This design comes from an exercise in tuning for small area on the open sky130 flow, not from production work.
Function was checked by simulation only, so behaviour that the tests miss may differ from the original.
Not every run is shown, and edits may drop behaviour that the tests do not exercise.
Power is estimated from default activity; no workload was simulated.

**Run 1: cells by drive strength**

Bar = 100 µm.
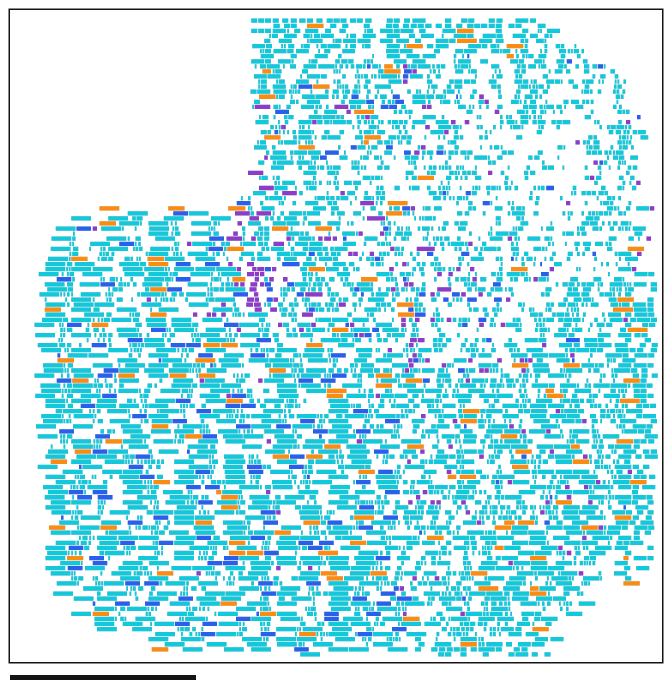
**Run 1: pin map**

Pins as bars across the die edge, other pins in gray.
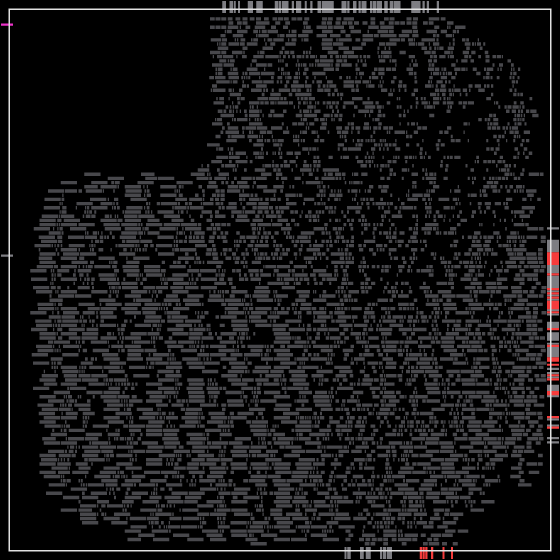
**Run 1: the clock network**

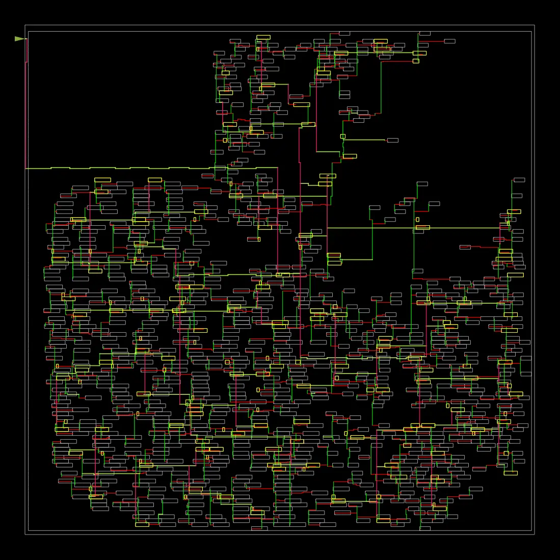
**flow/config.mk**
```make
export PLATFORM = sky130hd
export DESIGN_NAME = arm
export DESIGN_NICKNAME = arm
export VERILOG_FILES = /design/flow/design.v
export SDC_FILE = /design/flow/constraint.sdc
export NUM_CORES = 4
export LEC_CHECK = 0
export CAP_MARGIN = 20
export CORE_MARGIN = 2
export CORE_UTILIZATION = 40
export PLACE_DENSITY = 0.6
export SLEW_MARGIN = 20
```
**flow/constraint.sdc**
```tcl
create_clock -name core_clock -period 9.0 [get_ports {clk}]
set_input_delay 1.8000 -clock core_clock [delete_from_list [all_inputs] [get_ports {clk}]]
set_output_delay 1.8000 -clock core_clock [all_outputs]
set_load 0.01 [all_outputs]
```
**flow/design.v**
```verilog
module mux_n #(parameter WIDTH = 8)
(	input logic [WIDTH-1:0] d0, d1,
	input logic s,
	output logic [WIDTH-1:0] y
);
	assign y = s ? d1 : d0;
endmodule
module mux3 #(parameter WIDTH = 8)
(
    input  logic [WIDTH-1:0] d0,    
    input  logic [WIDTH-1:0] d1,    
    input  logic [WIDTH-1:0] d2,    
    input  logic [1:0]       s,     
    output logic [WIDTH-1:0] y      
);
    always_comb begin
        case (s)
            2'b00: y = d0;        
            2'b01: y = d1;        
            2'b10: y = d2;        
            default: y = '0;      
        endcase
    end
endmodule
module adder #(parameter int WIDTH = 32) 
(
	input  logic [WIDTH-1:0] A,
	output logic [WIDTH-1:0] Y
);
	assign Y = A + WIDTH'(32'd4);  
endmodule
module flopenr #(parameter WIDTH = 8) 
                (input  logic             clk, reset, en, 
                 input  logic [WIDTH-1:0] d,  
                 output logic [WIDTH-1:0] q); 
  always_ff @(posedge clk, posedge reset) begin 
    if (reset)   q <= 0; 
    else if (en) q <= d; 
	end 
endmodule 
module alu #(parameter N = 32)
(
    input  logic [2:0]    aluControl,
    input  logic [N-1:0]  SrcA,
    input  logic [N-1:0]  SrcB,
    output logic [N-1:0]  aluResult,
    output logic [3:0]    aluFlags
);
    logic [N:0] add_wide;
    logic [N:0] sub_wide;
    always_comb begin
        case (aluControl)
            3'b000:   aluResult = SrcA + SrcB;    
            3'b001:   aluResult = SrcA - SrcB;    
            3'b010:   aluResult = SrcA & SrcB;    
            3'b011:   aluResult = SrcA | SrcB;    
            3'b100:   aluResult = SrcB;           
            default:  aluResult = SrcA + SrcB;    
        endcase
        add_wide = {1'b0, SrcA} + {1'b0, SrcB};
        sub_wide = {1'b0, SrcA} + {1'b0, ~SrcB} + {{N{1'b0}}, 1'b1};  
        aluFlags[3] = aluResult[N-1];              
        aluFlags[2] = (aluResult == '0);           
        case (aluControl)
            3'b000: begin
                aluFlags[1] = add_wide[N];    
                aluFlags[0] = (~(SrcA[N-1] ^ SrcB[N-1])) &
                               (SrcA[N-1] ^ aluResult[N-1]);   
            end
            3'b001: begin
                aluFlags[1] = sub_wide[N];    
                aluFlags[0] = (SrcA[N-1] ^ SrcB[N-1]) &
                               (SrcA[N-1] ^ aluResult[N-1]);   
            end
            default: begin
                aluFlags[1] = 1'b0;
                aluFlags[0] = 1'b0;
            end
        endcase
    end
endmodule
module extimm 
(
    input  logic [23:0]  Instr,
    input  logic [1:0]   ImmSrc,
    output logic [31:0]  ExtImm
);
    always_comb
        case (ImmSrc)
            2'b00: ExtImm = {24'b0, Instr[7:0]};
            2'b01: ExtImm = {20'b0, Instr[11:0]};
            2'b10: ExtImm = {{6{Instr[23]}}, Instr[23:0], 2'b00};
            default: ExtImm = 32'b0;
        endcase
endmodule
module condcheck 
(
    input  logic [3:0]  Cond,
    input  logic [3:0]  Flags,
    output logic        CondEx
);
    logic neg, zero, carry, overflow, ge;
    assign {neg, zero, carry, overflow} = Flags;
    assign ge = (neg == overflow);
    always_comb begin
        case (Cond)
            4'b0000: CondEx = zero;                   
            4'b0001: CondEx = ~zero;                  
            4'b0010: CondEx = carry;                  
            4'b0011: CondEx = ~carry;                 
            4'b0100: CondEx = neg;                    
            4'b0101: CondEx = ~neg;                   
            4'b0110: CondEx = overflow;               
            4'b0111: CondEx = ~overflow;              
            4'b1000: CondEx = carry & ~zero;          
            4'b1001: CondEx = ~(carry & ~zero);       
            4'b1010: CondEx = ge;                     
            4'b1011: CondEx = ~ge;                    
            4'b1100: CondEx = ~zero & ge;             
            4'b1101: CondEx = ~(~zero & ge);          
            4'b1110: CondEx = 1'b1;                   
            default: CondEx = 1'b0;                   
        endcase
    end
endmodule
module control_unit (
	input  logic [3:0] Cond,
	input  logic [1:0] Op,
	input  logic [5:0] Funct,
	input  logic [3:0] Rd,
	output logic MemtoReg,
	output logic MemWrite,
	output logic [2:0] ALUControl,
	output logic ALUSrc,
	output logic [1:0] ImmSrc,
	output logic RegWrite,
	output logic [1:0] RegSrc
);
	always_comb begin
		MemtoReg   = 1'b0;
		MemWrite   = 1'b0;
		RegWrite   = 1'b0;
		ALUSrc     = 1'b0;
		ImmSrc     = 2'b00;
		RegSrc     = 2'b00;
		ALUControl = 3'b000;  
		case (Op)
			2'b00: begin  
				RegWrite = 1'b1;
				MemtoReg = 1'b0;
				MemWrite = 1'b0;
				RegSrc   = 2'b00;
				if (Funct[5] == 1'b0) begin
					ALUSrc = 1'b0;
					ImmSrc = 2'b00;  
				end else begin
					ALUSrc = 1'b1;
					ImmSrc = 2'b00;  
				end
				case (Funct[4:1])
					4'b0010: ALUControl = 3'b001;  
					4'b0000: ALUControl = 3'b010;  
					4'b1100: ALUControl = 3'b011;  
					4'b1101: ALUControl = 3'b100;  
					default: ALUControl = 3'b000;  
				endcase
			end
			2'b01: begin  
				ALUSrc = 1'b1;      
				ImmSrc = 2'b01;     
				RegSrc = 2'b00;
				if (Funct[0] == 1'b0) begin  
					MemWrite = 1'b1;
					RegWrite = 1'b0;
					MemtoReg = 1'b0;  
					RegSrc    = 2'b10;  
				end else begin  
					MemWrite = 1'b0;
					RegWrite = 1'b1;
					MemtoReg = 1'b1;
				end
			end
			default: begin
			end
		endcase
	end
endmodule
module hazardunit
(
    input  logic [3:0]  destRegE,       
    input  logic        loadE,          
    input  logic [3:0]  rsE,            
    input  logic [3:0]  rtE,            
    input  logic [3:0]  rsD,            
    input  logic [3:0]  rtD,            
    input  logic        writeM,         
    input  logic [3:0]  rdM,            
    input  logic        writeW,         
    input  logic [3:0]  rdW,            
    input  logic        branch_M,
    output logic        stall,          
    output logic        flush,          
    output logic [1:0]  forwardA,       
    output logic [1:0]  forwardB        
);
    always_comb begin
        forwardA = 2'b00;
        forwardB = 2'b00;
        if (writeM && (rdM != 4'd15) && (rdM == rsE))
            forwardA = 2'b01;
        else if (writeW && (rdW != 4'd15) && (rdW == rsE))
            forwardA = 2'b10;
        if (writeM && (rdM != 4'd15) && (rdM == rtE))
            forwardB = 2'b01;
        else if (writeW && (rdW != 4'd15) && (rdW == rtE))
            forwardB = 2'b10;
    end
    always_comb begin
    stall = 0;
        flush = 0;
        if (loadE && ((destRegE == rsD) || (destRegE == rtD))) begin
            stall = 1;  
        end
        if (branch_M) begin
            flush = 1;  
        end
    end
endmodule
module reg_file 
(
	input  logic        CLK,
	input  logic        WE3,          
	input  logic [3:0]  RA1,          
	input  logic [3:0]  RA2,          
	input  logic [3:0]  WA3,          
	input  logic [31:0] WD3,          
	input  logic [31:0] R15,          
	output logic [31:0] RD1,          
	output logic [31:0] RD2           
);
	logic [31:0] rf[14:0];
	always_ff @(posedge CLK) begin
		if (WE3 && WA3 != 4'b1111) begin  
			rf[WA3] <= WD3;
		end
	end
	assign RD1 =
		(RA1 == 4'b1111)                           ? R15  :
		(WE3 && (WA3 == RA1) && (WA3 != 4'b1111))  ? WD3  :
		                                             rf[RA1];
	assign RD2 =
		(RA2 == 4'b1111)                           ? R15  :
		(WE3 && (WA3 == RA2) && (WA3 != 4'b1111))  ? WD3  :
		                                             rf[RA2];
endmodule
module IF_register (
	input  logic [31:0] instF,
	input  logic        stall,
	input  logic        flushD,
	input  logic        clk,
	output logic [31:0] instD
);
	always_ff @(posedge clk) begin
		if (flushD) instD <= 32'h0000_0000;  
		else if (!stall) instD <= instF;     
	end
endmodule
module D_register (
    input   logic       clk,
    input   logic       flushE,
    input   logic       stallD,
    input   logic       MemtoRegD,
    input   logic       MemWriteD,
    input   logic       ALUSrcD,
    input   logic       RegWriteD,
    input   logic [2:0] ALUControlD,
    input   logic       BranchD,
    input   logic [1:0] FlagWriteD,
    input   logic       CondTrueD,
    input   logic [3:0] RA1D,
    input   logic [3:0] RA2D,
    input   logic [3:0] WA3D,
    input   logic [31:0] RD1D,
    input   logic [31:0] RD2D,
    input   logic [31:0] ExtImmD,
    output  logic       MemtoRegE,
    output  logic       MemWriteE,
    output  logic       ALUSrcE,
    output  logic       RegWriteE,
    output  logic [2:0] ALUControlE,
    output  logic       BranchE,
    output  logic [1:0] FlagWriteE,
    output  logic       CondTrueE,
    output  logic [3:0] RA1E,
    output  logic [3:0] RA2E,
    output  logic [3:0] WA3E,
    output  logic [31:0] RD1E,
    output  logic [31:0] RD2E,
    output  logic [31:0] ExtImmE
);
    always_ff @(posedge clk) begin
        if (flushE) begin
            MemtoRegE   <= 1'b0;  
            MemWriteE   <= 1'b0;  
            ALUSrcE     <= 1'b0;  
            RegWriteE   <= 1'b0;
            ALUControlE <= 3'b000;  
            BranchE     <= 1'b0;
            FlagWriteE  <= 2'b00;  
            CondTrueE   <= 1'b0;
            RA1E        <= 4'b0;  
            RA2E        <= 4'b0;  
            WA3E        <= 4'b0;  
            RD1E        <= 32'h0;  
            RD2E        <= 32'h0;  
            ExtImmE     <= 32'h0;
        end else if (!stallD) begin
            MemtoRegE   <= MemtoRegD;
            MemWriteE   <= MemWriteD & CondTrueD;  
            ALUSrcE     <= ALUSrcD;  
            RegWriteE   <= RegWriteD & CondTrueD;
            ALUControlE <= ALUControlD;  
            BranchE     <= BranchD;
            FlagWriteE  <= FlagWriteD;  
            CondTrueE   <= CondTrueD;
            RA1E        <= RA1D;  
            RA2E        <= RA2D;  
            WA3E        <= WA3D;
            RD1E        <= RD1D;   
            RD2E        <= RD2D;  
            ExtImmE     <= ExtImmD;  
        end
    end
endmodule
module E_register (
	input  logic        clk,
	input  logic        flushE,    
	input  logic        MemtoRegE,
	input  logic        MemWriteE,
	input  logic        RegWriteE,
	input  logic        PCSrcE,
	input  logic [31:0] ALUResultE,
	input  logic [31:0] WriteDataE,
	input  logic [3:0]  WA3E,
	output logic        MemtoRegM,
	output logic        MemWriteM,
	output logic        RegWriteM,
	output logic        PCSrcM,
	output logic [31:0] ALUResultM,
	output logic [31:0] WriteDataM,
	output logic [3:0]  WA3M
);
	always_ff @(posedge clk) begin
		if (flushE) begin
			MemtoRegM  <= 1'b0;
			MemWriteM  <= 1'b0;
			RegWriteM  <= 1'b0;
			PCSrcM     <= 1'b0;
			ALUResultM <= 32'h0;
			WriteDataM <= 32'h0;
			WA3M       <= 4'h0;
		end else begin
			MemtoRegM  <= MemtoRegE;
			MemWriteM  <= MemWriteE;
			RegWriteM  <= RegWriteE;
			PCSrcM     <= PCSrcE;
			ALUResultM <= ALUResultE;
			WriteDataM <= WriteDataE;
			WA3M       <= WA3E;
		end
	end
endmodule
module WB_register 
(
    input  logic        clk,
    input  logic        PCSrcM,
    input  logic        RegWriteM,
    input  logic        MemtoRegM,
    input  logic [31:0] ReadDataM,
    input  logic [31:0] ALUOutM,
    input  logic [3:0]  WA3M,
    output logic        PCSrcW,
    output logic        RegWriteW,
    output logic        MemtoRegW,
    output logic [31:0] ReadDataW,
    output logic [31:0] ALUOutW,
    output logic [3:0]  WA3W
);
    always_ff @(posedge clk) begin
        PCSrcW     <= PCSrcM;
        RegWriteW  <= RegWriteM;
        MemtoRegW  <= MemtoRegM;
        ReadDataW  <= ReadDataM;
        ALUOutW    <= ALUOutM;
        WA3W       <= WA3M;
    end
endmodule
module datapath( 
	input  logic        clk, 
	input  logic        reset,
	input  logic [1:0]  RegSrc,
	input  logic        RegWrite,
	input  logic        MemWrite,
	input  logic [1:0]  ImmSrc,
	input  logic        ALUSrc,
	input  logic [2:0]  ALUControl,
	input  logic        MemtoReg,
	input  logic        Branch,           
	input  logic [1:0]  FlagWrite,        
	output logic [31:0] PC,
	output logic [3:0]  ALUFlagsE,
	input  logic [31:0] InstrF,           
	output logic [31:0] InstrD,           
	output logic [31:0] ALUResult, 
	output logic [31:0] WriteData,
	input  logic [31:0] ReadData,
	output logic        MemWriteEOut
);
	logic [31:0] PCNext, PCPlus4, PCPlus8;
	logic [31:0] ExtImmD, SrcA, SrcB, Result;
	logic [31:0] WriteDataD;              
	logic [3:0]  RA1, RA2;                
	logic        PCSrcM_clean;
	logic        stallF_clean;
	logic        flushD_clean;
	always_comb begin
		if (reset) begin
			PCSrcM_clean = 1'b0;
			stallF_clean = 1'b0;
			flushD_clean = 1'b1;
		end 
		else begin
			PCSrcM_clean = PCSrcM;
			stallF_clean = stallF;
			flushD_clean = flushD;
		end
	end
	mux_n #(32) pcmux 
	(
		.d0(PCPlus4),
		.d1(ALUResultM),
		.s(PCSrcM_clean),
		.y(PCNext)
	);
	flopenr #(32) pcreg 
	(
		.clk(clk),
		.reset(reset),
		.en(~stallF_clean),
		.d(PCNext),
		.q(PC)
	);
	adder pcadd1
	(
		.A(PC),
		.Y(PCPlus4)
	);
	adder pcadd2(
		.A(PCPlus4),
		.Y(PCPlus8)
	);
	logic [31:0] PCPlus8E;
	assign PCPlus8E = PCPlus4E + 32'd4;
	IF_register u_fetch_dff
	(
		.instF(InstrF),
		.stall(stallF_clean),
		.flushD(flushD_clean),
		.clk(clk),
		.instD(InstrD)
	);
	mux_n #(4) ra1mux 
	(
		.d0(InstrD[19:16]),
		.d1(4'b1111),
		.s(RegSrc[0]),
		.y(RA1)
	);
	mux_n #(4) ra2mux 
	(
		.d0(InstrD[3:0]),
		.d1(InstrD[15:12]),
		.s(RegSrc[1]),
		.y(RA2)
	);
	logic       RegWriteW_clean;
	logic [3:0] WA3W_clean;
	assign RegWriteW_clean = RegWriteW | LinkW;
	assign WA3W_clean      = LinkW ? 4'd14 : WA3W;    
	logic LinkD, LinkE, LinkM, LinkW;
	reg_file rf 
	(
		.CLK(clk),
	    .WE3(RegWriteW_clean),
		.RA1(RA1),
		.RA2(RA2),
	    .WA3(WA3W_clean),
        .WD3(Result),
		.R15(PCPlus8),
		.RD1(SrcA),
		.RD2(WriteDataD)
	);
	extimm Extend
	(
		.Instr(InstrD[23:0]),
		.ImmSrc(ImmSrc),
		.ExtImm(ExtImmD)
	);
    logic        stallF, stallD, flushE, flushM;
    logic [1:0]  forwardA, forwardB;
	logic [31:0] ALUResultE_int;
	logic [31:0] srcA_fwd, srcB_fwd;
	always_comb begin
		srcA_fwd = (forwardA == 2'b01) ? ALUResultM :
		           (forwardA == 2'b10) ? Result     :
		                                 RD1E;
		srcB_fwd = (forwardB == 2'b01) ? ALUResultM :
		           (forwardB == 2'b10) ? Result     :
		                                 RD2E;
	end
	mux_n #(32) srcbmux 
	(
		.d0(srcB_fwd),
		.d1(ExtImmE),
		.s(ALUSrcE),
		.y(SrcB)
	);
	logic [31:0] SrcA_ALU;
	assign SrcA_ALU = BranchE ? PCPlus8E : srcA_fwd;
	alu #(32) alu_inst 
	(
		.aluControl(ALUControlE),
		.SrcA(SrcA_ALU),
		.SrcB(SrcB),
		.aluResult(ALUResultE_int),
		.aluFlags(ALUFlagsE)
	);
	logic        MemtoRegE, MemWriteE, ALUSrcE, RegWriteE;
	logic [2:0]  ALUControlE;
	logic        BranchE;
	logic [1:0]  FlagWriteE;
	logic        CondTrueE;
	logic [31:0] RD1E, RD2E, ExtImmE;
	logic [3:0]  RA1E, RA2E, WA3E;
	logic [3:0] Register_flags;      
	logic [3:0] Cond_flags;          
	logic       CondTrueD;           
	always_comb begin
		Cond_flags = Register_flags;
		if (FlagWriteE) 
			Cond_flags = ALUFlagsE;  
	end
	condcheck u_condcheck
	(
		.Cond(InstrD[31:28]),
		.Flags(Cond_flags),
		.CondEx(CondTrueD)
	);
	D_register u_decode_dff 
	(
		.clk(clk),
		.flushE(flushE),
		.stallD(stallD),
		.MemtoRegD(MemtoReg),
		.MemWriteD(MemWrite),
		.ALUSrcD(ALUSrc),
		.RegWriteD(RegWrite),
		.ALUControlD(ALUControl),
		.BranchD(Branch),
		.FlagWriteD(FlagWrite),
		.CondTrueD(CondTrueD),
		.RA1D(RA1),
		.RA2D(RA2),
		.RD1D(SrcA),
		.RD2D(WriteDataD),
		.ExtImmD(ExtImmD),
		.WA3D(InstrD[15:12]),
		.MemtoRegE(MemtoRegE),
		.MemWriteE(MemWriteE),
		.ALUSrcE(ALUSrcE),
		.RegWriteE(RegWriteE),
		.ALUControlE(ALUControlE),
		.BranchE(BranchE),
		.FlagWriteE(FlagWriteE),
		.CondTrueE(CondTrueE),
		.RA1E(RA1E),
		.RA2E(RA2E),
		.RD1E(RD1E),
		.RD2E(RD2E),
		.ExtImmE(ExtImmE),
		.WA3E(WA3E)
	);
	logic [3:0] WA3W;
	logic        MemtoRegM, MemWriteM, RegWriteM, PCSrcM;
	logic [31:0] ALUResultM, WriteDataM;
	logic [3:0]  WA3M;
	logic        PCSrcW, RegWriteW, MemtoRegW;
	logic [31:0] ReadDataW, ALUOutW;
	always_ff @(posedge clk or posedge reset) begin
		if (reset)
			Register_flags <= 4'h0;
		else if (FlagWriteE)
			Register_flags <= ALUFlagsE;
	end
	logic PCSrcE;
	assign PCSrcE = BranchE & CondTrueE;
	E_register u_execute_dff 
	(
		.clk(clk),
		.flushE(flushM),
	    .MemtoRegE(MemtoRegE),
	    .MemWriteE(MemWriteE),
	    .RegWriteE(RegWriteE),
	    .PCSrcE(PCSrcE),
	    .ALUResultE(ALUResultE_int),
	    .WriteDataE(srcB_fwd),
	    .WA3E(WA3E),
	    .MemtoRegM(MemtoRegM),
	    .MemWriteM(MemWriteM),
	    .RegWriteM(RegWriteM),
	    .PCSrcM(PCSrcM),
	    .ALUResultM(ALUResultM),
	    .WriteDataM(WriteDataM),
	    .WA3M(WA3M)
    );
	logic haz_stall, haz_flush;
	hazardunit hz
	(
		.destRegE(WA3E),
		.loadE(MemtoRegE),
		.rsE(RA1E),
		.rtE(RA2E),
		.rsD(RA1),
		.rtD(RA2),
		.writeM(RegWriteM),
		.rdM(WA3M),
		.writeW(RegWriteW_clean),
		.rdW(WA3W_clean),
		.branch_M(PCSrcM),
		.stall(haz_stall),
		.flush(haz_flush),
		.forwardA(forwardA),
		.forwardB(forwardB)
	);
	assign stallF = haz_stall;
	assign stallD = 1'b0;
	assign flushE = haz_flush | haz_stall | reset;    
	assign flushM = haz_flush | reset;                
	logic  flushD;
	assign flushD = haz_flush;
	assign MemWriteEOut = MemWriteM;
	assign WriteData = WriteDataM;
	assign ALUResult = ALUResultM;
    WB_register u_write_dff 
	(
	    .clk(clk),
	    .PCSrcM(PCSrcM),
	    .RegWriteM(RegWriteM),
	    .MemtoRegM(MemtoRegM),
	    .ReadDataM(ReadData),
	    .ALUOutM(ALUResultM),
	    .WA3M(WA3M),
	    .PCSrcW(PCSrcW),
	    .RegWriteW(RegWriteW),
	    .MemtoRegW(MemtoRegW),
	    .ReadDataW(ReadDataW),
	    .ALUOutW(ALUOutW),
	    .WA3W(WA3W)
    );
	assign LinkD = (InstrD[27:25] == 3'b101) && InstrD[24];
	logic [31:0] PCPlus4D, PCPlus4E, PCPlus4M, PCPlus4W;
	always_ff @(posedge clk or posedge reset) begin
		if (reset) begin
			LinkE    <= 1'b0;
			LinkM    <= 1'b0;
			LinkW    <= 1'b0;
			PCPlus4D <= 32'h0;
			PCPlus4E <= 32'h0;
			PCPlus4M <= 32'h0;
			PCPlus4W <= 32'h0;
		end 
		else begin
			PCPlus4D <= PCPlus4;
			LinkE    <= LinkD;
			PCPlus4E <= PCPlus4D;
			LinkM    <= LinkE;
			PCPlus4M <= PCPlus4E;
			LinkW    <= LinkM;
			PCPlus4W <= PCPlus4M;
		end
	end
	logic [1:0] WB_select;
	always_comb 
		WB_select = LinkW ? 2'b10 : {1'b0, MemtoRegW};
	mux3 #(32) ry_mux 
	(
		.d0(ALUOutW),
		.d1(ReadDataW),
		.d2(PCPlus4W),
		.s(WB_select),
		.y(Result)
	);
endmodule
module arm(
    input  logic        clk,
    input  logic        reset,
    output logic [31:0] PC,
    input  logic [31:0] InstrF,
    output logic        MemWrite,
    output logic [31:0] ALUResult,
    output logic [31:0] WriteData,
    input  logic [31:0] ReadData
);
    logic        RegWrite, ALUSrc, MemtoReg;
    logic [1:0]  RegSrc, ImmSrc;
    logic [2:0]  ALUControl;
    logic        MemWriteD;
    logic        BranchD;
    logic [1:0]  FlagWriteD;
    logic [31:0] InstrD;
    logic [3:0]  ALUFlagsE;
    logic [1:0] Op;          
    logic [5:0] Funct;       
    assign Op    = InstrD[27:26];
    assign Funct = {InstrD[25], InstrD[24:21], InstrD[20]};
    control_unit cu(
        .Cond   (InstrD[31:28]),
        .Op     (Op),
        .Funct  (Funct),
        .Rd     (InstrD[15:12]),
        .MemtoReg(MemtoReg),
        .MemWrite(MemWriteD),
        .ALUControl(ALUControl),
        .ALUSrc (ALUSrc),
        .ImmSrc (ImmSrc),
        .RegWrite(RegWrite),
        .RegSrc (RegSrc)
    );
    always_comb BranchD = (InstrD[27:25] == 3'b101);
    always_comb begin
        FlagWriteD = 2'b00;
        if (Op == 2'b00) begin  
            case (Funct[4:1])
                4'b0010: FlagWriteD = 2'b11;  
                4'b0100: FlagWriteD = 2'b11;  
                default: FlagWriteD = 2'b00;  
            endcase
        end
    end
    logic        ALUSrc_clean;
    logic [1:0]  ImmSrc_clean;
    logic [2:0]  ALUControl_clean;
    always_comb begin
        ALUSrc_clean     = ALUSrc;
        ImmSrc_clean     = ImmSrc;
        ALUControl_clean = ALUControl;
        if (BranchD) begin
            ALUSrc_clean    = 1'b1;      
            ImmSrc_clean    = 2'b10;     
            ALUControl_clean = 3'b000;    
        end
    end
    datapath dp(
        .clk(clk),
        .reset(reset),
        .RegSrc(RegSrc),
        .RegWrite(RegWrite),
        .MemWrite(MemWriteD),
        .ImmSrc(ImmSrc_clean),
        .ALUSrc(ALUSrc_clean),
        .ALUControl(ALUControl_clean),
        .MemtoReg(MemtoReg),
        .Branch(BranchD),
        .FlagWrite(FlagWriteD),
        .PC(PC),
        .InstrF(InstrF),
        .InstrD(InstrD),
        .ALUResult(ALUResult),
        .WriteData(WriteData),
        .ReadData(ReadData),
        .MemWriteEOut(MemWrite),
        .ALUFlagsE(ALUFlagsE)
    );
endmodule
```
**flow/run.sh**
```bash
#!/bin/bash
# synth_recipe.tcl (not shown) runs the flow's synth.tcl, then flattens the netlist and writes it again
# the make line also repeats each setting of config.mk as NAME=value (left out here)
make -C /OpenROAD-flow-scripts/flow DESIGN_CONFIG=/design/flow/config.mk WORK_HOME=/design/flow/orfs CLKGATE_MAP_FILE= SYNTH_SCRIPT=/design/flow/synth_recipe.tcl finish
```
==> summary.md, run 1 <==
| Metric | Value |
|---|---|
| Vias in the first global route | around 37000 |
| P_leak | 21.06 nW |
| Largest net degree at the start of global routing | between 100 and 150 |
| Critical path's slowest cell | nor4_1 |
| Psw | between 4 and 5 mW |
| CP peak stage delay | between 0.5 and 0.6 ns |
| Clock sink total | approximately 930 |
| Initial antenna violation count | 9 |
| MaxCap Viol Count | 0 |
| FF+latch count | about 930 |
| Rows | between 100 and 150 |
| Remaining DRCs | 0 |
| Nets | 4934 |
| # Taps | 1600 |
| Final core utilization | 0.4654 |
| Yosys top cell area share | 0.3013 |
| Top Ports | 163 |
| Inverters | 130 |
| GRT Util Overall | 0.3054 |
| Combinational share of power | 0.261 |
| First-pass GRT wire length | around 270 mm |
| First-pass DRT Iterations | 6 |
| Clock Pin Slew Worst Setup and Hold Paths | 0.06 ns |
| Worst R2R Start | dp.u_write_dff.WA3W[3] |
| Die height | between 300 and 400 µm |
| Seq pwr | 5.45 mW |
| Main area contributors after synthesis | edfxtp_1 (30%), dfxtp_1 (12%), dfrtp_1 (8.7%), nand2_1 (5.7%), mux4_2 (5.4%) |
| Worst slew pin tran | ~1.2 ns |
| Critical path class | register to register |
| Reg area | approximately 24000 µm² |
| Biggest register | dp.rf.rf |
| DR iter-0 viols | about 4700 |
| CP endpoint kind | register |
| Top class by area | flip-flops and latches |
| Cell taking the most area after synthesis | edfxtp_1 |
| Crit path DAT | between 8 and 9 ns |
| Hold depth | 0 |
| CP Max Fanout | 23 |
| Synth Flop Type | edfxtp_1 |
| CORE AREA | 118400 µm² |
| Worst R2R End | dp.u_decode_dff.MemWriteE |
| Hold slack | between 0.3 and 0.4 ns |
| Die ar. | 122400 µm² |
| Worst r2r path cells | 25 |
| RSZ-0062 raised after global routing | false |
| Register area share after synthesis | 0.5083 |
| Die W | 349.8 µm |
| Fin crit share | 0.9062 |
| Sequential share of cell area | 0.4416 |
| Via density | approximately 6.0 |
| Post-synth EDFFs | between 400 and 500 |
| Top power group | registers |
| Max-slew violations | 0 |
| Endpoints failing hold | 0 |
| Buffering overhead | 0.05159 |
| Synth cell count leaders | nand2_1 (724), edfxtp_1 (480), nor2_1 (362), dfxtp_1 (286), clkbuf_1 (269) |
| Peak supply drop | roughly 0.00015 V |
| Clock-cell share | 0.06151 |
| Post-CTS setup buffers | 0 |
| Clock group power | between 4 and 5 mW |
| Cell repeated most along the worst path | o21ai_0 |
| H-tree depth | 3 |
| Mapped Cells | ~4600 |
| Starting Density | 0.4041 |
| Post-Route WL | 188.9 mm |
| Status | complete, no violations |
| CTS tree | yes |
| TNS Setup | 0 ns |
| Port Buffers | about 160 |
| Multi-input logic cell count | about 3200 |
| Total congestion overflow | 0 |
| Crit path launch type | register |
| Root Driver | clkbuf_16 |
| # fillers | about 11000 |
| GP Congestion | approximately 1.0 |
| Flop pwr share | 0.415 |
| Worst clock skew | between 0.06 and 0.07 ns |
| Worst path depth | 25 |
| Footprint of the multi-input gates | approximately 22000 µm² |
| Post-Synthesis Cell Area | 47840 µm² |
| Multi-input logic portion of the cell area | 0.3996 |
| Max_slew headroom | 0.2106 |
| CP top delay family | compound AO/OA/AOI/OAI gates |
| Max Fclk | 122.6 MHz |
| Remaining antenna violation count after routing | 0 |
| Reg2Reg Setup Slack | ~0.84 ns |
| WP data required | 9.58 ns |
| Total power draw | 13.13 mW |
| Int Power | between 8 and 9 mW |
Notes on 'cells by drive strength' above:
- cyan: _0 and _1 cells (cells 4281; share 89%)
- purple: _3 and _4 cells (cells 200; share 4.2%)
- blue: _2 cells (cells 206; share 4.3%)
- orange: _6 and larger (cells 130; share 2.7%)
Final WS setup: 0.8441 ns
bufs w/o clock: 323
area delta synth->final: 15.19%

Notes on 'pin map' above:
- magenta: clk (pins 1; direction input; edge left)
- red: ReadData (pins 32; direction input; edge 26 right, 6 bottom)

Notes on 'the clock network' above:
total CTS buffers: 99
Worst-Skew Late Latency: 0.72 ns
CLK BUF: 127

[run 1: metrics by stage]
step           setup slack (ns)  area, µm²  cells
6_report                 0.8441      55110   6425
5_1_grt                  0.2740      55090   6418
4_1_cts                  0.9940      55070   6417
3_5_place_dp              1.012      51680   6231
3_3_place_gp              1.052      51670   6231
2_1_floorplan             2.397      47840   4630
[run 1: kinds of logic (layout without fill, tap and decap cells)]
| logic type | count (synthesis) | in the layout | share of synthesized area |
|---|---|---|---|
| simple gates | 1669 | 1669 | 0.1579 |
| compound gates | 947 | 947 | 0.1316 |
| flops | 933 | 933 | 0.5083 |
| buf+inv | 452 | 639 | 0.03685 |
| mux | 336 | 336 | 0.1008 |
| xor+xnor | 157 | 157 | 0.02874 |
| fa+ha+maj | 136 | 136 | 0.03573 |
| other cells | 0 | 8 | 0 |
[run 1: per-layer routing]
| metal | vias to the layer above | share of wire | track usage |
|---|---|---|---|
| met5 | - | 0.00028 | 0 |
| li1 | 17170 | - | - |
| met3 | 433 | 0.090 | 0.05905 |
| met1 | 19150 | 0.41 | 0.4100 |
| met4 | 10 | 0.066 | 0.1741 |
| met2 | 1954 | 0.44 | 0.4623 |
[run 1: layout by cell type, fill, tap and decap left out, types with 115 or more instances in the layout]
master,instances
a211oi_1,130
mux4_2,115
mux2i_1,204
edfxtp_1,480
inv_1,124
buf_4,160
dfxtp_1,278
a21oi_1,246
nand2_1,722
dfrtp_1,166
nand3_1,191
ha_1,135
nor2_1,349
o21ai_0,156
clkdlybuf4s50_1,162
[run 1: worst reg2reg max path: cells and delay by family, from the launching register on]
kind                       cells  cell delay [ns]
xor gates and xnor gates       1             0.10
buffers and inverters          2             0.55
DFF                            1             0.55
adders and majority gates      1             0.43
and+or+nand+nor                6             2.68
AOI/OAI and AO/OA             13             3.11
muxes                          2             0.64
[run 1: worst min-delay path by stage]
stage / from / to
2_1_floorplan: dp.u_execute_dff.MemtoRegM / dp.u_write_dff.MemtoRegW
3_3_place_gp: dp.PCPlus4D[31] / dp.PCPlus4E[31]
5_1_grt: dp.PCPlus4M[1] / dp.PCPlus4W[1]
4_1_cts: dp.PCPlus4M[1] / dp.PCPlus4W[1]
3_5_place_dp: dp.PCPlus4D[19] / dp.PCPlus4E[19]
6_report: dp.PCPlus4D[12] / dp.PCPlus4E[12]
[run 1: timing repair]
action	in CTS	in global routing
resized for setup	0	1
endpoints found under the setup margin	0	3
endpoints found under the hold margin	0	0
**Run 1: where the registers sit**

Bar = 100 µm.
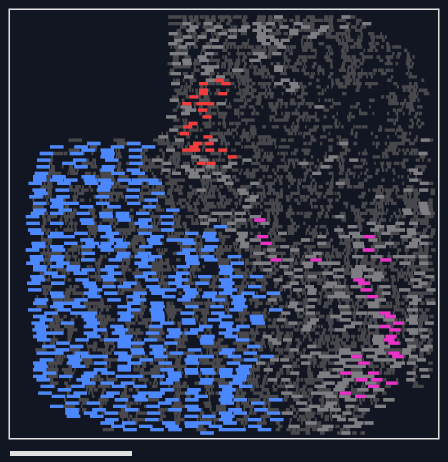

==> run 2: a larger rewrite; changed files in full <==
==> flow/design.v <==
module arm(
    input  logic        clk,
    input  logic        reset,
    output logic [31:0] PC,
    input  logic [31:0] InstrF,
    output logic        MemWrite,
    output logic [31:0] ALUResult,
    output logic [31:0] WriteData,
    input  logic [31:0] ReadData
);
    logic [31:2] pc_q;
    logic [31:2] pc_plus4;
    logic        stall;            
    logic        PCSrcM;           
    logic [31:0] ResM;             
    assign pc_plus4 = pc_q + 30'd1;
    always_ff @(posedge clk or posedge reset) begin
        if (reset)       pc_q <= '0;
        else if (!stall) pc_q <= PCSrcM ? ResM[31:2] : pc_plus4;
    end
    assign PC = {pc_q, 2'b00};
    logic [31:0] InstrD;
    always_ff @(posedge clk) begin
        if (!stall) InstrD <= InstrF;
        if (reset | PCSrcM) InstrD[27:26] <= 2'b11;
    end
    logic [31:0] InstrE;
    logic        validE;
    logic       d_store;
    logic [3:0] ra2_d;
    logic       loadE;
    assign d_store = (InstrD[27:26] == 2'b01) & ~InstrD[20];
    assign ra2_d   = d_store ? InstrD[15:12] : InstrD[3:0];
    assign loadE   = validE & (InstrE[27:26] == 2'b01) & InstrE[20];
    assign stall   = loadE & ((InstrE[15:12] == InstrD[19:16]) |
                              (InstrE[15:12] == ra2_d));
    logic        stalled_last;
    logic [31:2] link_d;
    always_ff @(posedge clk) stalled_last <= stall;
    assign link_d = stalled_last ? pc_plus4 : pc_q;
    logic [31:2] link_e;
    always_ff @(posedge clk) begin
        InstrE <= InstrD;
        link_e <= link_d;
        if (reset) InstrE[27:26] <= 2'b11;
    end
    always_ff @(posedge clk or posedge reset) begin
        if (reset) validE <= 1'b0;
        else       validE <= ~(stall | PCSrcM);
    end
    logic [3:0] flags;             
    logic       e_dp, e_mem, e_load, e_store, e_br, e_link;
    logic [3:0] opc;
    assign e_dp    = (InstrE[27:26] == 2'b00);
    assign e_mem   = (InstrE[27:26] == 2'b01);
    assign e_load  = e_mem & InstrE[20];
    assign e_store = e_mem & ~InstrE[20];
    assign e_br    = (InstrE[27:25] == 3'b101);
    assign e_link  = e_br & InstrE[24];
    assign opc     = InstrE[24:21];
    logic n_f, z_f, c_f, v_f, ge, cond_ok;
    assign {n_f, z_f, c_f, v_f} = flags;
    assign ge = (n_f == v_f);
    always_comb begin
        case (InstrE[31:28])
            4'b0000: cond_ok = z_f;
            4'b0001: cond_ok = ~z_f;
            4'b0010: cond_ok = c_f;
            4'b0011: cond_ok = ~c_f;
            4'b0100: cond_ok = n_f;
            4'b0101: cond_ok = ~n_f;
            4'b0110: cond_ok = v_f;
            4'b0111: cond_ok = ~v_f;
            4'b1000: cond_ok = c_f & ~z_f;
            4'b1001: cond_ok = ~(c_f & ~z_f);
            4'b1010: cond_ok = ge;
            4'b1011: cond_ok = ~ge;
            4'b1100: cond_ok = ~z_f & ge;
            4'b1101: cond_ok = ~(~z_f & ge);
            4'b1110: cond_ok = 1'b1;
            default: cond_ok = 1'b0;
        endcase
    end
    logic exec_e;
    assign exec_e = validE & cond_ok;
    logic is_sub, is_and, is_orr, is_mov, flag_we;
    assign is_sub  = e_dp & (opc == 4'b0010);
    assign is_and  = e_dp & (opc == 4'b0000);
    assign is_orr  = e_dp & (opc == 4'b1100);
    assign is_mov  = e_dp & (opc == 4'b1101);
    assign flag_we = validE & e_dp & ((opc == 4'b0010) | (opc == 4'b0100));
    logic        RegWriteM, MemWriteM, LinkM, MemtoRegM;
    logic [3:0]  WA3M;
    logic [31:0] WriteDataM;
    logic        we_m;
    logic [3:0]  wa_m;
    logic [31:0] wd_m;
    assign we_m = (RegWriteM | LinkM) & (wa_m != 4'd15);
    assign wa_m = LinkM ? 4'd14 : WA3M;
    assign wd_m = MemtoRegM ? ReadData : (LinkM ? WriteDataM : ResM);
    logic [31:0] rf [0:14];
    always_ff @(posedge clk) begin
        if (we_m) rf[wa_m] <= wd_m;
    end
    logic [3:0] ra1, ra2;
    assign ra1 = InstrE[19:16];
    assign ra2 = e_store ? InstrE[15:12] : InstrE[3:0];
    logic byp1, byp2;
    assign byp1 = RegWriteM & (WA3M == ra1) & (WA3M != 4'd15);
    assign byp2 = RegWriteM & (WA3M == ra2) & (WA3M != 4'd15);
    logic [31:0] rd1, rd2;
    always_comb begin
        if (e_br)                     rd1 = {link_e, 2'b00};
        else if (ra1 == 4'd15)        rd1 = {pc_plus4, 2'b00};
        else if (byp1)                rd1 = ResM;
        else                          rd1 = rf[ra1];
        if (e_link)                   rd2 = {link_e, 2'b00};
        else if (ra2 == 4'd15)        rd2 = {pc_plus4, 2'b00};
        else if (byp2)                rd2 = ResM;
        else                          rd2 = rf[ra2];
    end
    logic        use_imm;
    logic [31:0] imm, srcb, srcb_x, alu_out;
    logic [32:0] sum;
    logic        cin;
    assign use_imm = e_br | e_mem | (e_dp & InstrE[25]);
    assign imm = e_br  ? {{6{InstrE[23]}}, InstrE[23:0], 2'b11} :
                 e_mem ? {20'b0, InstrE[11:0]} :
                         {24'b0, InstrE[7:0]};
    assign srcb   = use_imm ? imm : rd2;
    assign srcb_x = is_sub ? ~srcb : srcb;
    assign cin    = is_sub | e_br;      
    assign sum    = {1'b0, rd1} + {1'b0, srcb_x} + {32'b0, cin};
    always_comb begin
        if (is_and)      alu_out = rd1 & srcb;
        else if (is_orr) alu_out = rd1 | srcb;
        else if (is_mov) alu_out = srcb;
        else             alu_out = sum[31:0];
    end
    always_ff @(posedge clk or posedge reset) begin
        if (reset)        flags <= 4'b0;
        else if (flag_we) flags <= {sum[31], sum[31:0] == 32'b0, sum[32],
                                    (rd1[31] == srcb_x[31]) & (rd1[31] ^ sum[31])};
    end
    always_ff @(posedge clk or posedge reset) begin
        if (reset) begin
            RegWriteM <= 1'b0;
            MemWriteM <= 1'b0;
            PCSrcM    <= 1'b0;
            LinkM     <= 1'b0;
        end else begin
            RegWriteM <= exec_e & (e_dp | e_load) & ~PCSrcM;
            MemWriteM <= exec_e & e_store & ~PCSrcM;
            PCSrcM    <= exec_e & e_br & ~PCSrcM;
            LinkM     <= e_link;
        end
    end
    always_ff @(posedge clk) begin
        ResM       <= alu_out;
        WriteDataM <= rd2;
        WA3M       <= InstrE[15:12];
        MemtoRegM  <= e_load;
    end
    assign MemWrite  = MemWriteM;
    assign ALUResult = ResM;
    assign WriteData = WriteDataM;
endmodule
**Run 2: where the registers sit**

Bar = 100 µm.
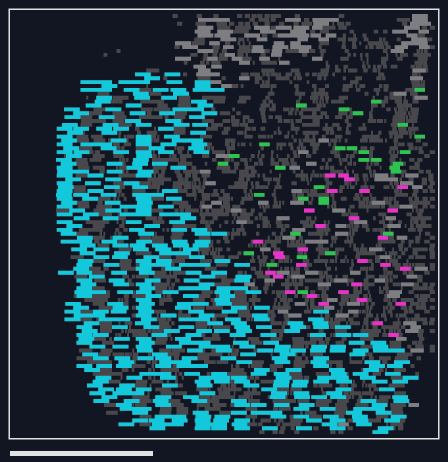
- magenta: link_e (placed flops 30; where middle right)
- cyan: rf (placed flops 480)
- green: ResM (placed flops 32)
- not colored: 141
final core utilization: 0.4697
seq pwr: 4.55 mW
Reg area: 18990 µm²

**Run 2: clock network drawn from the DEF**

Bar = 100 µm.
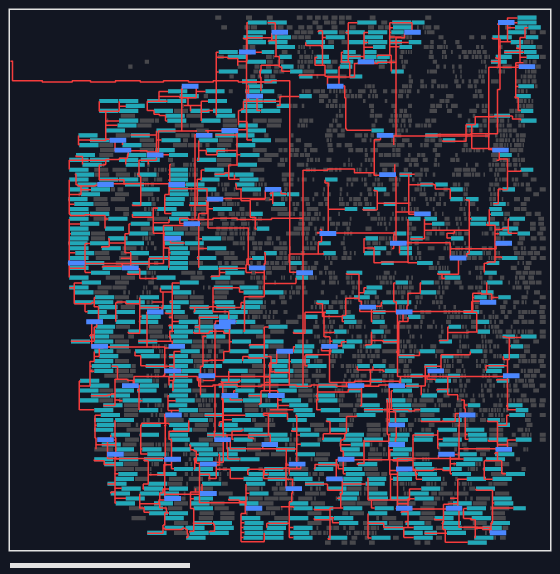
- cyan: flip-flops (count 683)
- red: clock wires (length 8800 µm)
- blue: clock drivers (count 75)
- routed clock nets: 76
clock share of power: 0.314
clock group power: 3.30 mW
worst clock skew: 0.04207 ns
Worst-Skew Late Latency: 0.66 ns

==> run 2 against run 1 <==
  * Area after synthesis decreased by 27%
  * Critical path type unchanged
  * Highest routed layer unchanged
  * Global-route usage down 1.6 points
  * Sequential share of layout area increased by 2.5 points
  * Largest power group unchanged
  * Via count fell by 33%
  * Non-clock buffer count down 54
==> summary.md, run 2 <==
| Metric | Value |
|---|---|
| Remaining DRCs | 0 (unchanged) |
| Register area share after synthesis | 0.5438 (+0.03548) |
| GRT met2 Usage | 0.4575 (-0.004835) |
| Post-cts sizing count | 0 (unchanged) |
| CP top delay family | compound AO/OA/AOI/OAI gates |
| First-pass DRT Iterations | 6 (unchanged) |
| GP Congestion | 1.013 (-2.2%) |
| Post-synth EDFFs | 510 (+6.3%) |
| Mapped Cells | 2733 (-41%) |
| Critical path's slowest cell | dfxtp_1 |
| Worst R2R End | flags[2] |
| CORE AREA | 86620 µm² (-27%) |
| Cell repeated most along the worst path | a21oi_1 |
| H-tree depth | 3 (unchanged) |
| Cell variety after synth | 87 |
| GR peak layer | met2 |
| Yosys top cell area share | 0.4390 (+0.1377) |
| Fin crit share | 0.8715 (-0.03467) |
| Root Driver | clkbuf_16 |
| Synth cell count leaders | edfxtp_1 (510), nand2_1 (357), mux4_2 (221), o21ai_0 (176), nor2_1 (161) |
| First-pass GRT wire length | 185.8 mm (-31%) |
| Leading cell type in the layout, fill and taps excluded | edfxtp_1 |
| Worst slew pin tran | 1.195 ns (+0.01997 ns) |
| P_leak | 13.90 nW (-34%) |
| Largest net degree at the start of global routing | 75 (-49%) |
| Post-CTS setup buffers | 0 (unchanged) |
| Endpoints failing hold | 0 (unchanged) |
| Rows | 108 (-14%) |
| Crit path DAT | 8.39 ns (-0.34 ns) |
| Remaining antenna violation count after routing | 0 (unchanged) |
| Cell taking the most area after synthesis | edfxtp_1 |
| Die height | 299.3 µm (-14%) |
| Met1 usage | 0.3884 (-0.02161) |
| Die ar. | 89600 µm² (-27%) |
| Main area contributors after synthesis | edfxtp_1 (44%), mux4_2 (14%), dfxtp_1 (7.7%), nand2_1 (3.8%), mux2i_1 (3.6%) |
| Starting Density | 0.4028 (-0.001269) |
| WP data required | 9.55 ns (-0.03 ns) |
| Vias in the first global route | 25480 (-30%) |
| Crit path launch type | register |
| CP peak stage delay | 0.65 ns (+0.09 ns) |
| TNS Setup | 0 ns (unchanged) |
| Worst r2r path cells | 22 (-12%) |
| CP endpoint kind | register |
| Critical path class | register to register |
| Biggest register | rf |
| Max-slew violations | 0 (unchanged) |
| Total CTS buffers | 75 (-24%) |
| Max Fclk | 127.5 MHz (+4.0%) |
| Final cell count without fillers | 4102 (-36%) |
| Max_slew headroom | 0.1949 (-0.01570) |
| GRT Util Overall | 0.2895 (-0.01590) |
| Post-Route WL | 131.4 mm (-30%) |
| Port Buffers | 160 (-1.2%) |
| Synth Flop Type | edfxtp_1 |
| Initial antenna violation count | 2 (-7) |
| MaxCap Viol Count | 0 (unchanged) |
| Met3 usage | 0.05008 (-0.008972) |
| Worst path depth | 22 (-12%) |
| Total power draw | 10.50 mW (-20%) |
| Highest-count cells in the layout ignoring fill and taps | edfxtp_1 (510), nand2_1 (357), mux4_2 (221) |
| Nets | 2983 (-40%) |
| Worst R2R Start | InstrE[26] |
| Status | complete, no violations |
| RSZ-0062 raised after global routing | false |
| Area delta synth->final | 16.61% |
| Top Ports | 163 (unchanged) |
run 2: layout make-up:
class,instances,area (µm²)
diodes,2,5.005
clock inverters,48,680.7
flip-flops and latches,683,18990
inverters,36,135.1
fillers,7512,45940
well taps,1155,1445
clock buffers,91,1957
multi-input cells,1818,15000
repair buffers,269,2472
run 2: routing by layer:
metal	wire length, µm	vias to the layer above
met5	11	-
met4	7432	2
met3	12660	326
met2	60740	1652
met1	50590	13200
li1	-	10850
run 2: report_power, final:
group,switching [mW],internal (mW),leakage [nW]
Sequential,0.591,3.96,6.25
Clock,1.37,1.93,1.26
Combinational,1.58,1.07,6.39
run 2: cells by family after synthesis:
family | count (synthesis) | synth area share
compound gates | 599 | 0.1096
xor+xnor | 124 | 0.03113
flops | 683 | 0.5438
other cells | 1 | 0.0001075
buf+inv | 233 | 0.03073
simple gates | 695 | 0.08625
mux | 364 | 0.1857
fa+ha+maj | 34 | 0.01262
run 2: how the worst min path moves through the flow:
stage	slack (ns)	endpoint	start	cells after the start
floorplan	0.32	InstrE[10]	InstrD[10]	0
CTS	0.34	InstrE[21]	InstrD[21]	0
global placement	0.33	InstrE[21]	InstrD[21]	0
detailed placement	0.33	InstrE[21]	InstrD[21]	0
finish	0.34	InstrE[21]	InstrD[21]	0
global route	0.35	InstrE[21]	InstrD[21]	0
run 2: metrics by stage:
step | worst slack, ns | hold slack (ns) | area, µm²
after floorplan | 3.201 | 0.3233 | 34890
after global placement | 1.138 | 0.3269 | 37990
after detailed placement | 0.9329 | 0.3269 | 38030
after CTS | 0.9474 | 0.3411 | 40660
after global routing | 0.9342 | 0.3486 | 40680
final | 1.156 | 0.3400 | 40680
**Run 2: the clock network**

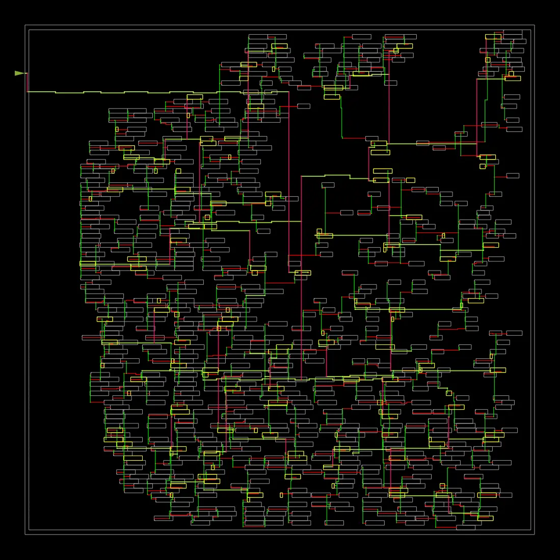

==> inputs of run 3 (changes only) <==
--- a/flow/design.v
+++ b/flow/design.v
@@ -1,3 +1,16 @@
+module rdport (
+    input  logic [479:0] regs,      
+    input  logic [14:0]  sel,       
+    input  logic         sel_a, sel_b, sel_c,
+    input  logic [31:0]  a, b, c,
+    output logic [31:0]  rd
+);
+    always_comb begin
+        rd = ({32{sel_a}} & a) | ({32{sel_b}} & b) | ({32{sel_c}} & c);
+        for (int i = 0; i < 15; i++)
+            rd = rd | ({32{sel[i]}} & regs[32*i +: 32]);
+    end
+endmodule
 module arm(
     input  logic        clk,
     input  logic        reset,
@@ -108,17 +121,28 @@
     logic byp1, byp2;
     assign byp1 = RegWriteM & (WA3M == ra1) & (WA3M != 4'd15);
     assign byp2 = RegWriteM & (WA3M == ra2) & (WA3M != 4'd15);
+    logic        l1, p1, b1, l2, p2, b2;
+    logic [14:0] s1, s2;
+    assign l1 = e_br;
+    assign p1 = ~e_br & (ra1 == 4'd15);
+    assign b1 = ~e_br & byp1;
+    assign l2 = e_link;
+    assign p2 = ~e_link & (ra2 == 4'd15);
+    assign b2 = ~e_link & byp2;
+    always_comb begin
+        for (int i = 0; i < 15; i++) begin
+            s1[i] = ~e_br & ~byp1 & (ra1 == 4'(i));
+            s2[i] = ~e_link & ~byp2 & (ra2 == 4'(i));
+        end
+    end
+    logic [479:0] regs;
+    always_comb
+        for (int i = 0; i < 15; i++) regs[32*i +: 32] = rf[i];
     logic [31:0] rd1, rd2;
-    always_comb begin
-        if (e_br)                     rd1 = {link_e, 2'b00};
-        else if (ra1 == 4'd15)        rd1 = {pc_plus4, 2'b00};
-        else if (byp1)                rd1 = ResM;
-        else                          rd1 = rf[ra1];
-        if (e_link)                   rd2 = {link_e, 2'b00};
-        else if (ra2 == 4'd15)        rd2 = {pc_plus4, 2'b00};
-        else if (byp2)                rd2 = ResM;
-        else                          rd2 = rf[ra2];
-    end
+    rdport port1 (.regs(regs), .sel(s1), .sel_a(l1), .sel_b(p1), .sel_c(b1),
+                  .a({link_e, 2'b00}), .b({pc_plus4, 2'b00}), .c(ResM), .rd(rd1));
+    rdport port2 (.regs(regs), .sel(s2), .sel_a(l2), .sel_b(p2), .sel_c(b2),
+                  .a({link_e, 2'b00}), .b({pc_plus4, 2'b00}), .c(ResM), .rd(rd2));
     logic        use_imm;
     logic [31:0] imm, srcb, srcb_x, alu_out;
     logic [32:0] sum;
--- a/flow/config.mk
+++ b/flow/config.mk
@@ -7,6 +7,10 @@
 export LEC_CHECK = 0
 export CAP_MARGIN = 20
 export CORE_MARGIN = 2
-export CORE_UTILIZATION = 40
-export PLACE_DENSITY = 0.6
+export CORE_UTILIZATION = 60
+export CTS_BUF_LIST = sky130_fd_sc_hd__clkbuf_2 sky130_fd_sc_hd__clkbuf_4
+export CTS_CLUSTER_SIZE = 30
+export PLACE_DENSITY = 0.7
 export SLEW_MARGIN = 20
+export SYNTH_HIERARCHICAL = 1
+export SYNTH_MINIMUM_KEEP_SIZE = 0
**Run 3: the clock network**

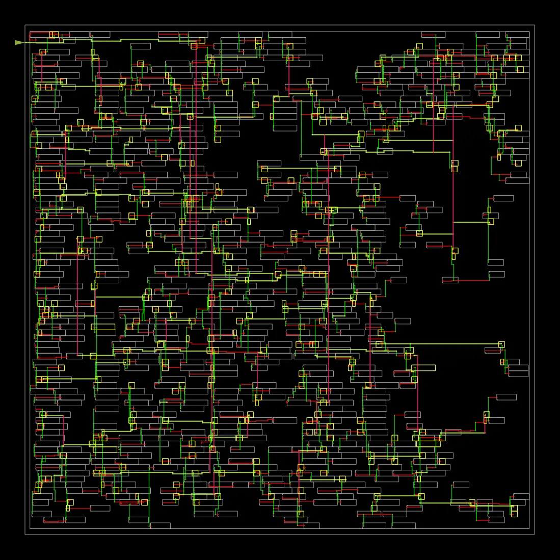
Worst-Skew Late Latency: 1.08 ns
CLK BUF: 264
clock sink total: 683
FF+latch count: 683
total CTS buffers: 172

**Run 3: cells by drive strength**

Bar = 50 µm.
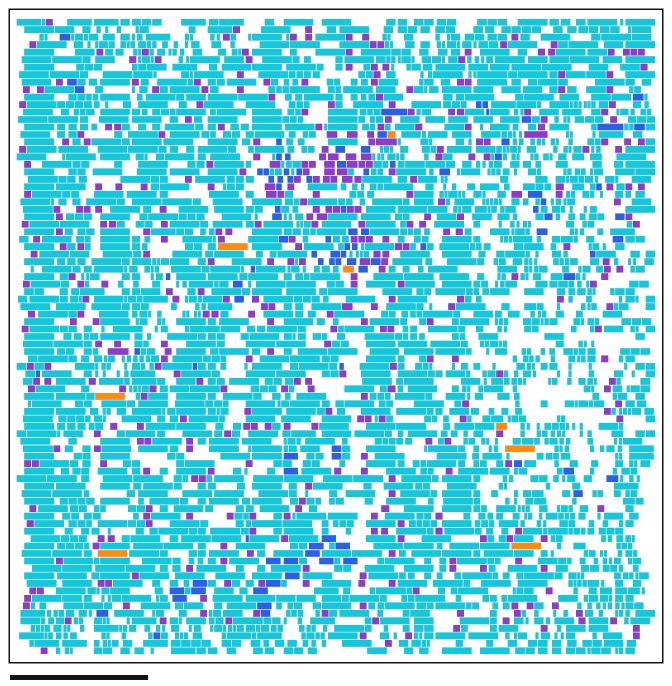
- blue: _2 cells (cells 97; share 3.1%)
- cyan: _0 and _1 cells (cells 2582; share 83%)
- purple: _3 and _4 cells (cells 414; share 13%)
- orange: _6 and larger (cells 8; share 0.26%)
Final WS setup: 0.9040 ns
area delta synth->final: 15.56%
bufs w/o clock: 286
design area: 37640 µm²

==> run 3 against run 2 <==
  * Clock-buffer cell count up 173
  * Critical path depth up 6
  * Power down 6.2%
  * Routed wire length down 5.5%
  * Sequential cell count unchanged
  * Critical endpoint unchanged
  * Highest routed layer unchanged
==> summary.md, run 3 <==
| Metric | Value |
|---|---|
| Fin crit share | 0.8996 (+0.02802) |
| Sw Share | 0.3498 (+0.01246) |
| Die height | 237.0 µm (-21%) |
| Final core utilization | 0.7009 (+0.2312) |
| # fillers | 3917 (-48%) |
| Cell taking the most area after synthesis | edfxtp_1 |
| P_leak | 12.90 nW (-7.2%) |
| Worst R2R Start | InstrE[26] |
| Critical path class | register to register |
| WP data required | 9.98 ns (+0.43 ns) |
| Crit path launch type | register |
| Die ar. | 56170 µm² (-37%) |
| First-pass GRT wire length | 176.0 mm (-5.3%) |
| Main area contributors after synthesis | edfxtp_1 (47%), dfxtp_1 (8.2%), a22o_1 (5.1%), a22oi_1 (5.0%), a221oi_1 (4.7%) |
| Worst slew pin tran | 1.267 ns (+0.07247 ns) |
| Post-cts sizing count | 0 (unchanged) |
| CP peak stage delay | 0.98 ns (+0.33 ns) |
| Psw | 3.446 mW (-2.7%) |
| Reg area | 18980 µm² (about the same) |
| CTS Hold Bufs | 0 |
| Endpoints failing hold | 0 (unchanged) |
| Most frequent cell after synthesis | edfxtp_1 |
| Leading cell type in the layout, fill and taps excluded | edfxtp_1 |
| Status | complete, no violations |
| Max-slew violations | 0 (unchanged) |
| Post-synth EDFFs | 510 (unchanged) |
| Clock share of power | 0.286 (-0.028) |
| Cell repeated most along the worst path | nand4_1 |
| Root Driver | clkbuf_4 |
| CORE AREA | 53710 µm² (-38%) |
| Register area share after synthesis | 0.5824 (+0.03862) |
| Post-CTS setup buffers | 0 (unchanged) |
| Starting Density | 0.6065 (+0.2037) |
| Critical path's slowest cell | nor2_2 |
| TNS Setup | 0 ns (unchanged) |
| First-pass DRT Iterations | 7 (+1) |
| Hold Path Origin | InstrD[4] |
| Vias in the first global route | 26680 (+4.7%) |
| H-tree depth | 4 (+1) |
| MaxCap Viol Count | 0 (unchanged) |
| Mapped Cells | 2690 (-1.6%) |
| Max Fclk | 123.5 MHz (-3.1%) |
| Port Buffers | 160 (unchanged) |
| Clock Pin Slew Worst Setup and Hold Paths | roughly 0.070 ns |
| Remaining antenna violation count after routing | 0 (unchanged) |
| Max_slew headroom | 0.1504 (-0.04450) |
| Rows | 85 (-21%) |
| GRT Util Overall | 0.4362 (+0.1467) |
| DR iter-0 viols | 4826 |
| Top Ports | 163 (unchanged) |
| Placed Area | 35230 µm² (-7.3%) |
| Flop pwr share | 0.461 (+0.028) |
| Syn Area/Cell | around 12 µm² |
| Combinational share of power | 0.253 (about the same) |
| Crit path DAT | 9.07 ns (+0.68 ns) |
| Largest net degree at the start of global routing | 77 (+2.7%) |
| Cell variety after synth | 79 (-9.2%) |
| Remaining DRCs | 0 (unchanged) |
| Initial antenna violation count | 4 (+2) |
| Biggest register | rf |
| Worst Setup SP | InstrE[26] |
| Asr flop ratio synth | 0.05710 |
| Post-Route WL | 124.2 mm (-5.5%) |
| Highest-count cells in the layout ignoring fill and taps | edfxtp_1 (510), clkbuf_4 (264), a22oi_1 (218) |
| RSZ-0062 raised after global routing | false |
| Int Power | 6.406 mW (-7.9%) |
| Footprint of the multi-input gates | 12760 µm² (-15%) |
| Longest Clk Path Bufs | 3 |
| Yosys top cell area share | 0.4701 (+0.03117) |
| Worst clock skew | 0.07016 ns (+0.02808 ns) |
| Synth cell count leaders | edfxtp_1 (510), a22oi_1 (218), a22o_1 (188), a221oi_1 (174), o21ai_0 (157) |
| GP Congestion | 1.018 (+0.55%) |
| Synth Flop Type | edfxtp_1 |
| Nets | 3051 (+2.3%) |
| CP endpoint kind | register |
==> run 3: power groups by stage <==
stage	sequential [mW]	combinational [mW]	clock, mW
2_1_floorplan	4.32	1.27	0
3_3_place_gp	4.55	2.34	0
3_5_place_dp	4.56	2.39	0
4_1_cts	4.49	2.40	2.82
5_1_grt	4.54	2.62	3.00
6_report	4.54	2.49	2.82
==> run 3: final cells by class <==
cell class              instances  share of cell area
multi-input cells            1784              0.3389
well taps                     696             0.02313
diodes                          7           0.0004653
inverters                      24            0.002393
clock inverters                60             0.01057
repair buffers                286             0.06777
flip-flops and latches        683              0.5042
clock buffers                 264             0.05265
==> run 3: path summary, 6_finish.rpt <==
check                      cells past startpoint   endpoint  slack (ns)
max reg2reg                                   28   flags[2]        0.90
min reg2reg                                    0  InstrE[4]        0.35
min                                            0  InstrE[4]        0.35
max                                           28   flags[2]        0.90
max in group asynchronous                      3   pc_q[28]        6.88
min in group asynchronous                      2  MemWriteM        1.14
==> run 3: cells by family after synthesis <==
group | share of synthesized area
multiplexers | 0.02116
AND/OR/NAND/NOR | 0.08996
XOR/XNOR | 0.03361
adder cells (fa/ha/maj) | 0.01352
buffers and inverters | 0.03488
other | 0.0001151
AO/OA/AOI/OAI | 0.2243
flip-flops | 0.5824
==> run 3: metal layers <==
metal | vias up | wire length (µm) | GRT usage
li1 | 11500 | - | -
met1 | 13650 | 44250 | 0.5854
met2 | 2524 | 52860 | 0.6317
met3 | 491 | 20660 | 0.1535
met4 | 2 | 6405 | 0.2163
met5 | - | 12 | 0
==> run 3: stage by stage <==
stage / std cells / worst slack [ns] / power [mW] / hold slack (ns)
after global placement: 3472 / 1.375 / 6.887 / 0.3293
after CTS: 3796 / 1.152 / 9.713 / 0.3476
after detailed placement: 3472 / 1.167 / 6.942 / 0.3297
after global routing: 3802 / 0.4093 / 10.16 / 0.3497
after floorplan: 2699 / 2.709 / 5.586 / 0.3233
final: 3804 / 0.9040 / 9.852 / 0.3457
==> run 3: critical path: cells and delay by family, from the launching register on <==
family	cells	cell delay, ns
AND/OR/NAND/NOR	12	3.62
AO/OA/AOI/OAI	10	2.19
multiplexers	2	0.69
flip-flops	1	0.57
adder cells (fa/ha/maj)	1	0.38
buffers and inverters	2	0.36
XOR/XNOR	1	0.23
==> run 3: modules after synthesis (local to each module, per instance) <==
module / cell area (µm²) / copies in the design / cells inside
rdport: 3189 / 2 / 406
arm: 26200 / 1 / 1878
**Run 3: clock network drawn from the DEF**

Bar = 50 µm.
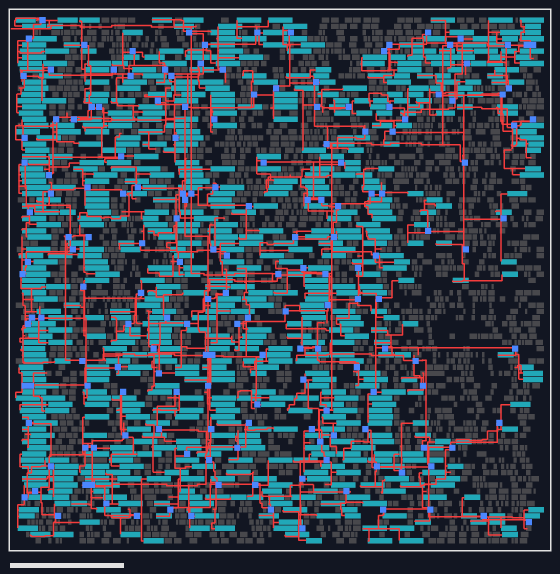

==> inputs of run 4 (changes only) <==
==> flow/config.mk (replaced) <==
export PLATFORM = sky130hd
export DESIGN_NAME = arm
export DESIGN_NICKNAME = arm
export VERILOG_FILES = /design/flow/design.v
export SDC_FILE = /design/flow/constraint.sdc
export NUM_CORES = 4
export LEC_CHECK = 0
export CAP_MARGIN = 20
export CORE_MARGIN = 2
export CORE_UTILIZATION = 40
export CTS_BUF_LIST = sky130_fd_sc_hd__clkbuf_4 sky130_fd_sc_hd__clkbuf_8
export PLACE_DENSITY = 0.6
export SLEW_MARGIN = 20
export SYNTH_HIERARCHICAL = 1
export SYNTH_MINIMUM_KEEP_SIZE = 0
**Run 4: clock network drawn from the DEF**

Bar = 100 µm.
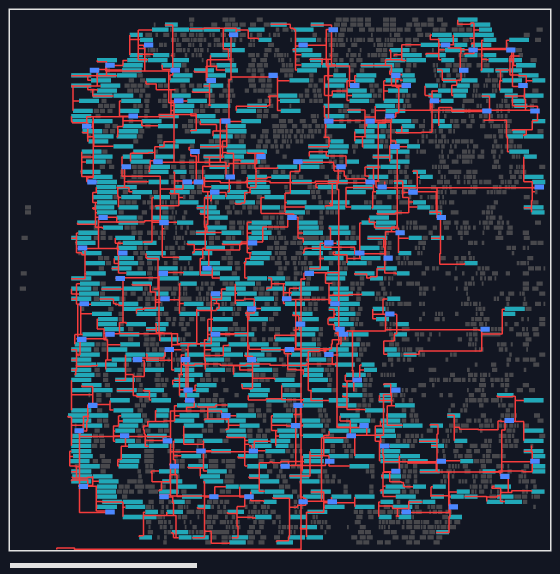
- cyan: flip-flops (count 683)
- blue: clock drivers (count 111)
- red: clock wires (length 9150 µm)
- routed clock nets: 112
- flops lie: widely spread
clock group power: 2.84 mW
worst clock skew: 0.06821 ns
Worst-Skew Late Latency: 0.76 ns
clock share of power: 0.286

==> run 4 against run 3 <==
  * Still clean
  * Final area increased by 0.95%
  * Global-route usage decreased by 13 points
  * Cell count rose by 6.2%
  * Clock skew shrank 0.0019 ns
  * Clock power about the same
  * Register-to-register slack worse by 0.05 ns
  * Sequential cell count stayed put
  * Critical path depth unchanged
  * Combinational power increased by 2%
  * Hold slack lost 0.0042 ns
  * First-iteration DRC count decreased by 33%
  * Via count down 5.1%
  * Critical path type unchanged
  * Largest cell class unchanged
==> summary.md, run 4 <==
| Metric | Value |
|---|---|
| DR iter-0 viols | 3211 (-33%) |
| Port Buffers | 160 (unchanged) |
| Critical path class | register to register |
| WP data required | 9.64 ns (-0.34 ns) |
| Cell taking the most area after synthesis | edfxtp_1 |
| Crit path DAT | 8.79 ns (-0.28 ns) |
| Nets | 2978 (-2.4%) |
| CP peak stage delay | 0.70 ns (-0.28 ns) |
| Worst Setup SP | InstrE[26] |
| Cell variety after synth | 79 (unchanged) |
| Total power draw | 9.939 mW (+0.88%) |
| Synth Flop Type | edfxtp_1 |
| Final core utilization | 0.4718 (-0.2291) |
| Die W | about 290 µm |
| Clock sink total | 683 (unchanged) |
| Worst Setup EP | ResM[28] |
| Worst R2R Start | InstrE[26] |
| Crit path launch type | register |
| Final setup viols | 0 |
| Tmin final | 8.149 ns |
| Main area contributors after synthesis | edfxtp_1 (47%), dfxtp_1 (8.2%), a22o_1 (5.1%), a22oi_1 (5.0%), a221oi_1 (4.7%) |
| Max FFs per register | 480 |
| Hold slack | 0.3415 ns (-0.004199 ns) |
| Design area | 38000 µm² (+0.95%) |
| Post-Route WL | 130.0 mm (+4.7%) |
| Die ar. | 83740 µm² (+49%) |
| Fin crit share | 0.9054 (+0.005852) |
| Asr flop ratio synth | 0.05710 (unchanged) |
| Top Ports | 163 (unchanged) |
| Mapped Cells | 2690 (unchanged) |
| First-pass DRT Iterations | 8 (+1) |
| Worst slew pin tran | 1.104 ns (-0.1631 ns) |
| CP Max Fanout | 18 |
| Root Driver | clkbuf_8 |
| Post-synth EDFFs | 510 (unchanged) |
| Reg2Reg Setup Slack | 0.85 ns (-0.05 ns) |
| Clock Pin Slew Worst Setup and Hold Paths | 0.06 ns (about the same) |
| MaxCap Viol Count | 0 (unchanged) |
| Longest Clk Path Bufs | 3 (unchanged) |
| Routed length per placed instance | about 32 µm |
| Post-Synthesis Cell Area | 32570 µm² |
| Placed Area | 35660 µm² (+1.2%) |
| Crit path buffers/inverters | 3 (+1) |
| CORE AREA | 80550 µm² (+50%) |
| Via density | roughly 6.6 |
| Most frequent cell after synthesis | edfxtp_1 |
| Endpoints failing hold | 0 (unchanged) |
| Rows | 104 (+22%) |
| First-pass GRT wire length | 182.3 mm (+3.6%) |
| # fillers | 7191 (+84%) |
| GP Congestion | 0.9581 (-5.9%) |
| H-tree depth | 3 (-1) |
| Max Fclk | 122.7 MHz (-0.65%) |
| Total congestion overflow | 0 |
| Post-cts sizing count | 0 (unchanged) |
| CP endpoint kind | register |
| TNS Setup | 0 ns (unchanged) |
| Max-slew violations | 0 (unchanged) |
| RSZ-0062 raised after global routing | false |
| Final WS setup | 0.8513 ns (-0.05267 ns) |
| Vias in the first global route | 25560 (-4.2%) |
| Synth cell count leaders | edfxtp_1 (510), a22oi_1 (218), a22o_1 (188), a221oi_1 (174), o21ai_0 (157) |
| Yosys top cell area share | 0.4701 (unchanged) |
| Die height | 289.4 µm (+22%) |
| Worst R2R End | ResM[28] |
| Status | complete, no violations |
| Placed insts | 3824 (+10%) |
| Critical path's slowest cell | o311ai_0 |
| CTS tree | yes |
| Via count | about 27000 |
| Highest-count cells in the layout ignoring fill and taps | edfxtp_1 (510), a22oi_1 (218), a22o_1 (188) |
| Post-CTS setup buffers | 0 (unchanged) |
| Final cell count without fillers | 4039 (+6.2%) |
| Power density over cell area | around 260 nW/µm² |
| Leading cell type in the layout, fill and taps excluded | edfxtp_1 |
| Max_slew headroom | 0.2630 (+0.1125) |
| #FFs+latches synth | slightly below 700 |
| GRT Util Overall | 0.3028 (-0.1334) |
| Remaining antenna violation count after routing | 0 (unchanged) |
| Worst r2r path cells | 28 (unchanged) |
| Syn Area/Cell | 12.11 µm² (unchanged) |
| Worst path depth | 28 (unchanged) |
| Remaining DRCs | 0 (unchanged) |
| Biggest register | rf |
| P_leak | 12.68 nW (-1.7%) |
| Peak supply drop | roughly 0.00012 V |
| Dpl hpwl | slightly below 90 mm |
| Largest net degree at the start of global routing | 76 (-1.3%) |
| Register area share after synthesis | 0.5824 (unchanged) |
| Starting Density | 0.4044 (-0.2021) |
| Area delta synth->final | 16.67% |
| CTS Hold Bufs | 0 (unchanged) |
| Synth warn | 8 |
| Pre-CTS setup slack | 0.9733 ns (-0.1935 ns) |
| CP top delay family | compound AO/OA/AOI/OAI gates |
| Initial antenna violation count | 5 (+1) |
**Run 4: the clock network**

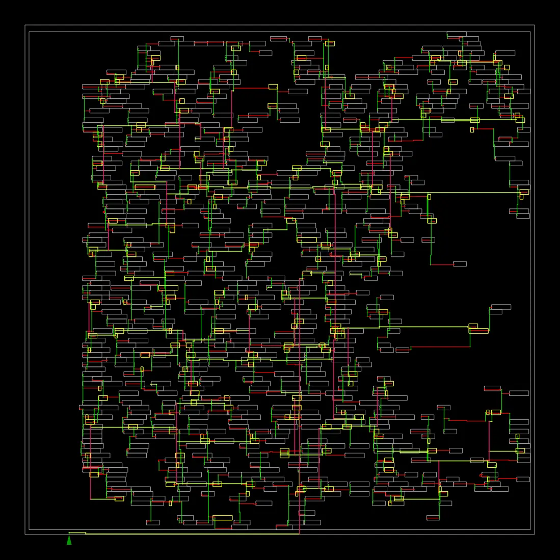
CLK BUF: 155
total CTS buffers: 111

-- run 4: cell type report --
| class | count | area (µm²) | area share |
|---|---|---|---|
| multi-input combinational | 1784 | 12800 | 0.3369 |
| timing repair buffer | 274 | 2474 | 0.06509 |
| inverter | 24 | 90.09 | 0.002370 |
| clock inverter | 56 | 417.9 | 0.01100 |
| antenna | 3 | 7.507 | 0.0001975 |
| tap | 1060 | 1326 | 0.03490 |
| clock buffer | 155 | 1908 | 0.05021 |
| sequential | 683 | 18980 | 0.4993 |
-- run 4: kinds of logic (layout without fill, tap and decap cells) --
logic type	count (synthesis)	in the layout	share of synthesized area
mux	68	68	0.02116
simple gates	582	582	0.08996
flops	683	683	0.5824
fa+ha+maj	34	34	0.01352
other cells	1	13	0.0001151
xor+xnor	125	125	0.03361
buf+inv	232	509	0.03488
compound gates	965	965	0.2243
-- run 4: Yosys stat by module (local to each module, per instance) --
module,flops+latches,copies in the design
arm,683,1
rdport,0,2
-- run 4: worst min-delay path by stage --
stage          slack [ns]        from    endpoint  depth (start not counted)
4_1_cts              0.34   InstrD[4]   InstrE[4]                          0
3_3_place_gp         0.33  InstrD[25]  InstrE[25]                          0
5_1_grt              0.35  InstrD[25]  InstrE[25]                          0
6_report             0.34   InstrD[9]   InstrE[9]                          0
2_1_floorplan        0.32  InstrD[10]  InstrE[10]                          0
3_5_place_dp         0.33  InstrD[22]  InstrE[22]                          0
-- run 4: per-layer routing --
metal	part of all wire	routed length, µm	GRT usage	vias to the layer above
met1	0.40	51560	0.4063	13390
met4	0.036	4717	0.1104	2
met2	0.45	58730	0.4734	1779
li1	-	-	-	11250
met3	0.12	14970	0.07780	313
met5	0.000092	12	0	-
-- run 4: worst reg2reg max path: cells and delay by family (launching register included) --
| family | cells | cell delay [ns] |
|---|---|---|
| flops | 1 | 0.56 |
| simple gates | 10 | 2.32 |
| xor+xnor | 1 | 0.14 |
| mux | 3 | 0.95 |
| fa+ha+maj | 1 | 0.25 |
| compound gates | 10 | 3.21 |
| buf+inv | 3 | 0.66 |
-- run 4: where the power goes --
part,total (mW),internal [mW],switching (mW),leakage (nW)
clock network,2.84,1.52,1.32,1.23
registers,4.55,3.96,0.588,6.24
logic,2.55,0.959,1.59,5.21
total,9.94,6.44,3.50,12.7
**Run 4: pin map**

Pins as bars across the die edge, other pins in gray.
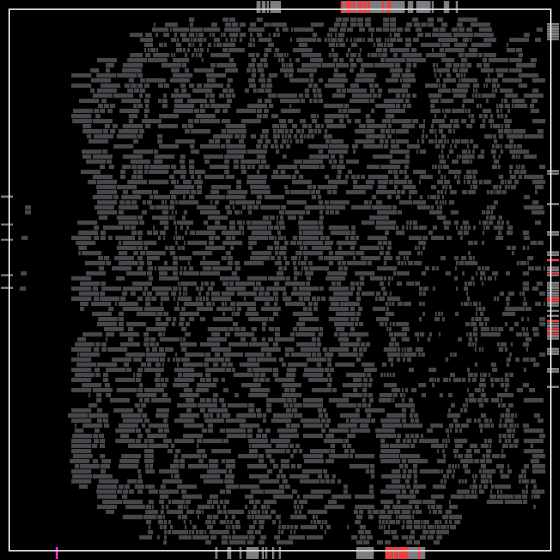

==> inputs of run 5 (changes only) <==
--- a/flow/design.v
+++ b/flow/design.v
@@ -1,12 +1,12 @@
 module rdport (
     input  logic [479:0] regs,      
     input  logic [14:0]  sel,       
-    input  logic         sel_a, sel_b, sel_c,
-    input  logic [31:0]  a, b, c,
+    input  logic         sel_b, sel_c,
+    input  logic [31:0]  b, c,
     output logic [31:0]  rd
 );
     always_comb begin
-        rd = ({32{sel_a}} & a) | ({32{sel_b}} & b) | ({32{sel_c}} & c);
+        rd = ({32{sel_b}} & b) | ({32{sel_c}} & c);
         for (int i = 0; i < 15; i++)
             rd = rd | ({32{sel[i]}} & regs[32*i +: 32]);
     end
@@ -121,32 +121,32 @@
     logic byp1, byp2;
     assign byp1 = RegWriteM & (WA3M == ra1) & (WA3M != 4'd15);
     assign byp2 = RegWriteM & (WA3M == ra2) & (WA3M != 4'd15);
-    logic        l1, p1, b1, l2, p2, b2;
+    logic [31:0] pcv;
+    assign pcv = e_br ? {link_e, 2'b00} : {pc_plus4, 2'b00};
+    logic        p1, b1, p2, b2;
     logic [14:0] s1, s2;
-    assign l1 = e_br;
-    assign p1 = ~e_br & (ra1 == 4'd15);
-    assign b1 = ~e_br & byp1;
-    assign l2 = e_link;
-    assign p2 = ~e_link & (ra2 == 4'd15);
-    assign b2 = ~e_link & byp2;
+    assign p1 = e_br | (~is_mov & (ra1 == 4'd15));
+    assign b1 = ~e_br & ~is_mov & byp1 & (ra1 != 4'd15);
+    assign p2 = e_br | (ra2 == 4'd15);
+    assign b2 = ~e_br & byp2 & (ra2 != 4'd15);
     always_comb begin
         for (int i = 0; i < 15; i++) begin
-            s1[i] = ~e_br & ~byp1 & (ra1 == 4'(i));
-            s2[i] = ~e_link & ~byp2 & (ra2 == 4'(i));
+            s1[i] = ~e_br & ~is_mov & ~byp1 & (ra1 == 4'(i));
+            s2[i] = ~e_br & ~byp2 & (ra2 == 4'(i));
         end
     end
     logic [479:0] regs;
     always_comb
         for (int i = 0; i < 15; i++) regs[32*i +: 32] = rf[i];
     logic [31:0] rd1, rd2;
-    rdport port1 (.regs(regs), .sel(s1), .sel_a(l1), .sel_b(p1), .sel_c(b1),
-                  .a({link_e, 2'b00}), .b({pc_plus4, 2'b00}), .c(ResM), .rd(rd1));
-    rdport port2 (.regs(regs), .sel(s2), .sel_a(l2), .sel_b(p2), .sel_c(b2),
-                  .a({link_e, 2'b00}), .b({pc_plus4, 2'b00}), .c(ResM), .rd(rd2));
+    rdport port1 (.regs(regs), .sel(s1), .sel_b(p1), .sel_c(b1),
+                  .b(pcv), .c(ResM), .rd(rd1));
+    rdport port2 (.regs(regs), .sel(s2), .sel_b(p2), .sel_c(b2),
+                  .b(pcv), .c(ResM), .rd(rd2));
     logic        use_imm;
     logic [31:0] imm, srcb, srcb_x, alu_out;
-    logic [32:0] sum;
-    logic        cin;
+    logic [31:0] g0, p0, gk, pk, cy, sum;
+    logic        cin, cout, logic_op;
     assign use_imm = e_br | e_mem | (e_dp & InstrE[25]);
     assign imm = e_br  ? {{6{InstrE[23]}}, InstrE[23:0], 2'b11} :
                  e_mem ? {20'b0, InstrE[11:0]} :
@@ -154,16 +154,33 @@
     assign srcb   = use_imm ? imm : rd2;
     assign srcb_x = is_sub ? ~srcb : srcb;
     assign cin    = is_sub | e_br;      
-    assign sum    = {1'b0, rd1} + {1'b0, srcb_x} + {32'b0, cin};
-    always_comb begin
-        if (is_and)      alu_out = rd1 & srcb;
-        else if (is_orr) alu_out = rd1 | srcb;
-        else if (is_mov) alu_out = srcb;
-        else             alu_out = sum[31:0];
-    end
+    assign g0 = rd1 & srcb_x;
+    assign p0 = rd1 ^ srcb_x;
+    always_comb begin
+        gk = g0;
+        pk = p0;
+        gk[0] = g0[0] | (p0[0] & cin);
+        for (int l = 0; l < 5; l++)
+            for (int i = 0; i < 32; i++)
+                if ((i + 1) % (2 << l) == 0) begin
+                    gk[i] = gk[i] | (pk[i] & gk[i - (1 << l)]);
+                    pk[i] = pk[i] & pk[i - (1 << l)];
+                end
+        for (int l = 3; l >= 0; l--)
+            for (int i = 0; i < 32; i++)
+                if ((i + 1) % (2 << l) == (1 << l) && i >= (2 << l)) begin
+                    gk[i] = gk[i] | (pk[i] & gk[i - (1 << l)]);
+                    pk[i] = pk[i] & pk[i - (1 << l)];
+                end
+    end
+    assign cy   = {gk[30:0], cin};
+    assign cout = gk[31];
+    assign sum  = p0 ^ cy;
+    assign logic_op = is_and | is_orr;
+    assign alu_out  = logic_op ? (g0 | ({32{is_orr}} & p0)) : sum;
     always_ff @(posedge clk or posedge reset) begin
         if (reset)        flags <= 4'b0;
-        else if (flag_we) flags <= {sum[31], sum[31:0] == 32'b0, sum[32],
+        else if (flag_we) flags <= {sum[31], sum == 32'b0, cout,
                                     (rd1[31] == srcb_x[31]) & (rd1[31] ^ sum[31])};
     end
     always_ff @(posedge clk or posedge reset) begin
**Run 5: pin map**

Pins as bars across the die edge, other pins in gray.
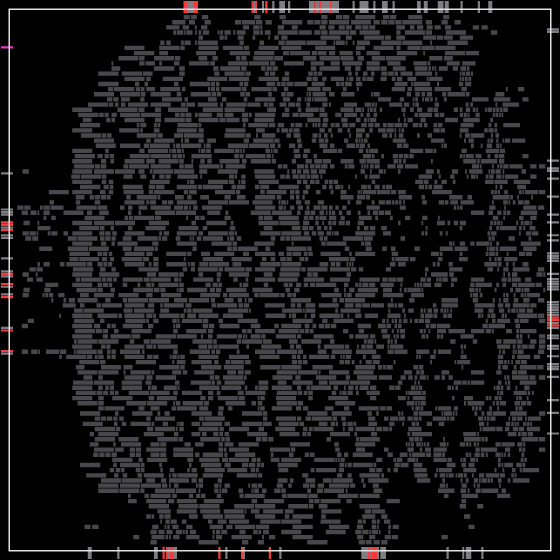
- magenta: clk (pins 1; direction input; edge left)
- red: ReadData (pins 32; direction input; edge 11 bottom, 10 top, 8 left, 3 right)
- all pins by edge: 59 top, 44 right, 37 bottom, 23 left
Die W: 285.2 µm
Port Buffers: 160
die height: 285.2 µm

**Run 5: the clock network**

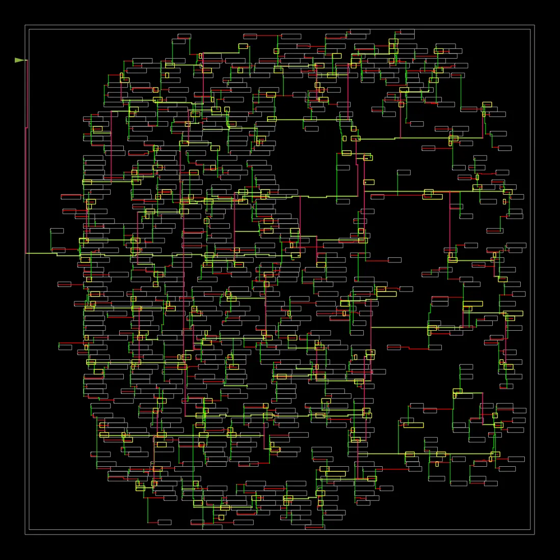
worst clock skew: 0.03393 ns
Worst-Skew Late Latency: 0.75 ns
clock group power: 2.89 mW
CLK BUF: 166

==> run 5 against run 4 <==
  * Worst setup slack gained 0.032 ns
  * First-iteration DRC count increased by 6.7%
  * Final area is 2.1% lower
  * Register-to-register slack better by 0.03 ns
  * Hold slack lost 0.0031 ns
  * Critical path type unchanged
  * Synthesized cell count down 4.4%
  * Die area down 2.8%
  * Routed wire length decreased by 5.8%
  * Fmax is 0.39% higher
  * Non-clock buffer count up 9
  * Via count shrank 6.1%
==> summary.md, run 5 <==
| Metric | Value |
|---|---|
| Crit path buffers/inverters | 3 (unchanged) |
| Initial antenna violation count | 7 (+2) |
| Critical path's slowest cell | nor2_2 |
| Psw | 3.266 mW (-6.6%) |
| Crit path DAT | 8.79 ns (about the same) |
| Status | complete, no violations |
| GP Congestion | 0.9951 (+3.9%) |
| Main area contributors after synthesis | edfxtp_1 (48%), dfxtp_1 (8.5%), a22oi_1 (6.7%), a221oi_1 (3.3%), dfrtp_1 (3.1%) |
| Reg area | 18980 µm² (unchanged) |
| MaxCap Viol Count | 0 (unchanged) |
| Crit path launch type | register |
| First-pass DRT Iterations | 9 (+1) |
| Simple-Gate Fraction of Synth Area | 0.09285 (+0.002898) |
| P_leak | 12.71 nW (+0.19%) |
| Synth warn | 8 (unchanged) |
| Pre-CTS setup slack | 1.145 ns (+0.1714 ns) |
| Via count | 25120 (-6.1%) |
| Biggest register | rf |
| Post-Route WL | 122.4 mm (-5.8%) |
| Yosys top cell area share | 0.4840 (+0.01391) |
| Layout cells sized above 1 | 0.1416 |
| Clock Pin Slew Worst Setup and Hold Paths | 0.06 ns (about the same) |
| CP endpoint kind | register |
| Post-synth EDFFs | 510 (unchanged) |
| Clock share of power | 0.296 (+0.010) |
| First-pass GRT wire length | 172.4 mm (-5.4%) |
| Footprint of the multi-input gates | 11860 µm² (-7.4%) |
| Final WS setup | 0.8829 ns (+0.03163 ns) |
| Area delta synth->final | 17.63% |
| Root Driver | clkbuf_8 |
| Max FFs per register | 480 (unchanged) |
| Design area | 37220 µm² (-2.1%) |
| Clock sink total | 683 (unchanged) |
| Via density | 6.396 (-3.4%) |
| Post-Synthesis Cell Area | 31640 µm² (-2.9%) |
| Remaining DRCs | 0 (unchanged) |
| Power density over cell area | 262.7 nW/µm² (+0.47%) |
| Sw Share | 0.3340 (-0.01783) |
| Asr flop ratio synth | 0.05710 (unchanged) |
| GRT Util Overall | 0.2933 (-0.009491) |
| Cell taking the most area after synthesis | edfxtp_1 |
| Compound-Gate Fraction of Synth Area | 0.1980 (-0.02627) |
| CTS tree | yes |
| CP top delay family | simple AND/OR/NAND/NOR gates |
| Max-slew violations | 0 (unchanged) |
| Nets | 2894 (-2.8%) |
| Tmin final | 8.117 ns (-0.03163 ns) |
| Final setup viols | 0 (unchanged) |
| Synth cell count leaders | edfxtp_1 (510), a22oi_1 (281), nand2_1 (224), dfxtp_1 (134), o21ai_0 (129) |
| # fillers | 7062 (-1.8%) |
| Cell variety after synth | 69 (-13%) |
| Combinational share of power | 0.255 (-0.002) |
| Total congestion overflow | 0 (unchanged) |
| Placed insts | 3715 (-2.9%) |
| Highest-count cells in the layout ignoring fill and taps | edfxtp_1 (510), a22oi_1 (281), nand2_1 (224) |
| CTS Hold Bufs | 0 (unchanged) |
| Rows | 103 (-0.96%) |
| Longest Clk Path Bufs | 3 (unchanged) |
| Remaining antenna violation count after routing | 0 (unchanged) |
| Worst slew pin tran | 1.301 ns (+0.1968 ns) |
| Peak supply drop | 0.0001005 V (-16%) |
| Most frequent cell after synthesis | edfxtp_1 |
| Die ar. | 81360 µm² (-2.8%) |
| Final cell count without fillers | 3927 (-2.8%) |
| Max Fclk | 123.2 MHz (+0.39%) |
| Int Power | 6.512 mW (+1.1%) |
| WP data required | 9.67 ns (+0.03 ns) |
| Leading cell type in the layout, fill and taps excluded | edfxtp_1 |
| CORE AREA | 78610 µm² (-2.4%) |
| Largest net degree at the start of global routing | 86 (+13%) |
| Post-CTS setup buffers | 0 (unchanged) |
| H-tree depth | 3 (unchanged) |
| Top Ports | 163 (unchanged) |
| #FFs+latches synth | 683 (unchanged) |
| Syn Area/Cell | 12.31 µm² (+1.6%) |
| Cell repeated most along the worst path | o21ai_0 |
| Dpl hpwl | 79.30 mm (-8.5%) |
| Mapped Cells | 2571 (-4.4%) |
| Endpoints failing hold | 0 (unchanged) |
| Vias in the first global route | 24910 (-2.6%) |
| Routed length per placed instance | 31.18 µm (-3.1%) |
| Synth Flop Type | edfxtp_1 |
| Min-delay worst type | register to register |
| Fin crit share | 0.9019 (-0.003514) |
| Max_slew headroom | 0.1234 (-0.1396) |
| Total CTS buffers | 111 (unchanged) |
| Register area share after synthesis | 0.5997 (+0.01723) |
| Post-synthesis mux area share | 0.01653 (-0.004634) |
| Critical path class | register to register |
| Placed Area | 34830 µm² (-2.3%) |
| DR iter-0 viols | 3425 (+6.7%) |
| Post-synthesis xor/xnor area fraction | 0.03350 (-0.0001131) |
| CP Max Fanout | 15 (-3) |
| Post-cts sizing count | 0 (unchanged) |
| TNS Setup | 0 ns (unchanged) |
| Synth Area in Adders | 0.02381 (+0.01029) |
| Largest family of logic cells by synthesized area | compound AO/OA/AOI/OAI gates |
| Flop pwr share | 0.450 (-0.008) |
| CP peak stage delay | 0.81 ns (+0.11 ns) |
| Starting Density | 0.4025 (-0.001954) |
| RSZ-0062 raised after global routing | false |
[run 5: changes by cell type in the layout (fill, tap and decap cells not counted), moves of 22 or more]
cell	previous run	this run
a22o_1	188	60
nand4_1	91	13
nand2_1	147	224
nand3_1	24	89
a22oi_1	218	281
a222oi_1	5	64
a221oi_1	174	119
nor2_1	96	57
o21ai_0	151	119
a21oi_1	82	58
xor2_1	61	39
[run 5: cells by family after synthesis]
group           count (synthesis)
xor+xnor                      121
compound gates                821
flops                         683
buf+inv                       237
other cells                     1
simple gates                  606
fa+ha+maj                      50
mux                            52
[run 5: routing by layer]
layer,up-vias,share of wire,GRT usage
li1,10650,-,-
met1,12500,0.38,0.3715
met2,1631,0.45,0.4607
met3,338,0.13,0.1006
met4,6,0.040,0.1179
met5,-,0.00038,0
[run 5: final cells by class]
cell class,count,area share
flip-flops and latches,683,0.5099
multi-input cells,1656,0.3186
repair buffers,283,0.06778
clock buffers,166,0.05399
well taps,1050,0.03530
clock inverters,44,0.009952
inverters,43,0.004337
diodes,2,0.0001345
[run 5: stage by stage]
step                      utilization  total power, mW  hold slack [ns]
final                          0.4734            9.778           0.3384
after global routing           0.4734            10.13           0.3487
after CTS                      0.4733            9.743           0.3433
after global placement         0.4430            6.821           0.3288
after detailed placement       0.4430            6.870           0.3269
after floorplan                     -            5.445           0.3233
[run 5: modules after synthesis, one instance, submodules excluded]
module / cell area [µm²] / cells / flip-flops and latches
rdport: 2942 / 403 / 0
arm: 25760 / 1765 / 683
[run 5: final timing paths]
kind | start | end | slack, ns | cells past startpoint
worst max register to register | InstrE[27] | flags[2] | 0.88 | 34
worst min-delay path | InstrD[7] | InstrE[7] | 0.34 | 0
max in group asynchronous | reset | PCSrcM | 6.65 | 2
worst min register to register | InstrD[7] | InstrE[7] | 0.34 | 0
min in group asynchronous | reset | MemWriteM | 1.70 | 2
worst max-delay path | InstrE[27] | flags[2] | 0.88 | 34
[run 5: power by group through the flow]
stage	combinational, mW	clock [mW]	sequential (mW)
after floorplan	1.15	0	4.29
after global placement	2.38	0	4.44
after detailed placement	2.42	0	4.45
after CTS	2.44	2.92	4.38
after global routing	2.64	3.06	4.43
final	2.49	2.89	4.40
**Run 5: cells by drive strength**

Bar = 100 µm.
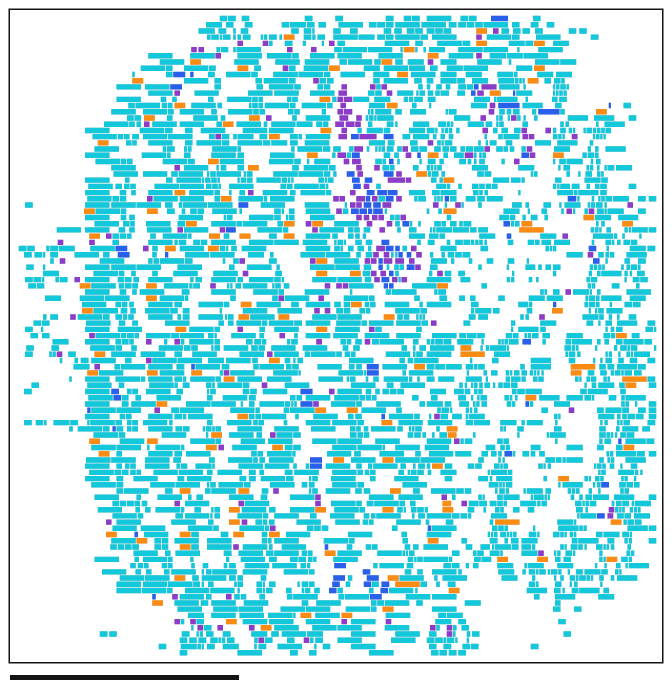

==> inputs of run 6 (changes only) <==
==> flow/flow/run.sh (new file) <==
#!/bin/bash
# Own layout flow: the standard layout (standard.sh, standard synthesis
# included) with two changes: the port buffers are the smallest buffer
# cell, and clock tree synthesis inserts no dummy loads.
set -euo pipefail
export BUFFER_PORTS_ARGS="-buffer_cell sky130_fd_sc_hd__buf_1"
export CTS_ARGS="-sink_clustering_enable -repair_clock_nets -dont_use_dummy_load -buf_list sky130_fd_sc_hd__clkbuf_16 -sink_clustering_size 22 -sink_clustering_max_diameter 80"
bash standard.sh finish > standard_flow.log 2>&1
==> flow/standard.sh (new file) <==
#!/bin/bash
# synth_recipe.tcl (not shown) runs the flow's synth.tcl, then flattens the netlist and writes it again
# the make line also repeats each setting of config.mk as NAME=value (left out here)
make -C /OpenROAD-flow-scripts/flow DESIGN_CONFIG=/design/flow/config.mk WORK_HOME=/design/flow/orfs CLKGATE_MAP_FILE= SYNTH_SCRIPT=/design/flow/synth_recipe.tcl "${@:-finish}"
removed: flow/run.sh
**Run 6: cells by drive strength**

Bar = 100 µm.
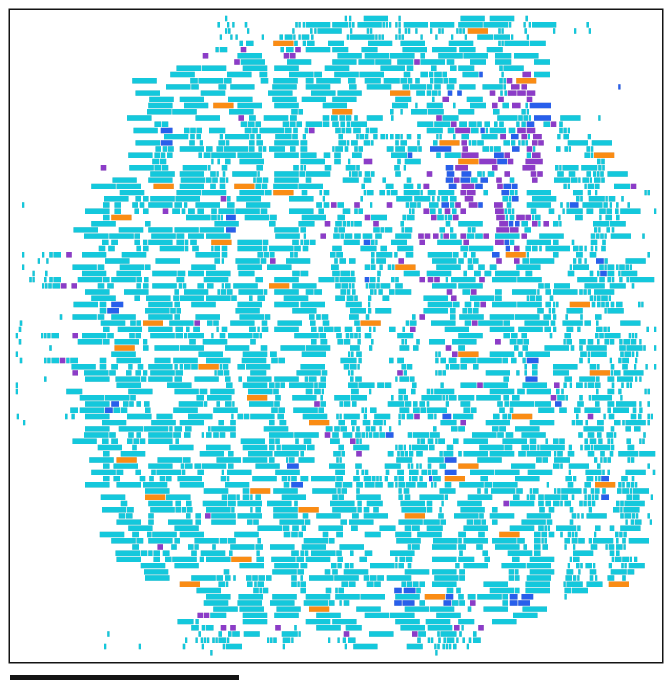
- purple: _3 and _4 cells (cells 147; share 5.4%)
- orange: _6 and larger (cells 41; share 1.5%)
- cyan: _0 and _1 cells (cells 2445; share 91%)
- blue: _2 cells (cells 68; share 2.5%)
Final WS setup: 0.8144 ns
area delta synth->final: 10.25%
design area: 34880 µm²
bufs w/o clock: 278

**Run 6: clock network drawn from the DEF**

Bar = 100 µm.
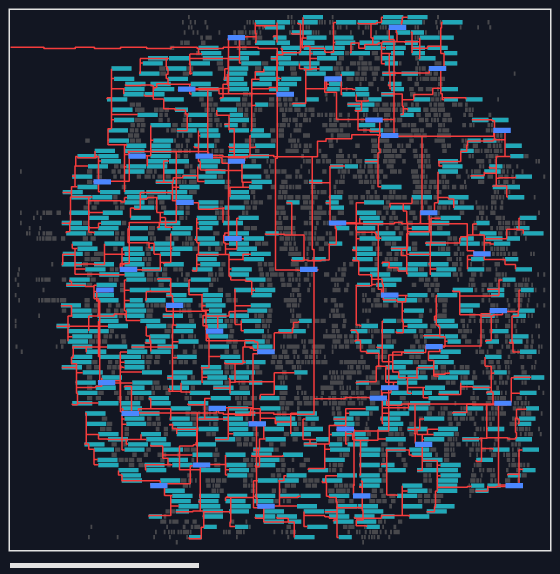
- blue: clock drivers (count 41)
- red: clock wires (length 7770 µm)
- cyan: flip-flops (count 683)
- routed clock nets: 42
- flops lie: widely spread

==> run 6 against run 5 <==
  * Synthesized cell count stayed put
  * Register-to-register slack worse by 0.07 ns
  * Sequential share of layout area rose by 3.4 points
  * Largest power group unchanged
==> summary.md, run 6 <==
| Metric | Value |
|---|---|
| Status | complete, no violations |
| Layout cells sized above 1 | 0.09478 (-0.04679) |
| CP Max Fanout | 24 (+9) |
| Asr flop ratio synth | 0.05710 (unchanged) |
| Register area share after synthesis | 0.5997 (unchanged) |
| Psw | 2.923 mW (-10%) |
| Clock sink total | 683 (unchanged) |
| Worst clock skew | 0.06976 ns (+0.03583 ns) |
| Vias in the first global route | 23930 (-3.9%) |
| P_leak | 11.51 nW (-9.4%) |
| Crit path launch type | register |
| Synth warn | 8 (unchanged) |
| Via density | 6.694 (+4.7%) |
| Nets | 2819 (-2.6%) |
| Dpl hpwl | 79.65 mm (+0.44%) |
| Initial antenna violation count | 4 (-3) |
| Post-Route WL | 124.2 mm (+1.5%) |
| Synth cell count leaders | edfxtp_1 (510), a22oi_1 (281), nand2_1 (224), dfxtp_1 (134), o21ai_0 (129) |
| Cell taking the most area after synthesis | edfxtp_1 |
| RSZ-0062 raised after global routing | false |
| Routed length per placed instance | 33.12 µm (+6.2%) |
| GRT Util Overall | 0.2951 (+0.001817) |
| Biggest register | rf |
| WP data required | 9.53 ns (-0.14 ns) |
| Worst Setup SP | InstrE[26] |
| Crit path DAT | 8.71 ns (-0.08 ns) |
| Longest Clk Path Bufs | 3 (unchanged) |
| Root Driver | clkbuf_16 |
| Hold worst-path end | InstrE[6] |
| Yosys top cell area share | 0.4840 (unchanged) |
| CORE AREA | 78610 µm² (unchanged) |
| Post-synth EDFFs | 510 (unchanged) |
| Crit path buffers/inverters | 5 (+2) |
| H-tree depth | 2 (-1) |
| Min-delay worst type | register to register |
| CTS Hold Bufs | 0 (unchanged) |
| Largest net degree at the start of global routing | 88 (+2.3%) |
| Hold slack | 0.3415 ns (+0.003089 ns) |
| Fin crit share | 0.9095 (+0.007612) |
| CTS tree | yes |
| Post-cts sizing count | 0 (unchanged) |
| #FFs+latches synth | 683 (unchanged) |
| Flop pwr share | 0.530 (+0.080) |
| Clock share of power | 0.218 (-0.078) |
| TNS Setup | 0 ns (unchanged) |
| Worst R2R Start | InstrE[26] |
| CP top delay family | simple AND/OR/NAND/NOR gates |
| Synth Flop Type | edfxtp_1 |
| Antenna cells | 0 (-2) |
| Main area contributors after synthesis | edfxtp_1 (48%), dfxtp_1 (8.5%), a22oi_1 (6.7%), a221oi_1 (3.3%), dfrtp_1 (3.1%) |
| Mapped Cells | 2571 (unchanged) |
| Peak supply drop | 0.0001419 V (+41%) |
| Leading cell type in the layout, fill and taps excluded | edfxtp_1 |
| Hold Path Origin | InstrD[6] |
| GP Congestion | 0.9909 (-0.42%) |
| Worst slew pin tran | 1.240 ns (-0.06131 ns) |
| Top Ports | 163 (unchanged) |
| Reg2Reg Setup Slack | 0.81 ns (-0.07 ns) |
| First-pass DRT Iterations | 9 (unchanged) |
| Post-CTS setup buffers | 0 (unchanged) |
| Total power draw | 8.398 mW (-14%) |
| CP endpoint kind | register |
| Clock Pin Slew Worst Setup and Hold Paths | 0.09 ns (+0.03 ns) |
| Die W | 285.2 µm (unchanged) |
| Endpoints failing hold | 0 (unchanged) |
| Max FFs per register | 480 (unchanged) |
| Combinational share of power | 0.252 (-0.003) |
| Die ar. | 81360 µm² (unchanged) |
| Worst-Skew Late Latency | 0.62 ns (-0.13 ns) |
| Final setup viols | 0 (unchanged) |
| Tmin final | 8.186 ns (+0.06851 ns) |
| Critical path class | register to register |
| Max-slew violations | 0 (unchanged) |
| CP peak stage delay | 0.89 ns (+0.08 ns) |
| Worst R2R End | flags[2] |
| First-pass GRT wire length | 172.8 mm (+0.19%) |
| Rows | 103 (unchanged) |
| Remaining DRCs | 0 (unchanged) |
| Highest-count cells in the layout ignoring fill and taps | edfxtp_1 (510), a22oi_1 (281), nand2_1 (224) |
| Cell variety after synth | 69 (unchanged) |
| MaxCap Viol Count | 0 (unchanged) |
| Placed insts | 3709 (-0.16%) |
| Die height | 285.2 µm (unchanged) |
| Via count | 25110 (-0.032%) |
| Total congestion overflow | 0 (unchanged) |
| Port Buffers | 160 (unchanged) |
| Power density over cell area | 240.7 nW/µm² (-8.4%) |
| Remaining antenna violation count after routing | 0 (unchanged) |
| Starting Density | 0.4025 (unchanged) |
| Syn Area/Cell | 12.31 µm² (unchanged) |
| Int Power | 5.475 mW (-16%) |
| Max_slew headroom | 0.1647 (+0.04130) |
| Post-Synthesis Cell Area | 31640 µm² (unchanged) |
| DR iter-0 viols | 3848 (+12%) |
| Worst r2r path cells | 31 (-8.8%) |
| Hold depth | 0 (unchanged) |
| Total CTS buffers | 41 (-63%) |
| Final cell count without fillers | 3751 (-4.5%) |
| Sw Share | 0.3481 (+0.01407) |
| Most frequent cell after synthesis | edfxtp_1 |
| Max Fclk | 122.2 MHz (-0.84%) |
| Critical path's slowest cell | nor2_4 |
| Final core utilization | 0.4437 (-0.02967) |
==> run 6: cells by family (layout without fill, tap and decap cells) <==
kind of cell,count (synthesis),in the layout,synth area share
adders and majority gates,50,50,0.02381
xor gates and xnor gates,121,121,0.03350
other,1,6,0.0001185
muxes,52,52,0.01653
buffers and inverters,237,362,0.03547
DFF,683,683,0.5997
AOI/OAI and AO/OA,821,821,0.1980
and+or+nand+nor,606,606,0.09286
==> run 6: power groups by stage <==
stage	sequential (mW)	combinational (mW)	clock, mW
6_report	4.45	2.12	1.83
5_1_grt	4.47	2.26	1.94
4_1_cts	4.43	2.06	1.85
3_5_place_dp	4.49	2.06	0
3_3_place_gp	4.48	2.01	0
2_1_floorplan	4.29	1.15	0
==> run 6: per-layer routing <==
layer | vias up | part of all wire | global-route usage
li1 | 10400 | - | -
met5 | - | 0.00011 | 0
met4 | 2 | 0.049 | 0.1306
met2 | 1884 | 0.45 | 0.4588
met3 | 349 | 0.13 | 0.07728
met1 | 12470 | 0.38 | 0.3888
==> run 6: area by class of cell <==
cell class | count | area, µm²
timing repair buffer | 278 | 1484
clock buffer | 41 | 1026
sequential | 683 | 18980
tap | 1050 | 1314
multi-input combinational | 1656 | 11920
inverter | 43 | 162.7
fill | 7205 | 43730
==> run 6: modules after synthesis (local to each module, per instance) <==
| module | times used | flops+latches |
|---|---|---|
| arm | 1 | 683 |
| rdport | 2 | 0 |
==> run 6: per-stage QoR <==
| stage | setup WS (ns) | instance area (µm²) |
|---|---|---|
| 2_1_floorplan | 2.503 | 31660 |
| 3_3_place_gp | 1.176 | 33830 |
| 3_5_place_dp | 0.9953 | 33840 |
| 4_1_cts | 0.9851 | 34870 |
| 5_1_grt | 0.2766 | 34880 |
| 6_report | 0.8144 | 34880 |
==> run 6: worst max-delay path by stage <==
stage	end	slack (ns)	depth (start not counted)
2_1_floorplan	flags[2]	2.50	32
3_3_place_gp	flags[2]	1.18	33
3_5_place_dp	flags[2]	1.0	33
4_1_cts	flags[2]	0.99	33
5_1_grt	flags[2]	0.28	32
6_report	flags[2]	0.81	31
**Run 6: where the registers sit**

Bar = 100 µm.
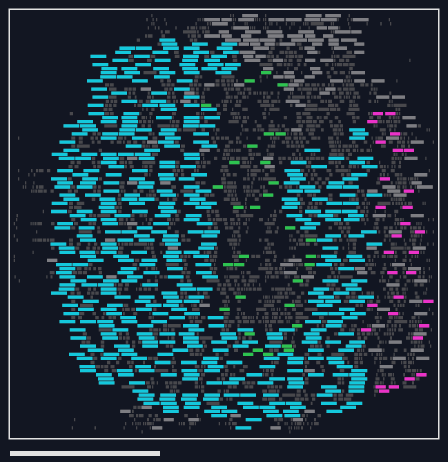

==> inputs of run 7 (changes only) <==
==> flow/flow/run.sh (replaced) <==
#!/bin/bash
# Own layout flow: the standard layout (standard.sh, standard synthesis
# included) with two changes: the port buffers are the smallest buffer
# cell, and clock tree synthesis inserts no dummy loads.
set -euo pipefail
export BUFFER_PORTS_ARGS="-buffer_cell sky130_fd_sc_hd__buf_1"
export CTS_ARGS="-sink_clustering_enable -repair_clock_nets -dont_use_dummy_load -buf_list sky130_fd_sc_hd__clkbuf_8"
bash standard.sh finish > standard_flow.log 2>&1
**Run 7: where the registers sit**

Bar = 100 µm.
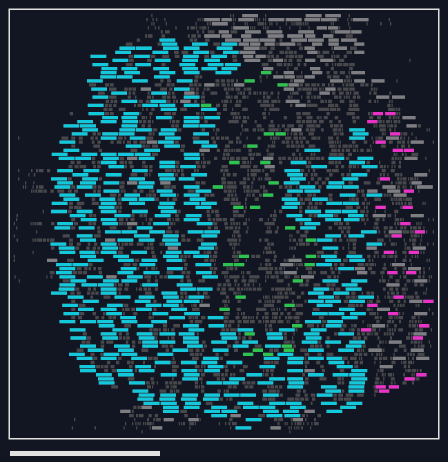
- cyan: rf (placed flops 480)
- magenta: link_e (placed flops 30)
- green: ResM (placed flops 32)

**Run 7: cells by drive strength**

Bar = 100 µm.
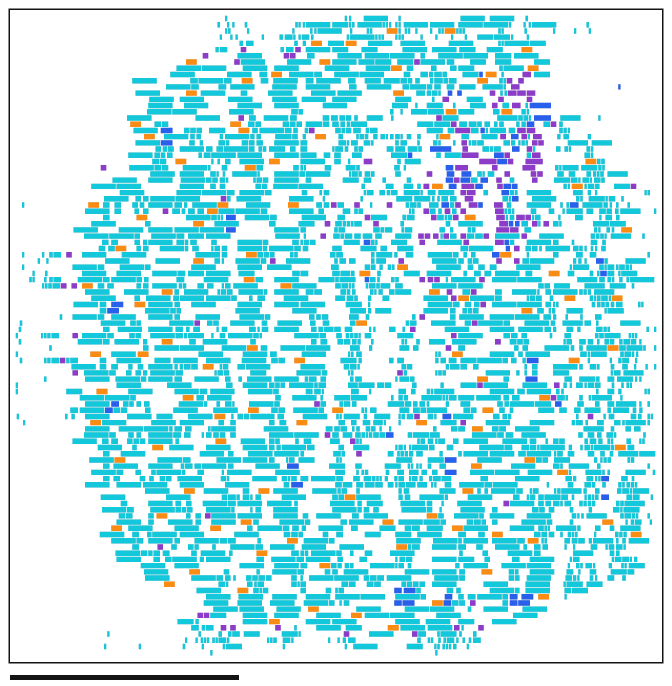
- orange: _6 and larger (cells 112; share 4.0%)
- cyan: _0 and _1 cells (cells 2445; share 88%)
- purple: _3 and _4 cells (cells 147; share 5.3%)
- blue: _2 cells (cells 67; share 2.4%)

==> run 7 against run 6 <==
  * Fmax down 0.69%
  * Worst setup slack worse by 0.057 ns
  * Synthesized cell count unchanged
  * Non-clock buffer count down 1
  * First-iteration DRC count up 3.5%
  * Sequential power about the same
  * Critical path depth unchanged
  * Final area up 1.5%
  * Clock power up 21%
  * Register-to-register slack worse by 0.06 ns
  * Combinational power about the same
  * Die area unchanged
  * Highest routed layer unchanged
==> summary.md, run 7 <==
| Metric | Value |
|---|---|
| CP peak stage delay | 0.88 ns (about the same) |
| Highest-count cells in the layout ignoring fill and taps | edfxtp_1 (510), a22oi_1 (281), nand2_1 (224) |
| Largest net degree at the start of global routing | 88 (unchanged) |
| Longest Clk Path Bufs | 3 (unchanged) |
| GRT Util Overall | 0.2994 (+0.004236) |
| CTS Hold Bufs | 0 (unchanged) |
| First-pass DRT Iterations | 10 (+1) |
| Worst slew pin tran | 1.230 ns (-0.01029 ns) |
| Crit path launch type | register |
| Starting Density | 0.4025 (unchanged) |
| Syn Area/Cell | 12.31 µm² (unchanged) |
| First-pass GRT wire length | 174.8 mm (+1.2%) |
| Die W | 285.2 µm (unchanged) |
| Final cell count without fillers | 3822 (+1.9%) |
| CP top delay family | simple AND/OR/NAND/NOR gates |
| Post-cts sizing count | 0 (unchanged) |
| Total congestion overflow | 0 (unchanged) |
| Area delta synth->final | 11.88% |
| Max_slew headroom | 0.1716 (+0.006934) |
| Reg area | 18980 µm² (unchanged) |
| Register area share after synthesis | 0.5997 (unchanged) |
| Peak supply drop | 0.0001037 V (-27%) |
| Nets | 2889 (+2.5%) |
| Root Driver | clkbuf_8 |
| Worst clock skew | 0.07549 ns (+0.005723 ns) |
| Placed Area | 33840 µm² (unchanged) |
| Critical path class | register to register |
| Placed insts | 3709 (unchanged) |
| Critical path's slowest cell | nor2_4 |
| Port Buffers | 160 (unchanged) |
| Biggest register | rf |
| Fin crit share | 0.9158 (+0.006280) |
| #FFs+latches synth | 683 (unchanged) |
| Max FFs per register | 480 (unchanged) |
| Remaining antenna violation count after routing | 0 (unchanged) |
| Asr flop ratio synth | 0.05710 (unchanged) |
| Max Fclk | 121.3 MHz (-0.69%) |
| Post-synth EDFFs | 510 (unchanged) |
| Max-slew violations | 0 (unchanged) |
| CP endpoint kind | register |
| Initial antenna violation count | 5 (+1) |
| DR iter-0 viols | 3984 (+3.5%) |
| Status | complete, no violations |
| Layout cells sized above 1 | 0.1176 (+0.02287) |
| Endpoints failing hold | 0 (unchanged) |
| Via density | 6.669 (-0.38%) |
| Total CTS buffers | 112 (+170%) |
| Yosys top cell area share | 0.4840 (unchanged) |
| MaxCap Viol Count | 0 (unchanged) |
| Footprint of the multi-input gates | 11920 µm² (unchanged) |
| Power density over cell area | 248.7 nW/µm² (+3.3%) |
| Worst-Skew Late Latency | 0.77 ns (+0.15 ns) |
| Die ar. | 81360 µm² (unchanged) |
| TNS Setup | 0 ns (unchanged) |
| Final setup viols | 0 (unchanged) |
| Rows | 103 (unchanged) |
| Die height | 285.2 µm (unchanged) |
| Synth Flop Type | edfxtp_1 |
| Crit path buffers/inverters | 5 (unchanged) |
| Clock Pin Slew Worst Setup and Hold Paths | 0.06 ns (-0.03 ns) |
| CP Max Fanout | 24 (unchanged) |
| # fillers | 7188 (-0.24%) |
| Total power draw | 8.802 mW (+4.8%) |
| Most frequent cell after synthesis | edfxtp_1 |
| Vias in the first global route | 24460 (+2.2%) |
| P_leak | 11.80 nW (+2.6%) |
run 7: layer usage:
metal / GRT usage / share of wire / routed length (µm)
met1: 0.3870 / 0.37 / 46570
met2: 0.4634 / 0.45 / 56290
met3: 0.08840 / 0.13 / 16930
met4: 0.1389 / 0.045 / 5632
met5: 0 / 0.00022 / 27
run 7: cell type report:
type / count / share of cell area
tap: 1050 / 0.03712
timing repair buffer: 277 / 0.04178
inverter: 43 / 0.004595
antenna: 1 / 0.00007070
sequential: 683 / 0.5361
multi-input combinational: 1656 / 0.3368
clock buffer: 112 / 0.04355
run 7: cells by family (layout without fill, tap and decap cells):
logic type | Yosys count | in the layout | share of synthesized area
AO/OA/AOI/OAI | 821 | 821 | 0.1980
flip-flops | 683 | 683 | 0.5997
AND/OR/NAND/NOR | 606 | 606 | 0.09286
buffers and inverters | 237 | 432 | 0.03547
XOR/XNOR | 121 | 121 | 0.03350
multiplexers | 52 | 52 | 0.01653
adder cells (fa/ha/maj) | 50 | 50 | 0.02381
other | 1 | 7 | 0.0001185
run 7: path summary, 6_finish.rpt:
path | start | to | slack (ns) | depth (start not counted)
worst max register to register | InstrE[26] | flags[2] | 0.76 | 31
worst max-delay path | InstrE[26] | flags[2] | 0.76 | 31
worst min register to register | InstrD[22] | InstrE[22] | 0.34 | 0
max in group asynchronous | reset | PCSrcM | 7.13 | 2
worst min-delay path | InstrD[22] | InstrE[22] | 0.34 | 0
min in group asynchronous | reset | MemWriteM | 1.29 | 2
run 7: modules after synthesis (local to each module, per instance):
module,cell area (µm²),flip-flops and latches,cells inside,times used
arm,25760,683,1765,1
rdport,2942,0,403,2
run 7: power breakdown:
| group | switching [mW] | leakage, nW | total, mW | internal (mW) |
|---|---|---|---|---|
| combinational | 1.41 | 4.74 | 2.12 | 0.715 |
| sequential | 0.503 | 6.25 | 4.46 | 3.96 |
| clock | 1.13 | 0.805 | 2.22 | 1.09 |
| total | 3.04 | 11.8 | 8.80 | 5.76 |
**Run 7: pin map**

Pins as bars across the die edge, other pins in gray.
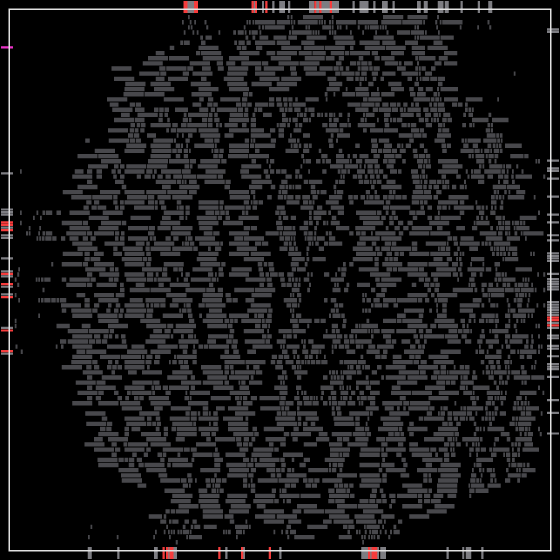

==> inputs of run 8 (changes only) <==
==> flow/flow/run.sh (replaced) <==
#!/bin/bash
# Own layout flow: the standard layout (standard.sh, standard synthesis
# included) with two changes: the port buffers are the smallest buffer
# cell, and clock tree synthesis inserts no dummy loads.
set -euo pipefail
export BUFFER_PORTS_ARGS="-buffer_cell sky130_fd_sc_hd__buf_1"
export CTS_ARGS="-sink_clustering_enable -repair_clock_nets -dont_use_dummy_load -buf_list sky130_fd_sc_hd__clkbuf_16 -sink_clustering_size 30 -sink_clustering_max_diameter 70"
bash standard.sh finish > standard_flow.log 2>&1
==> flow/config.mk (replaced) <==
export PLATFORM = sky130hd
export DESIGN_NAME = arm
export DESIGN_NICKNAME = arm
export VERILOG_FILES = /design/flow/design.v
export SDC_FILE = /design/flow/constraint.sdc
export NUM_CORES = 4
export LEC_CHECK = 0
export CAP_MARGIN = 10
export CORE_MARGIN = 2
export CORE_UTILIZATION = 40
export PLACE_DENSITY = 0.6
export SLEW_MARGIN = 10
export SYNTH_HIERARCHICAL = 1
export SYNTH_MINIMUM_KEEP_SIZE = 0
**Run 8: pin map**

Pins as bars across the die edge, other pins in gray.
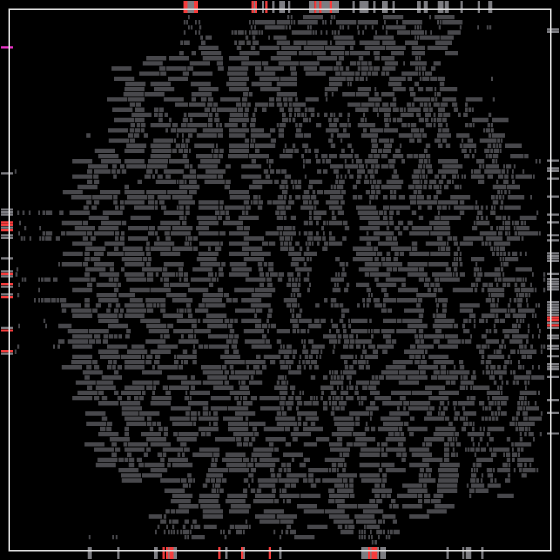
- red: ReadData (pins 32; direction input; edge 11 bottom, 10 top, 8 left, 3 right)
- magenta: clk (pins 1; direction input; edge left)
- all pins by edge: 59 top, 44 right, 37 bottom, 23 left

**Run 8: clock network drawn from the DEF**

Bar = 100 µm.
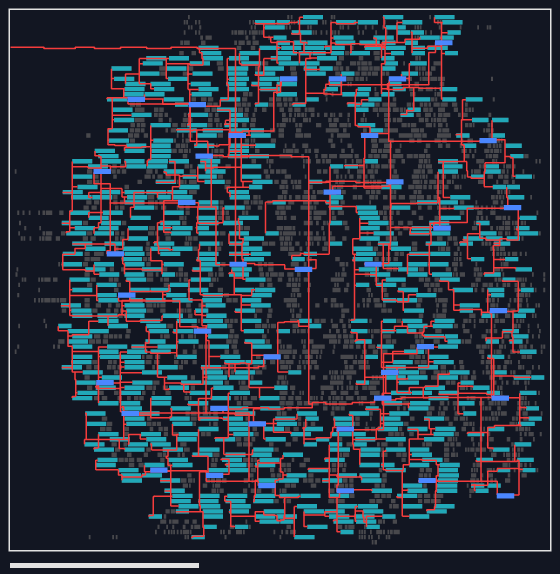
- blue: clock drivers (count 39)
- red: clock wires (length 7590 µm)
- cyan: flip-flops (count 683)
- routed clock nets: 40
- flops lie: widely spread

==> run 8 against run 7 <==
  * Still clean on timing, DRC and antenna
  * Final area down 1.7%
  * Clock power decreased by about 20%
  * Sequential power about the same
  * Largest cell class unchanged
==> summary.md, run 8 <==
| Metric | Value |
|---|---|
| Top Ports | 163 |
| Psw | 2.912 mW (-4.3%) |
| Final core utilization | 0.4428 |
| #FFs+latches synth | 683 (unchanged) |
| Largest net degree at the start of global routing | 88 (unchanged) |
| Fin crit share | 0.9134 (-0.002407) |
| Port Buffers | 160 (unchanged) |
| Max-slew violations | 0 (unchanged) |
| Rows | 103 (unchanged) |
| Clock share of power | 0.214 (-0.038) |
| Worst clock skew | 0.06057 ns (-0.01491 ns) |
| Layout cells sized above 1 | 0.09340 (-0.02424) |
| Peak supply drop | 0.0001204 V (+16%) |
| Leading cell type in the layout, fill and taps excluded | edfxtp_1 |
| Placed insts | 3709 (unchanged) |
| Synth Flop Type | edfxtp_1 |
| Root Driver | clkbuf_16 |
| Status | complete, no violations |
| Max FFs per register | 480 (unchanged) |
| H-tree depth | 2 |
| First-pass GRT wire length | 173.1 mm (-1.0%) |
| Post-Route WL | between 100 and 150 mm |
| Nets | 2816 (-2.5%) |
| Via count | ~25000 |
| Cell taking the most area after synthesis | edfxtp_1 |
| MaxCap Viol Count | 0 (unchanged) |
| Dpl hpwl | 79.64 mm |
| CP Max Fanout | 24 (unchanged) |
| Final cell count without fillers | 3748 (-1.9%) |
| Main area contributors after synthesis | edfxtp_1 (48%), dfxtp_1 (8.5%), a22oi_1 (6.7%), a221oi_1 (3.3%), dfrtp_1 (3.1%) |
| Pre-CTS setup slack | between 1 and 1.5 ns |
| CP endpoint kind | register |
| Combinational share of power | 0.254 (+0.013) |
| Highest-count cells in the layout ignoring fill and taps | edfxtp_1 (510), a22oi_1 (281), nand2_1 (224) |
| Post-synth EDFFs | 510 (unchanged) |
| Int Power | 5.436 mW (-5.6%) |
| Antenna cells | 0 (-1) |
| Via density | 6.664 (about the same) |
| Post-CTS setup buffers | 0 |
| Register area share after synthesis | 0.5997 (unchanged) |
| Synth cell count leaders | edfxtp_1 (510), a22oi_1 (281), nand2_1 (224), dfxtp_1 (134), o21ai_0 (129) |
| Longest Clk Path Bufs | 3 (unchanged) |
| GRT Util Overall | 0.2951 (-0.004309) |
| Max_slew headroom | 0.06597 (-0.1057) |
| Biggest register | rf |
| Design area | about 35000 µm² |
| Power density over cell area | 239.8 nW/µm² (-3.6%) |
| Total CTS buffers | 39 (-65%) |
| Worst slew pin tran | 1.386 ns (+0.1568 ns) |
| Crit path launch type | register |
| First-pass DRT Iterations | 9 (-1) |
| Tmin final | just over 8 ns |
| Initial antenna violation count | 4 (-1) |
| Max Fclk | 121.6 MHz (+0.26%) |
| Asr flop ratio synth | 0.05710 (unchanged) |
| Sw Share | 0.3488 (+0.003048) |
| Synth warn | 8 |
| Die W | 285.2 µm (unchanged) |
| Vias in the first global route | 23900 (-2.3%) |
| Total power draw | 8.347 mW (-5.2%) |
| Hold slack | 0.3380 ns |
| Post-Synthesis Cell Area | about 32000 µm² |
| Endpoints failing hold | 0 (unchanged) |
| Critical path class | register to register |
| Cell variety after synth | 69 |
| Remaining DRCs | 0 |
| RSZ-0062 raised after global routing | false |
| Remaining antenna violation count after routing | 0 (unchanged) |
| Starting Density | 0.4025 (unchanged) |
| Syn Area/Cell | 12.31 µm² (unchanged) |
| Final WS setup | ~0.78 ns |
| Most frequent cell after synthesis | edfxtp_1 |
| Mapped Cells | ~2600 |
| WP data required | about 9.5 ns |
| Total congestion overflow | 0 (unchanged) |
| Placed Area | 33830 µm² (about the same) |
| Routed length per placed instance | 33.11 µm |
| Min-delay worst type | register to register |
| Crit path DAT | around 8.8 ns |
| CTS Hold Bufs | 0 (unchanged) |
| CORE AREA | roughly 79000 µm² |
| P_leak | 11.47 nW (-2.8%) |
| Die ar. | 81360 µm² (unchanged) |
| Yosys top cell area share | 0.4840 (unchanged) |
| Clock Pin Slew Worst Setup and Hold Paths | 0.09 ns (+0.03 ns) |
| Final setup viols | 0 (unchanged) |
| CTS tree | yes |
| TNS Setup | 0 ns (unchanged) |
| DR iter-0 viols | 3805 (-4.5%) |
| GP Congestion | 0.9909 |
| Flop pwr share | 0.533 (+0.026) |
| Post-cts sizing count | 0 (unchanged) |
| Worst-Skew Late Latency | 0.63 ns (-0.14 ns) |
| Critical path's slowest cell | nor2_4 |
| Clock sink total | 683 |
| CP peak stage delay | 0.90 ns (+0.02 ns) |
| Die height | 285.2 µm (unchanged) |
| Area delta synth->final | 10.02% |
run 8: changes by cell type in the layout (fill, tap and decap cells not counted), sizes merged:
| cell | previous run | this run |
|---|---|---|
| clkinv | 1 | 0 |
| inv | 42 | 43 |
| clkbuf | 112 | 39 |
| diode | 1 | 0 |
run 8: logic make-up (layout without fill, tap and decap cells):
group,Yosys count,after routing,synth area share
flops,683,683,0.5997
compound gates,821,821,0.1980
fa+ha+maj,50,50,0.02381
other cells,1,6,0.0001185
mux,52,52,0.01653
xor+xnor,121,121,0.03350
simple gates,606,606,0.09286
buf+inv,237,359,0.03547
run 8: per-layer routing:
layer | vias to the layer above | GRT usage | wire (µm) | share of wire
li1 | 10390 | - | - | -
met4 | 0 | 0.1287 | 6055 | 0.049
met5 | - | 0 | 0 | 0
met2 | 1758 | 0.4612 | 55520 | 0.45
met3 | 346 | 0.07856 | 15310 | 0.12
met1 | 12480 | 0.3865 | 47230 | 0.38
run 8: worst paths after layout:
| kind | slack [ns] | endpoint | cells after the start | start |
|---|---|---|---|---|
| worst max-delay path | 0.78 | flags[2] | 32 | InstrE[26] |
| min in group asynchronous | 1.47 | MemWriteM | 2 | reset |
| worst max register to register | 0.78 | flags[2] | 32 | InstrE[26] |
| worst min-delay path | 0.34 | InstrE[29] | 0 | InstrD[29] |
| max in group asynchronous | 6.80 | pc_q[27] | 2 | reset |
| worst min register to register | 0.34 | InstrE[29] | 0 | InstrD[29] |
run 8: power by group through the flow:
stage	Sequential, mW	Clock, mW	Combinational, mW
detailed placement	4.50	0	2.05
finish	4.45	1.78	2.12
floorplan	4.29	0	1.15
global placement	4.48	0	2.01
CTS	4.43	1.80	2.06
global route	4.47	1.89	2.26
run 8: worst max-delay path: cells and delay by family, from the launching register on:
family / cells / cell delay [ns]
xor+xnor: 2 / 0.34
fa+ha+maj: 3 / 1.18
mux: 1 / 0.44
flops: 1 / 0.31
simple gates: 11 / 3.19
buf+inv: 5 / 0.71
compound gates: 10 / 1.97
run 8: cell type report:
| cell class | instances | area (µm²) |
|---|---|---|
| sequential | 683 | 18980 |
| fill | 7271 | 43800 |
| inverter | 43 | 161.4 |
| tap | 1050 | 1314 |
| multi-input combinational | 1656 | 11900 |
| timing repair buffer | 277 | 1479 |
| clock buffer | 39 | 975.9 |
run 8: Yosys stat by module, one instance, submodules excluded:
module  flops+latches  times used
arm               683           1
rdport              0           2

==> static timing again, ports no longer ideal <==
How much do the figures lean on ideal ports? The routed layouts below were timed once more, with nothing changed but the port constraints.
Step 1 assumes that a clkbuf_16 drives the clock port and a buf_2 every other input.
Step 2 times the ports against the registers' clock, not the clock port: input delays grow and output delays shrink by t, the midpoint of the rising clock arrivals with the driver on.
Three values: ideal ports, drivers, drivers and shift; two values: the first two.
| run | shift t [ns] | setup WS [ns] | worst slew at a driven data input, ns | pins driven straight from the clock port |
|---|---|---|---|---|
| run 1 | 0.760 | 0.844 / 0.844 / 0.844 | 0.08 | 1 |
| run 2 | 0.704 | 1.156 / 1.156 / 1.156 | 0.06 | 1 |
| run 3 | 1.104 | 0.904 / 0.904 / 0.904 | 0.05 | 1 |
| run 4 | 0.787 | 0.851 / 0.851 / 0.851 | 0.07 | 1 |
| run 5 | 0.794 | 0.883 / 0.883 / 0.883 | 0.04 | 1 |
| run 6 | 0.652 | 0.814 / 0.814 / 0.814 | 0.05 | 1 |
| run 7 | 0.795 | 0.758 / 0.758 / 0.758 | 0.05 | 1 |
| run 8 | 0.664 | 0.780 / 0.780 / 0.780 | 0.05 | 1 |
After both steps every run listed still meets setup and hold.
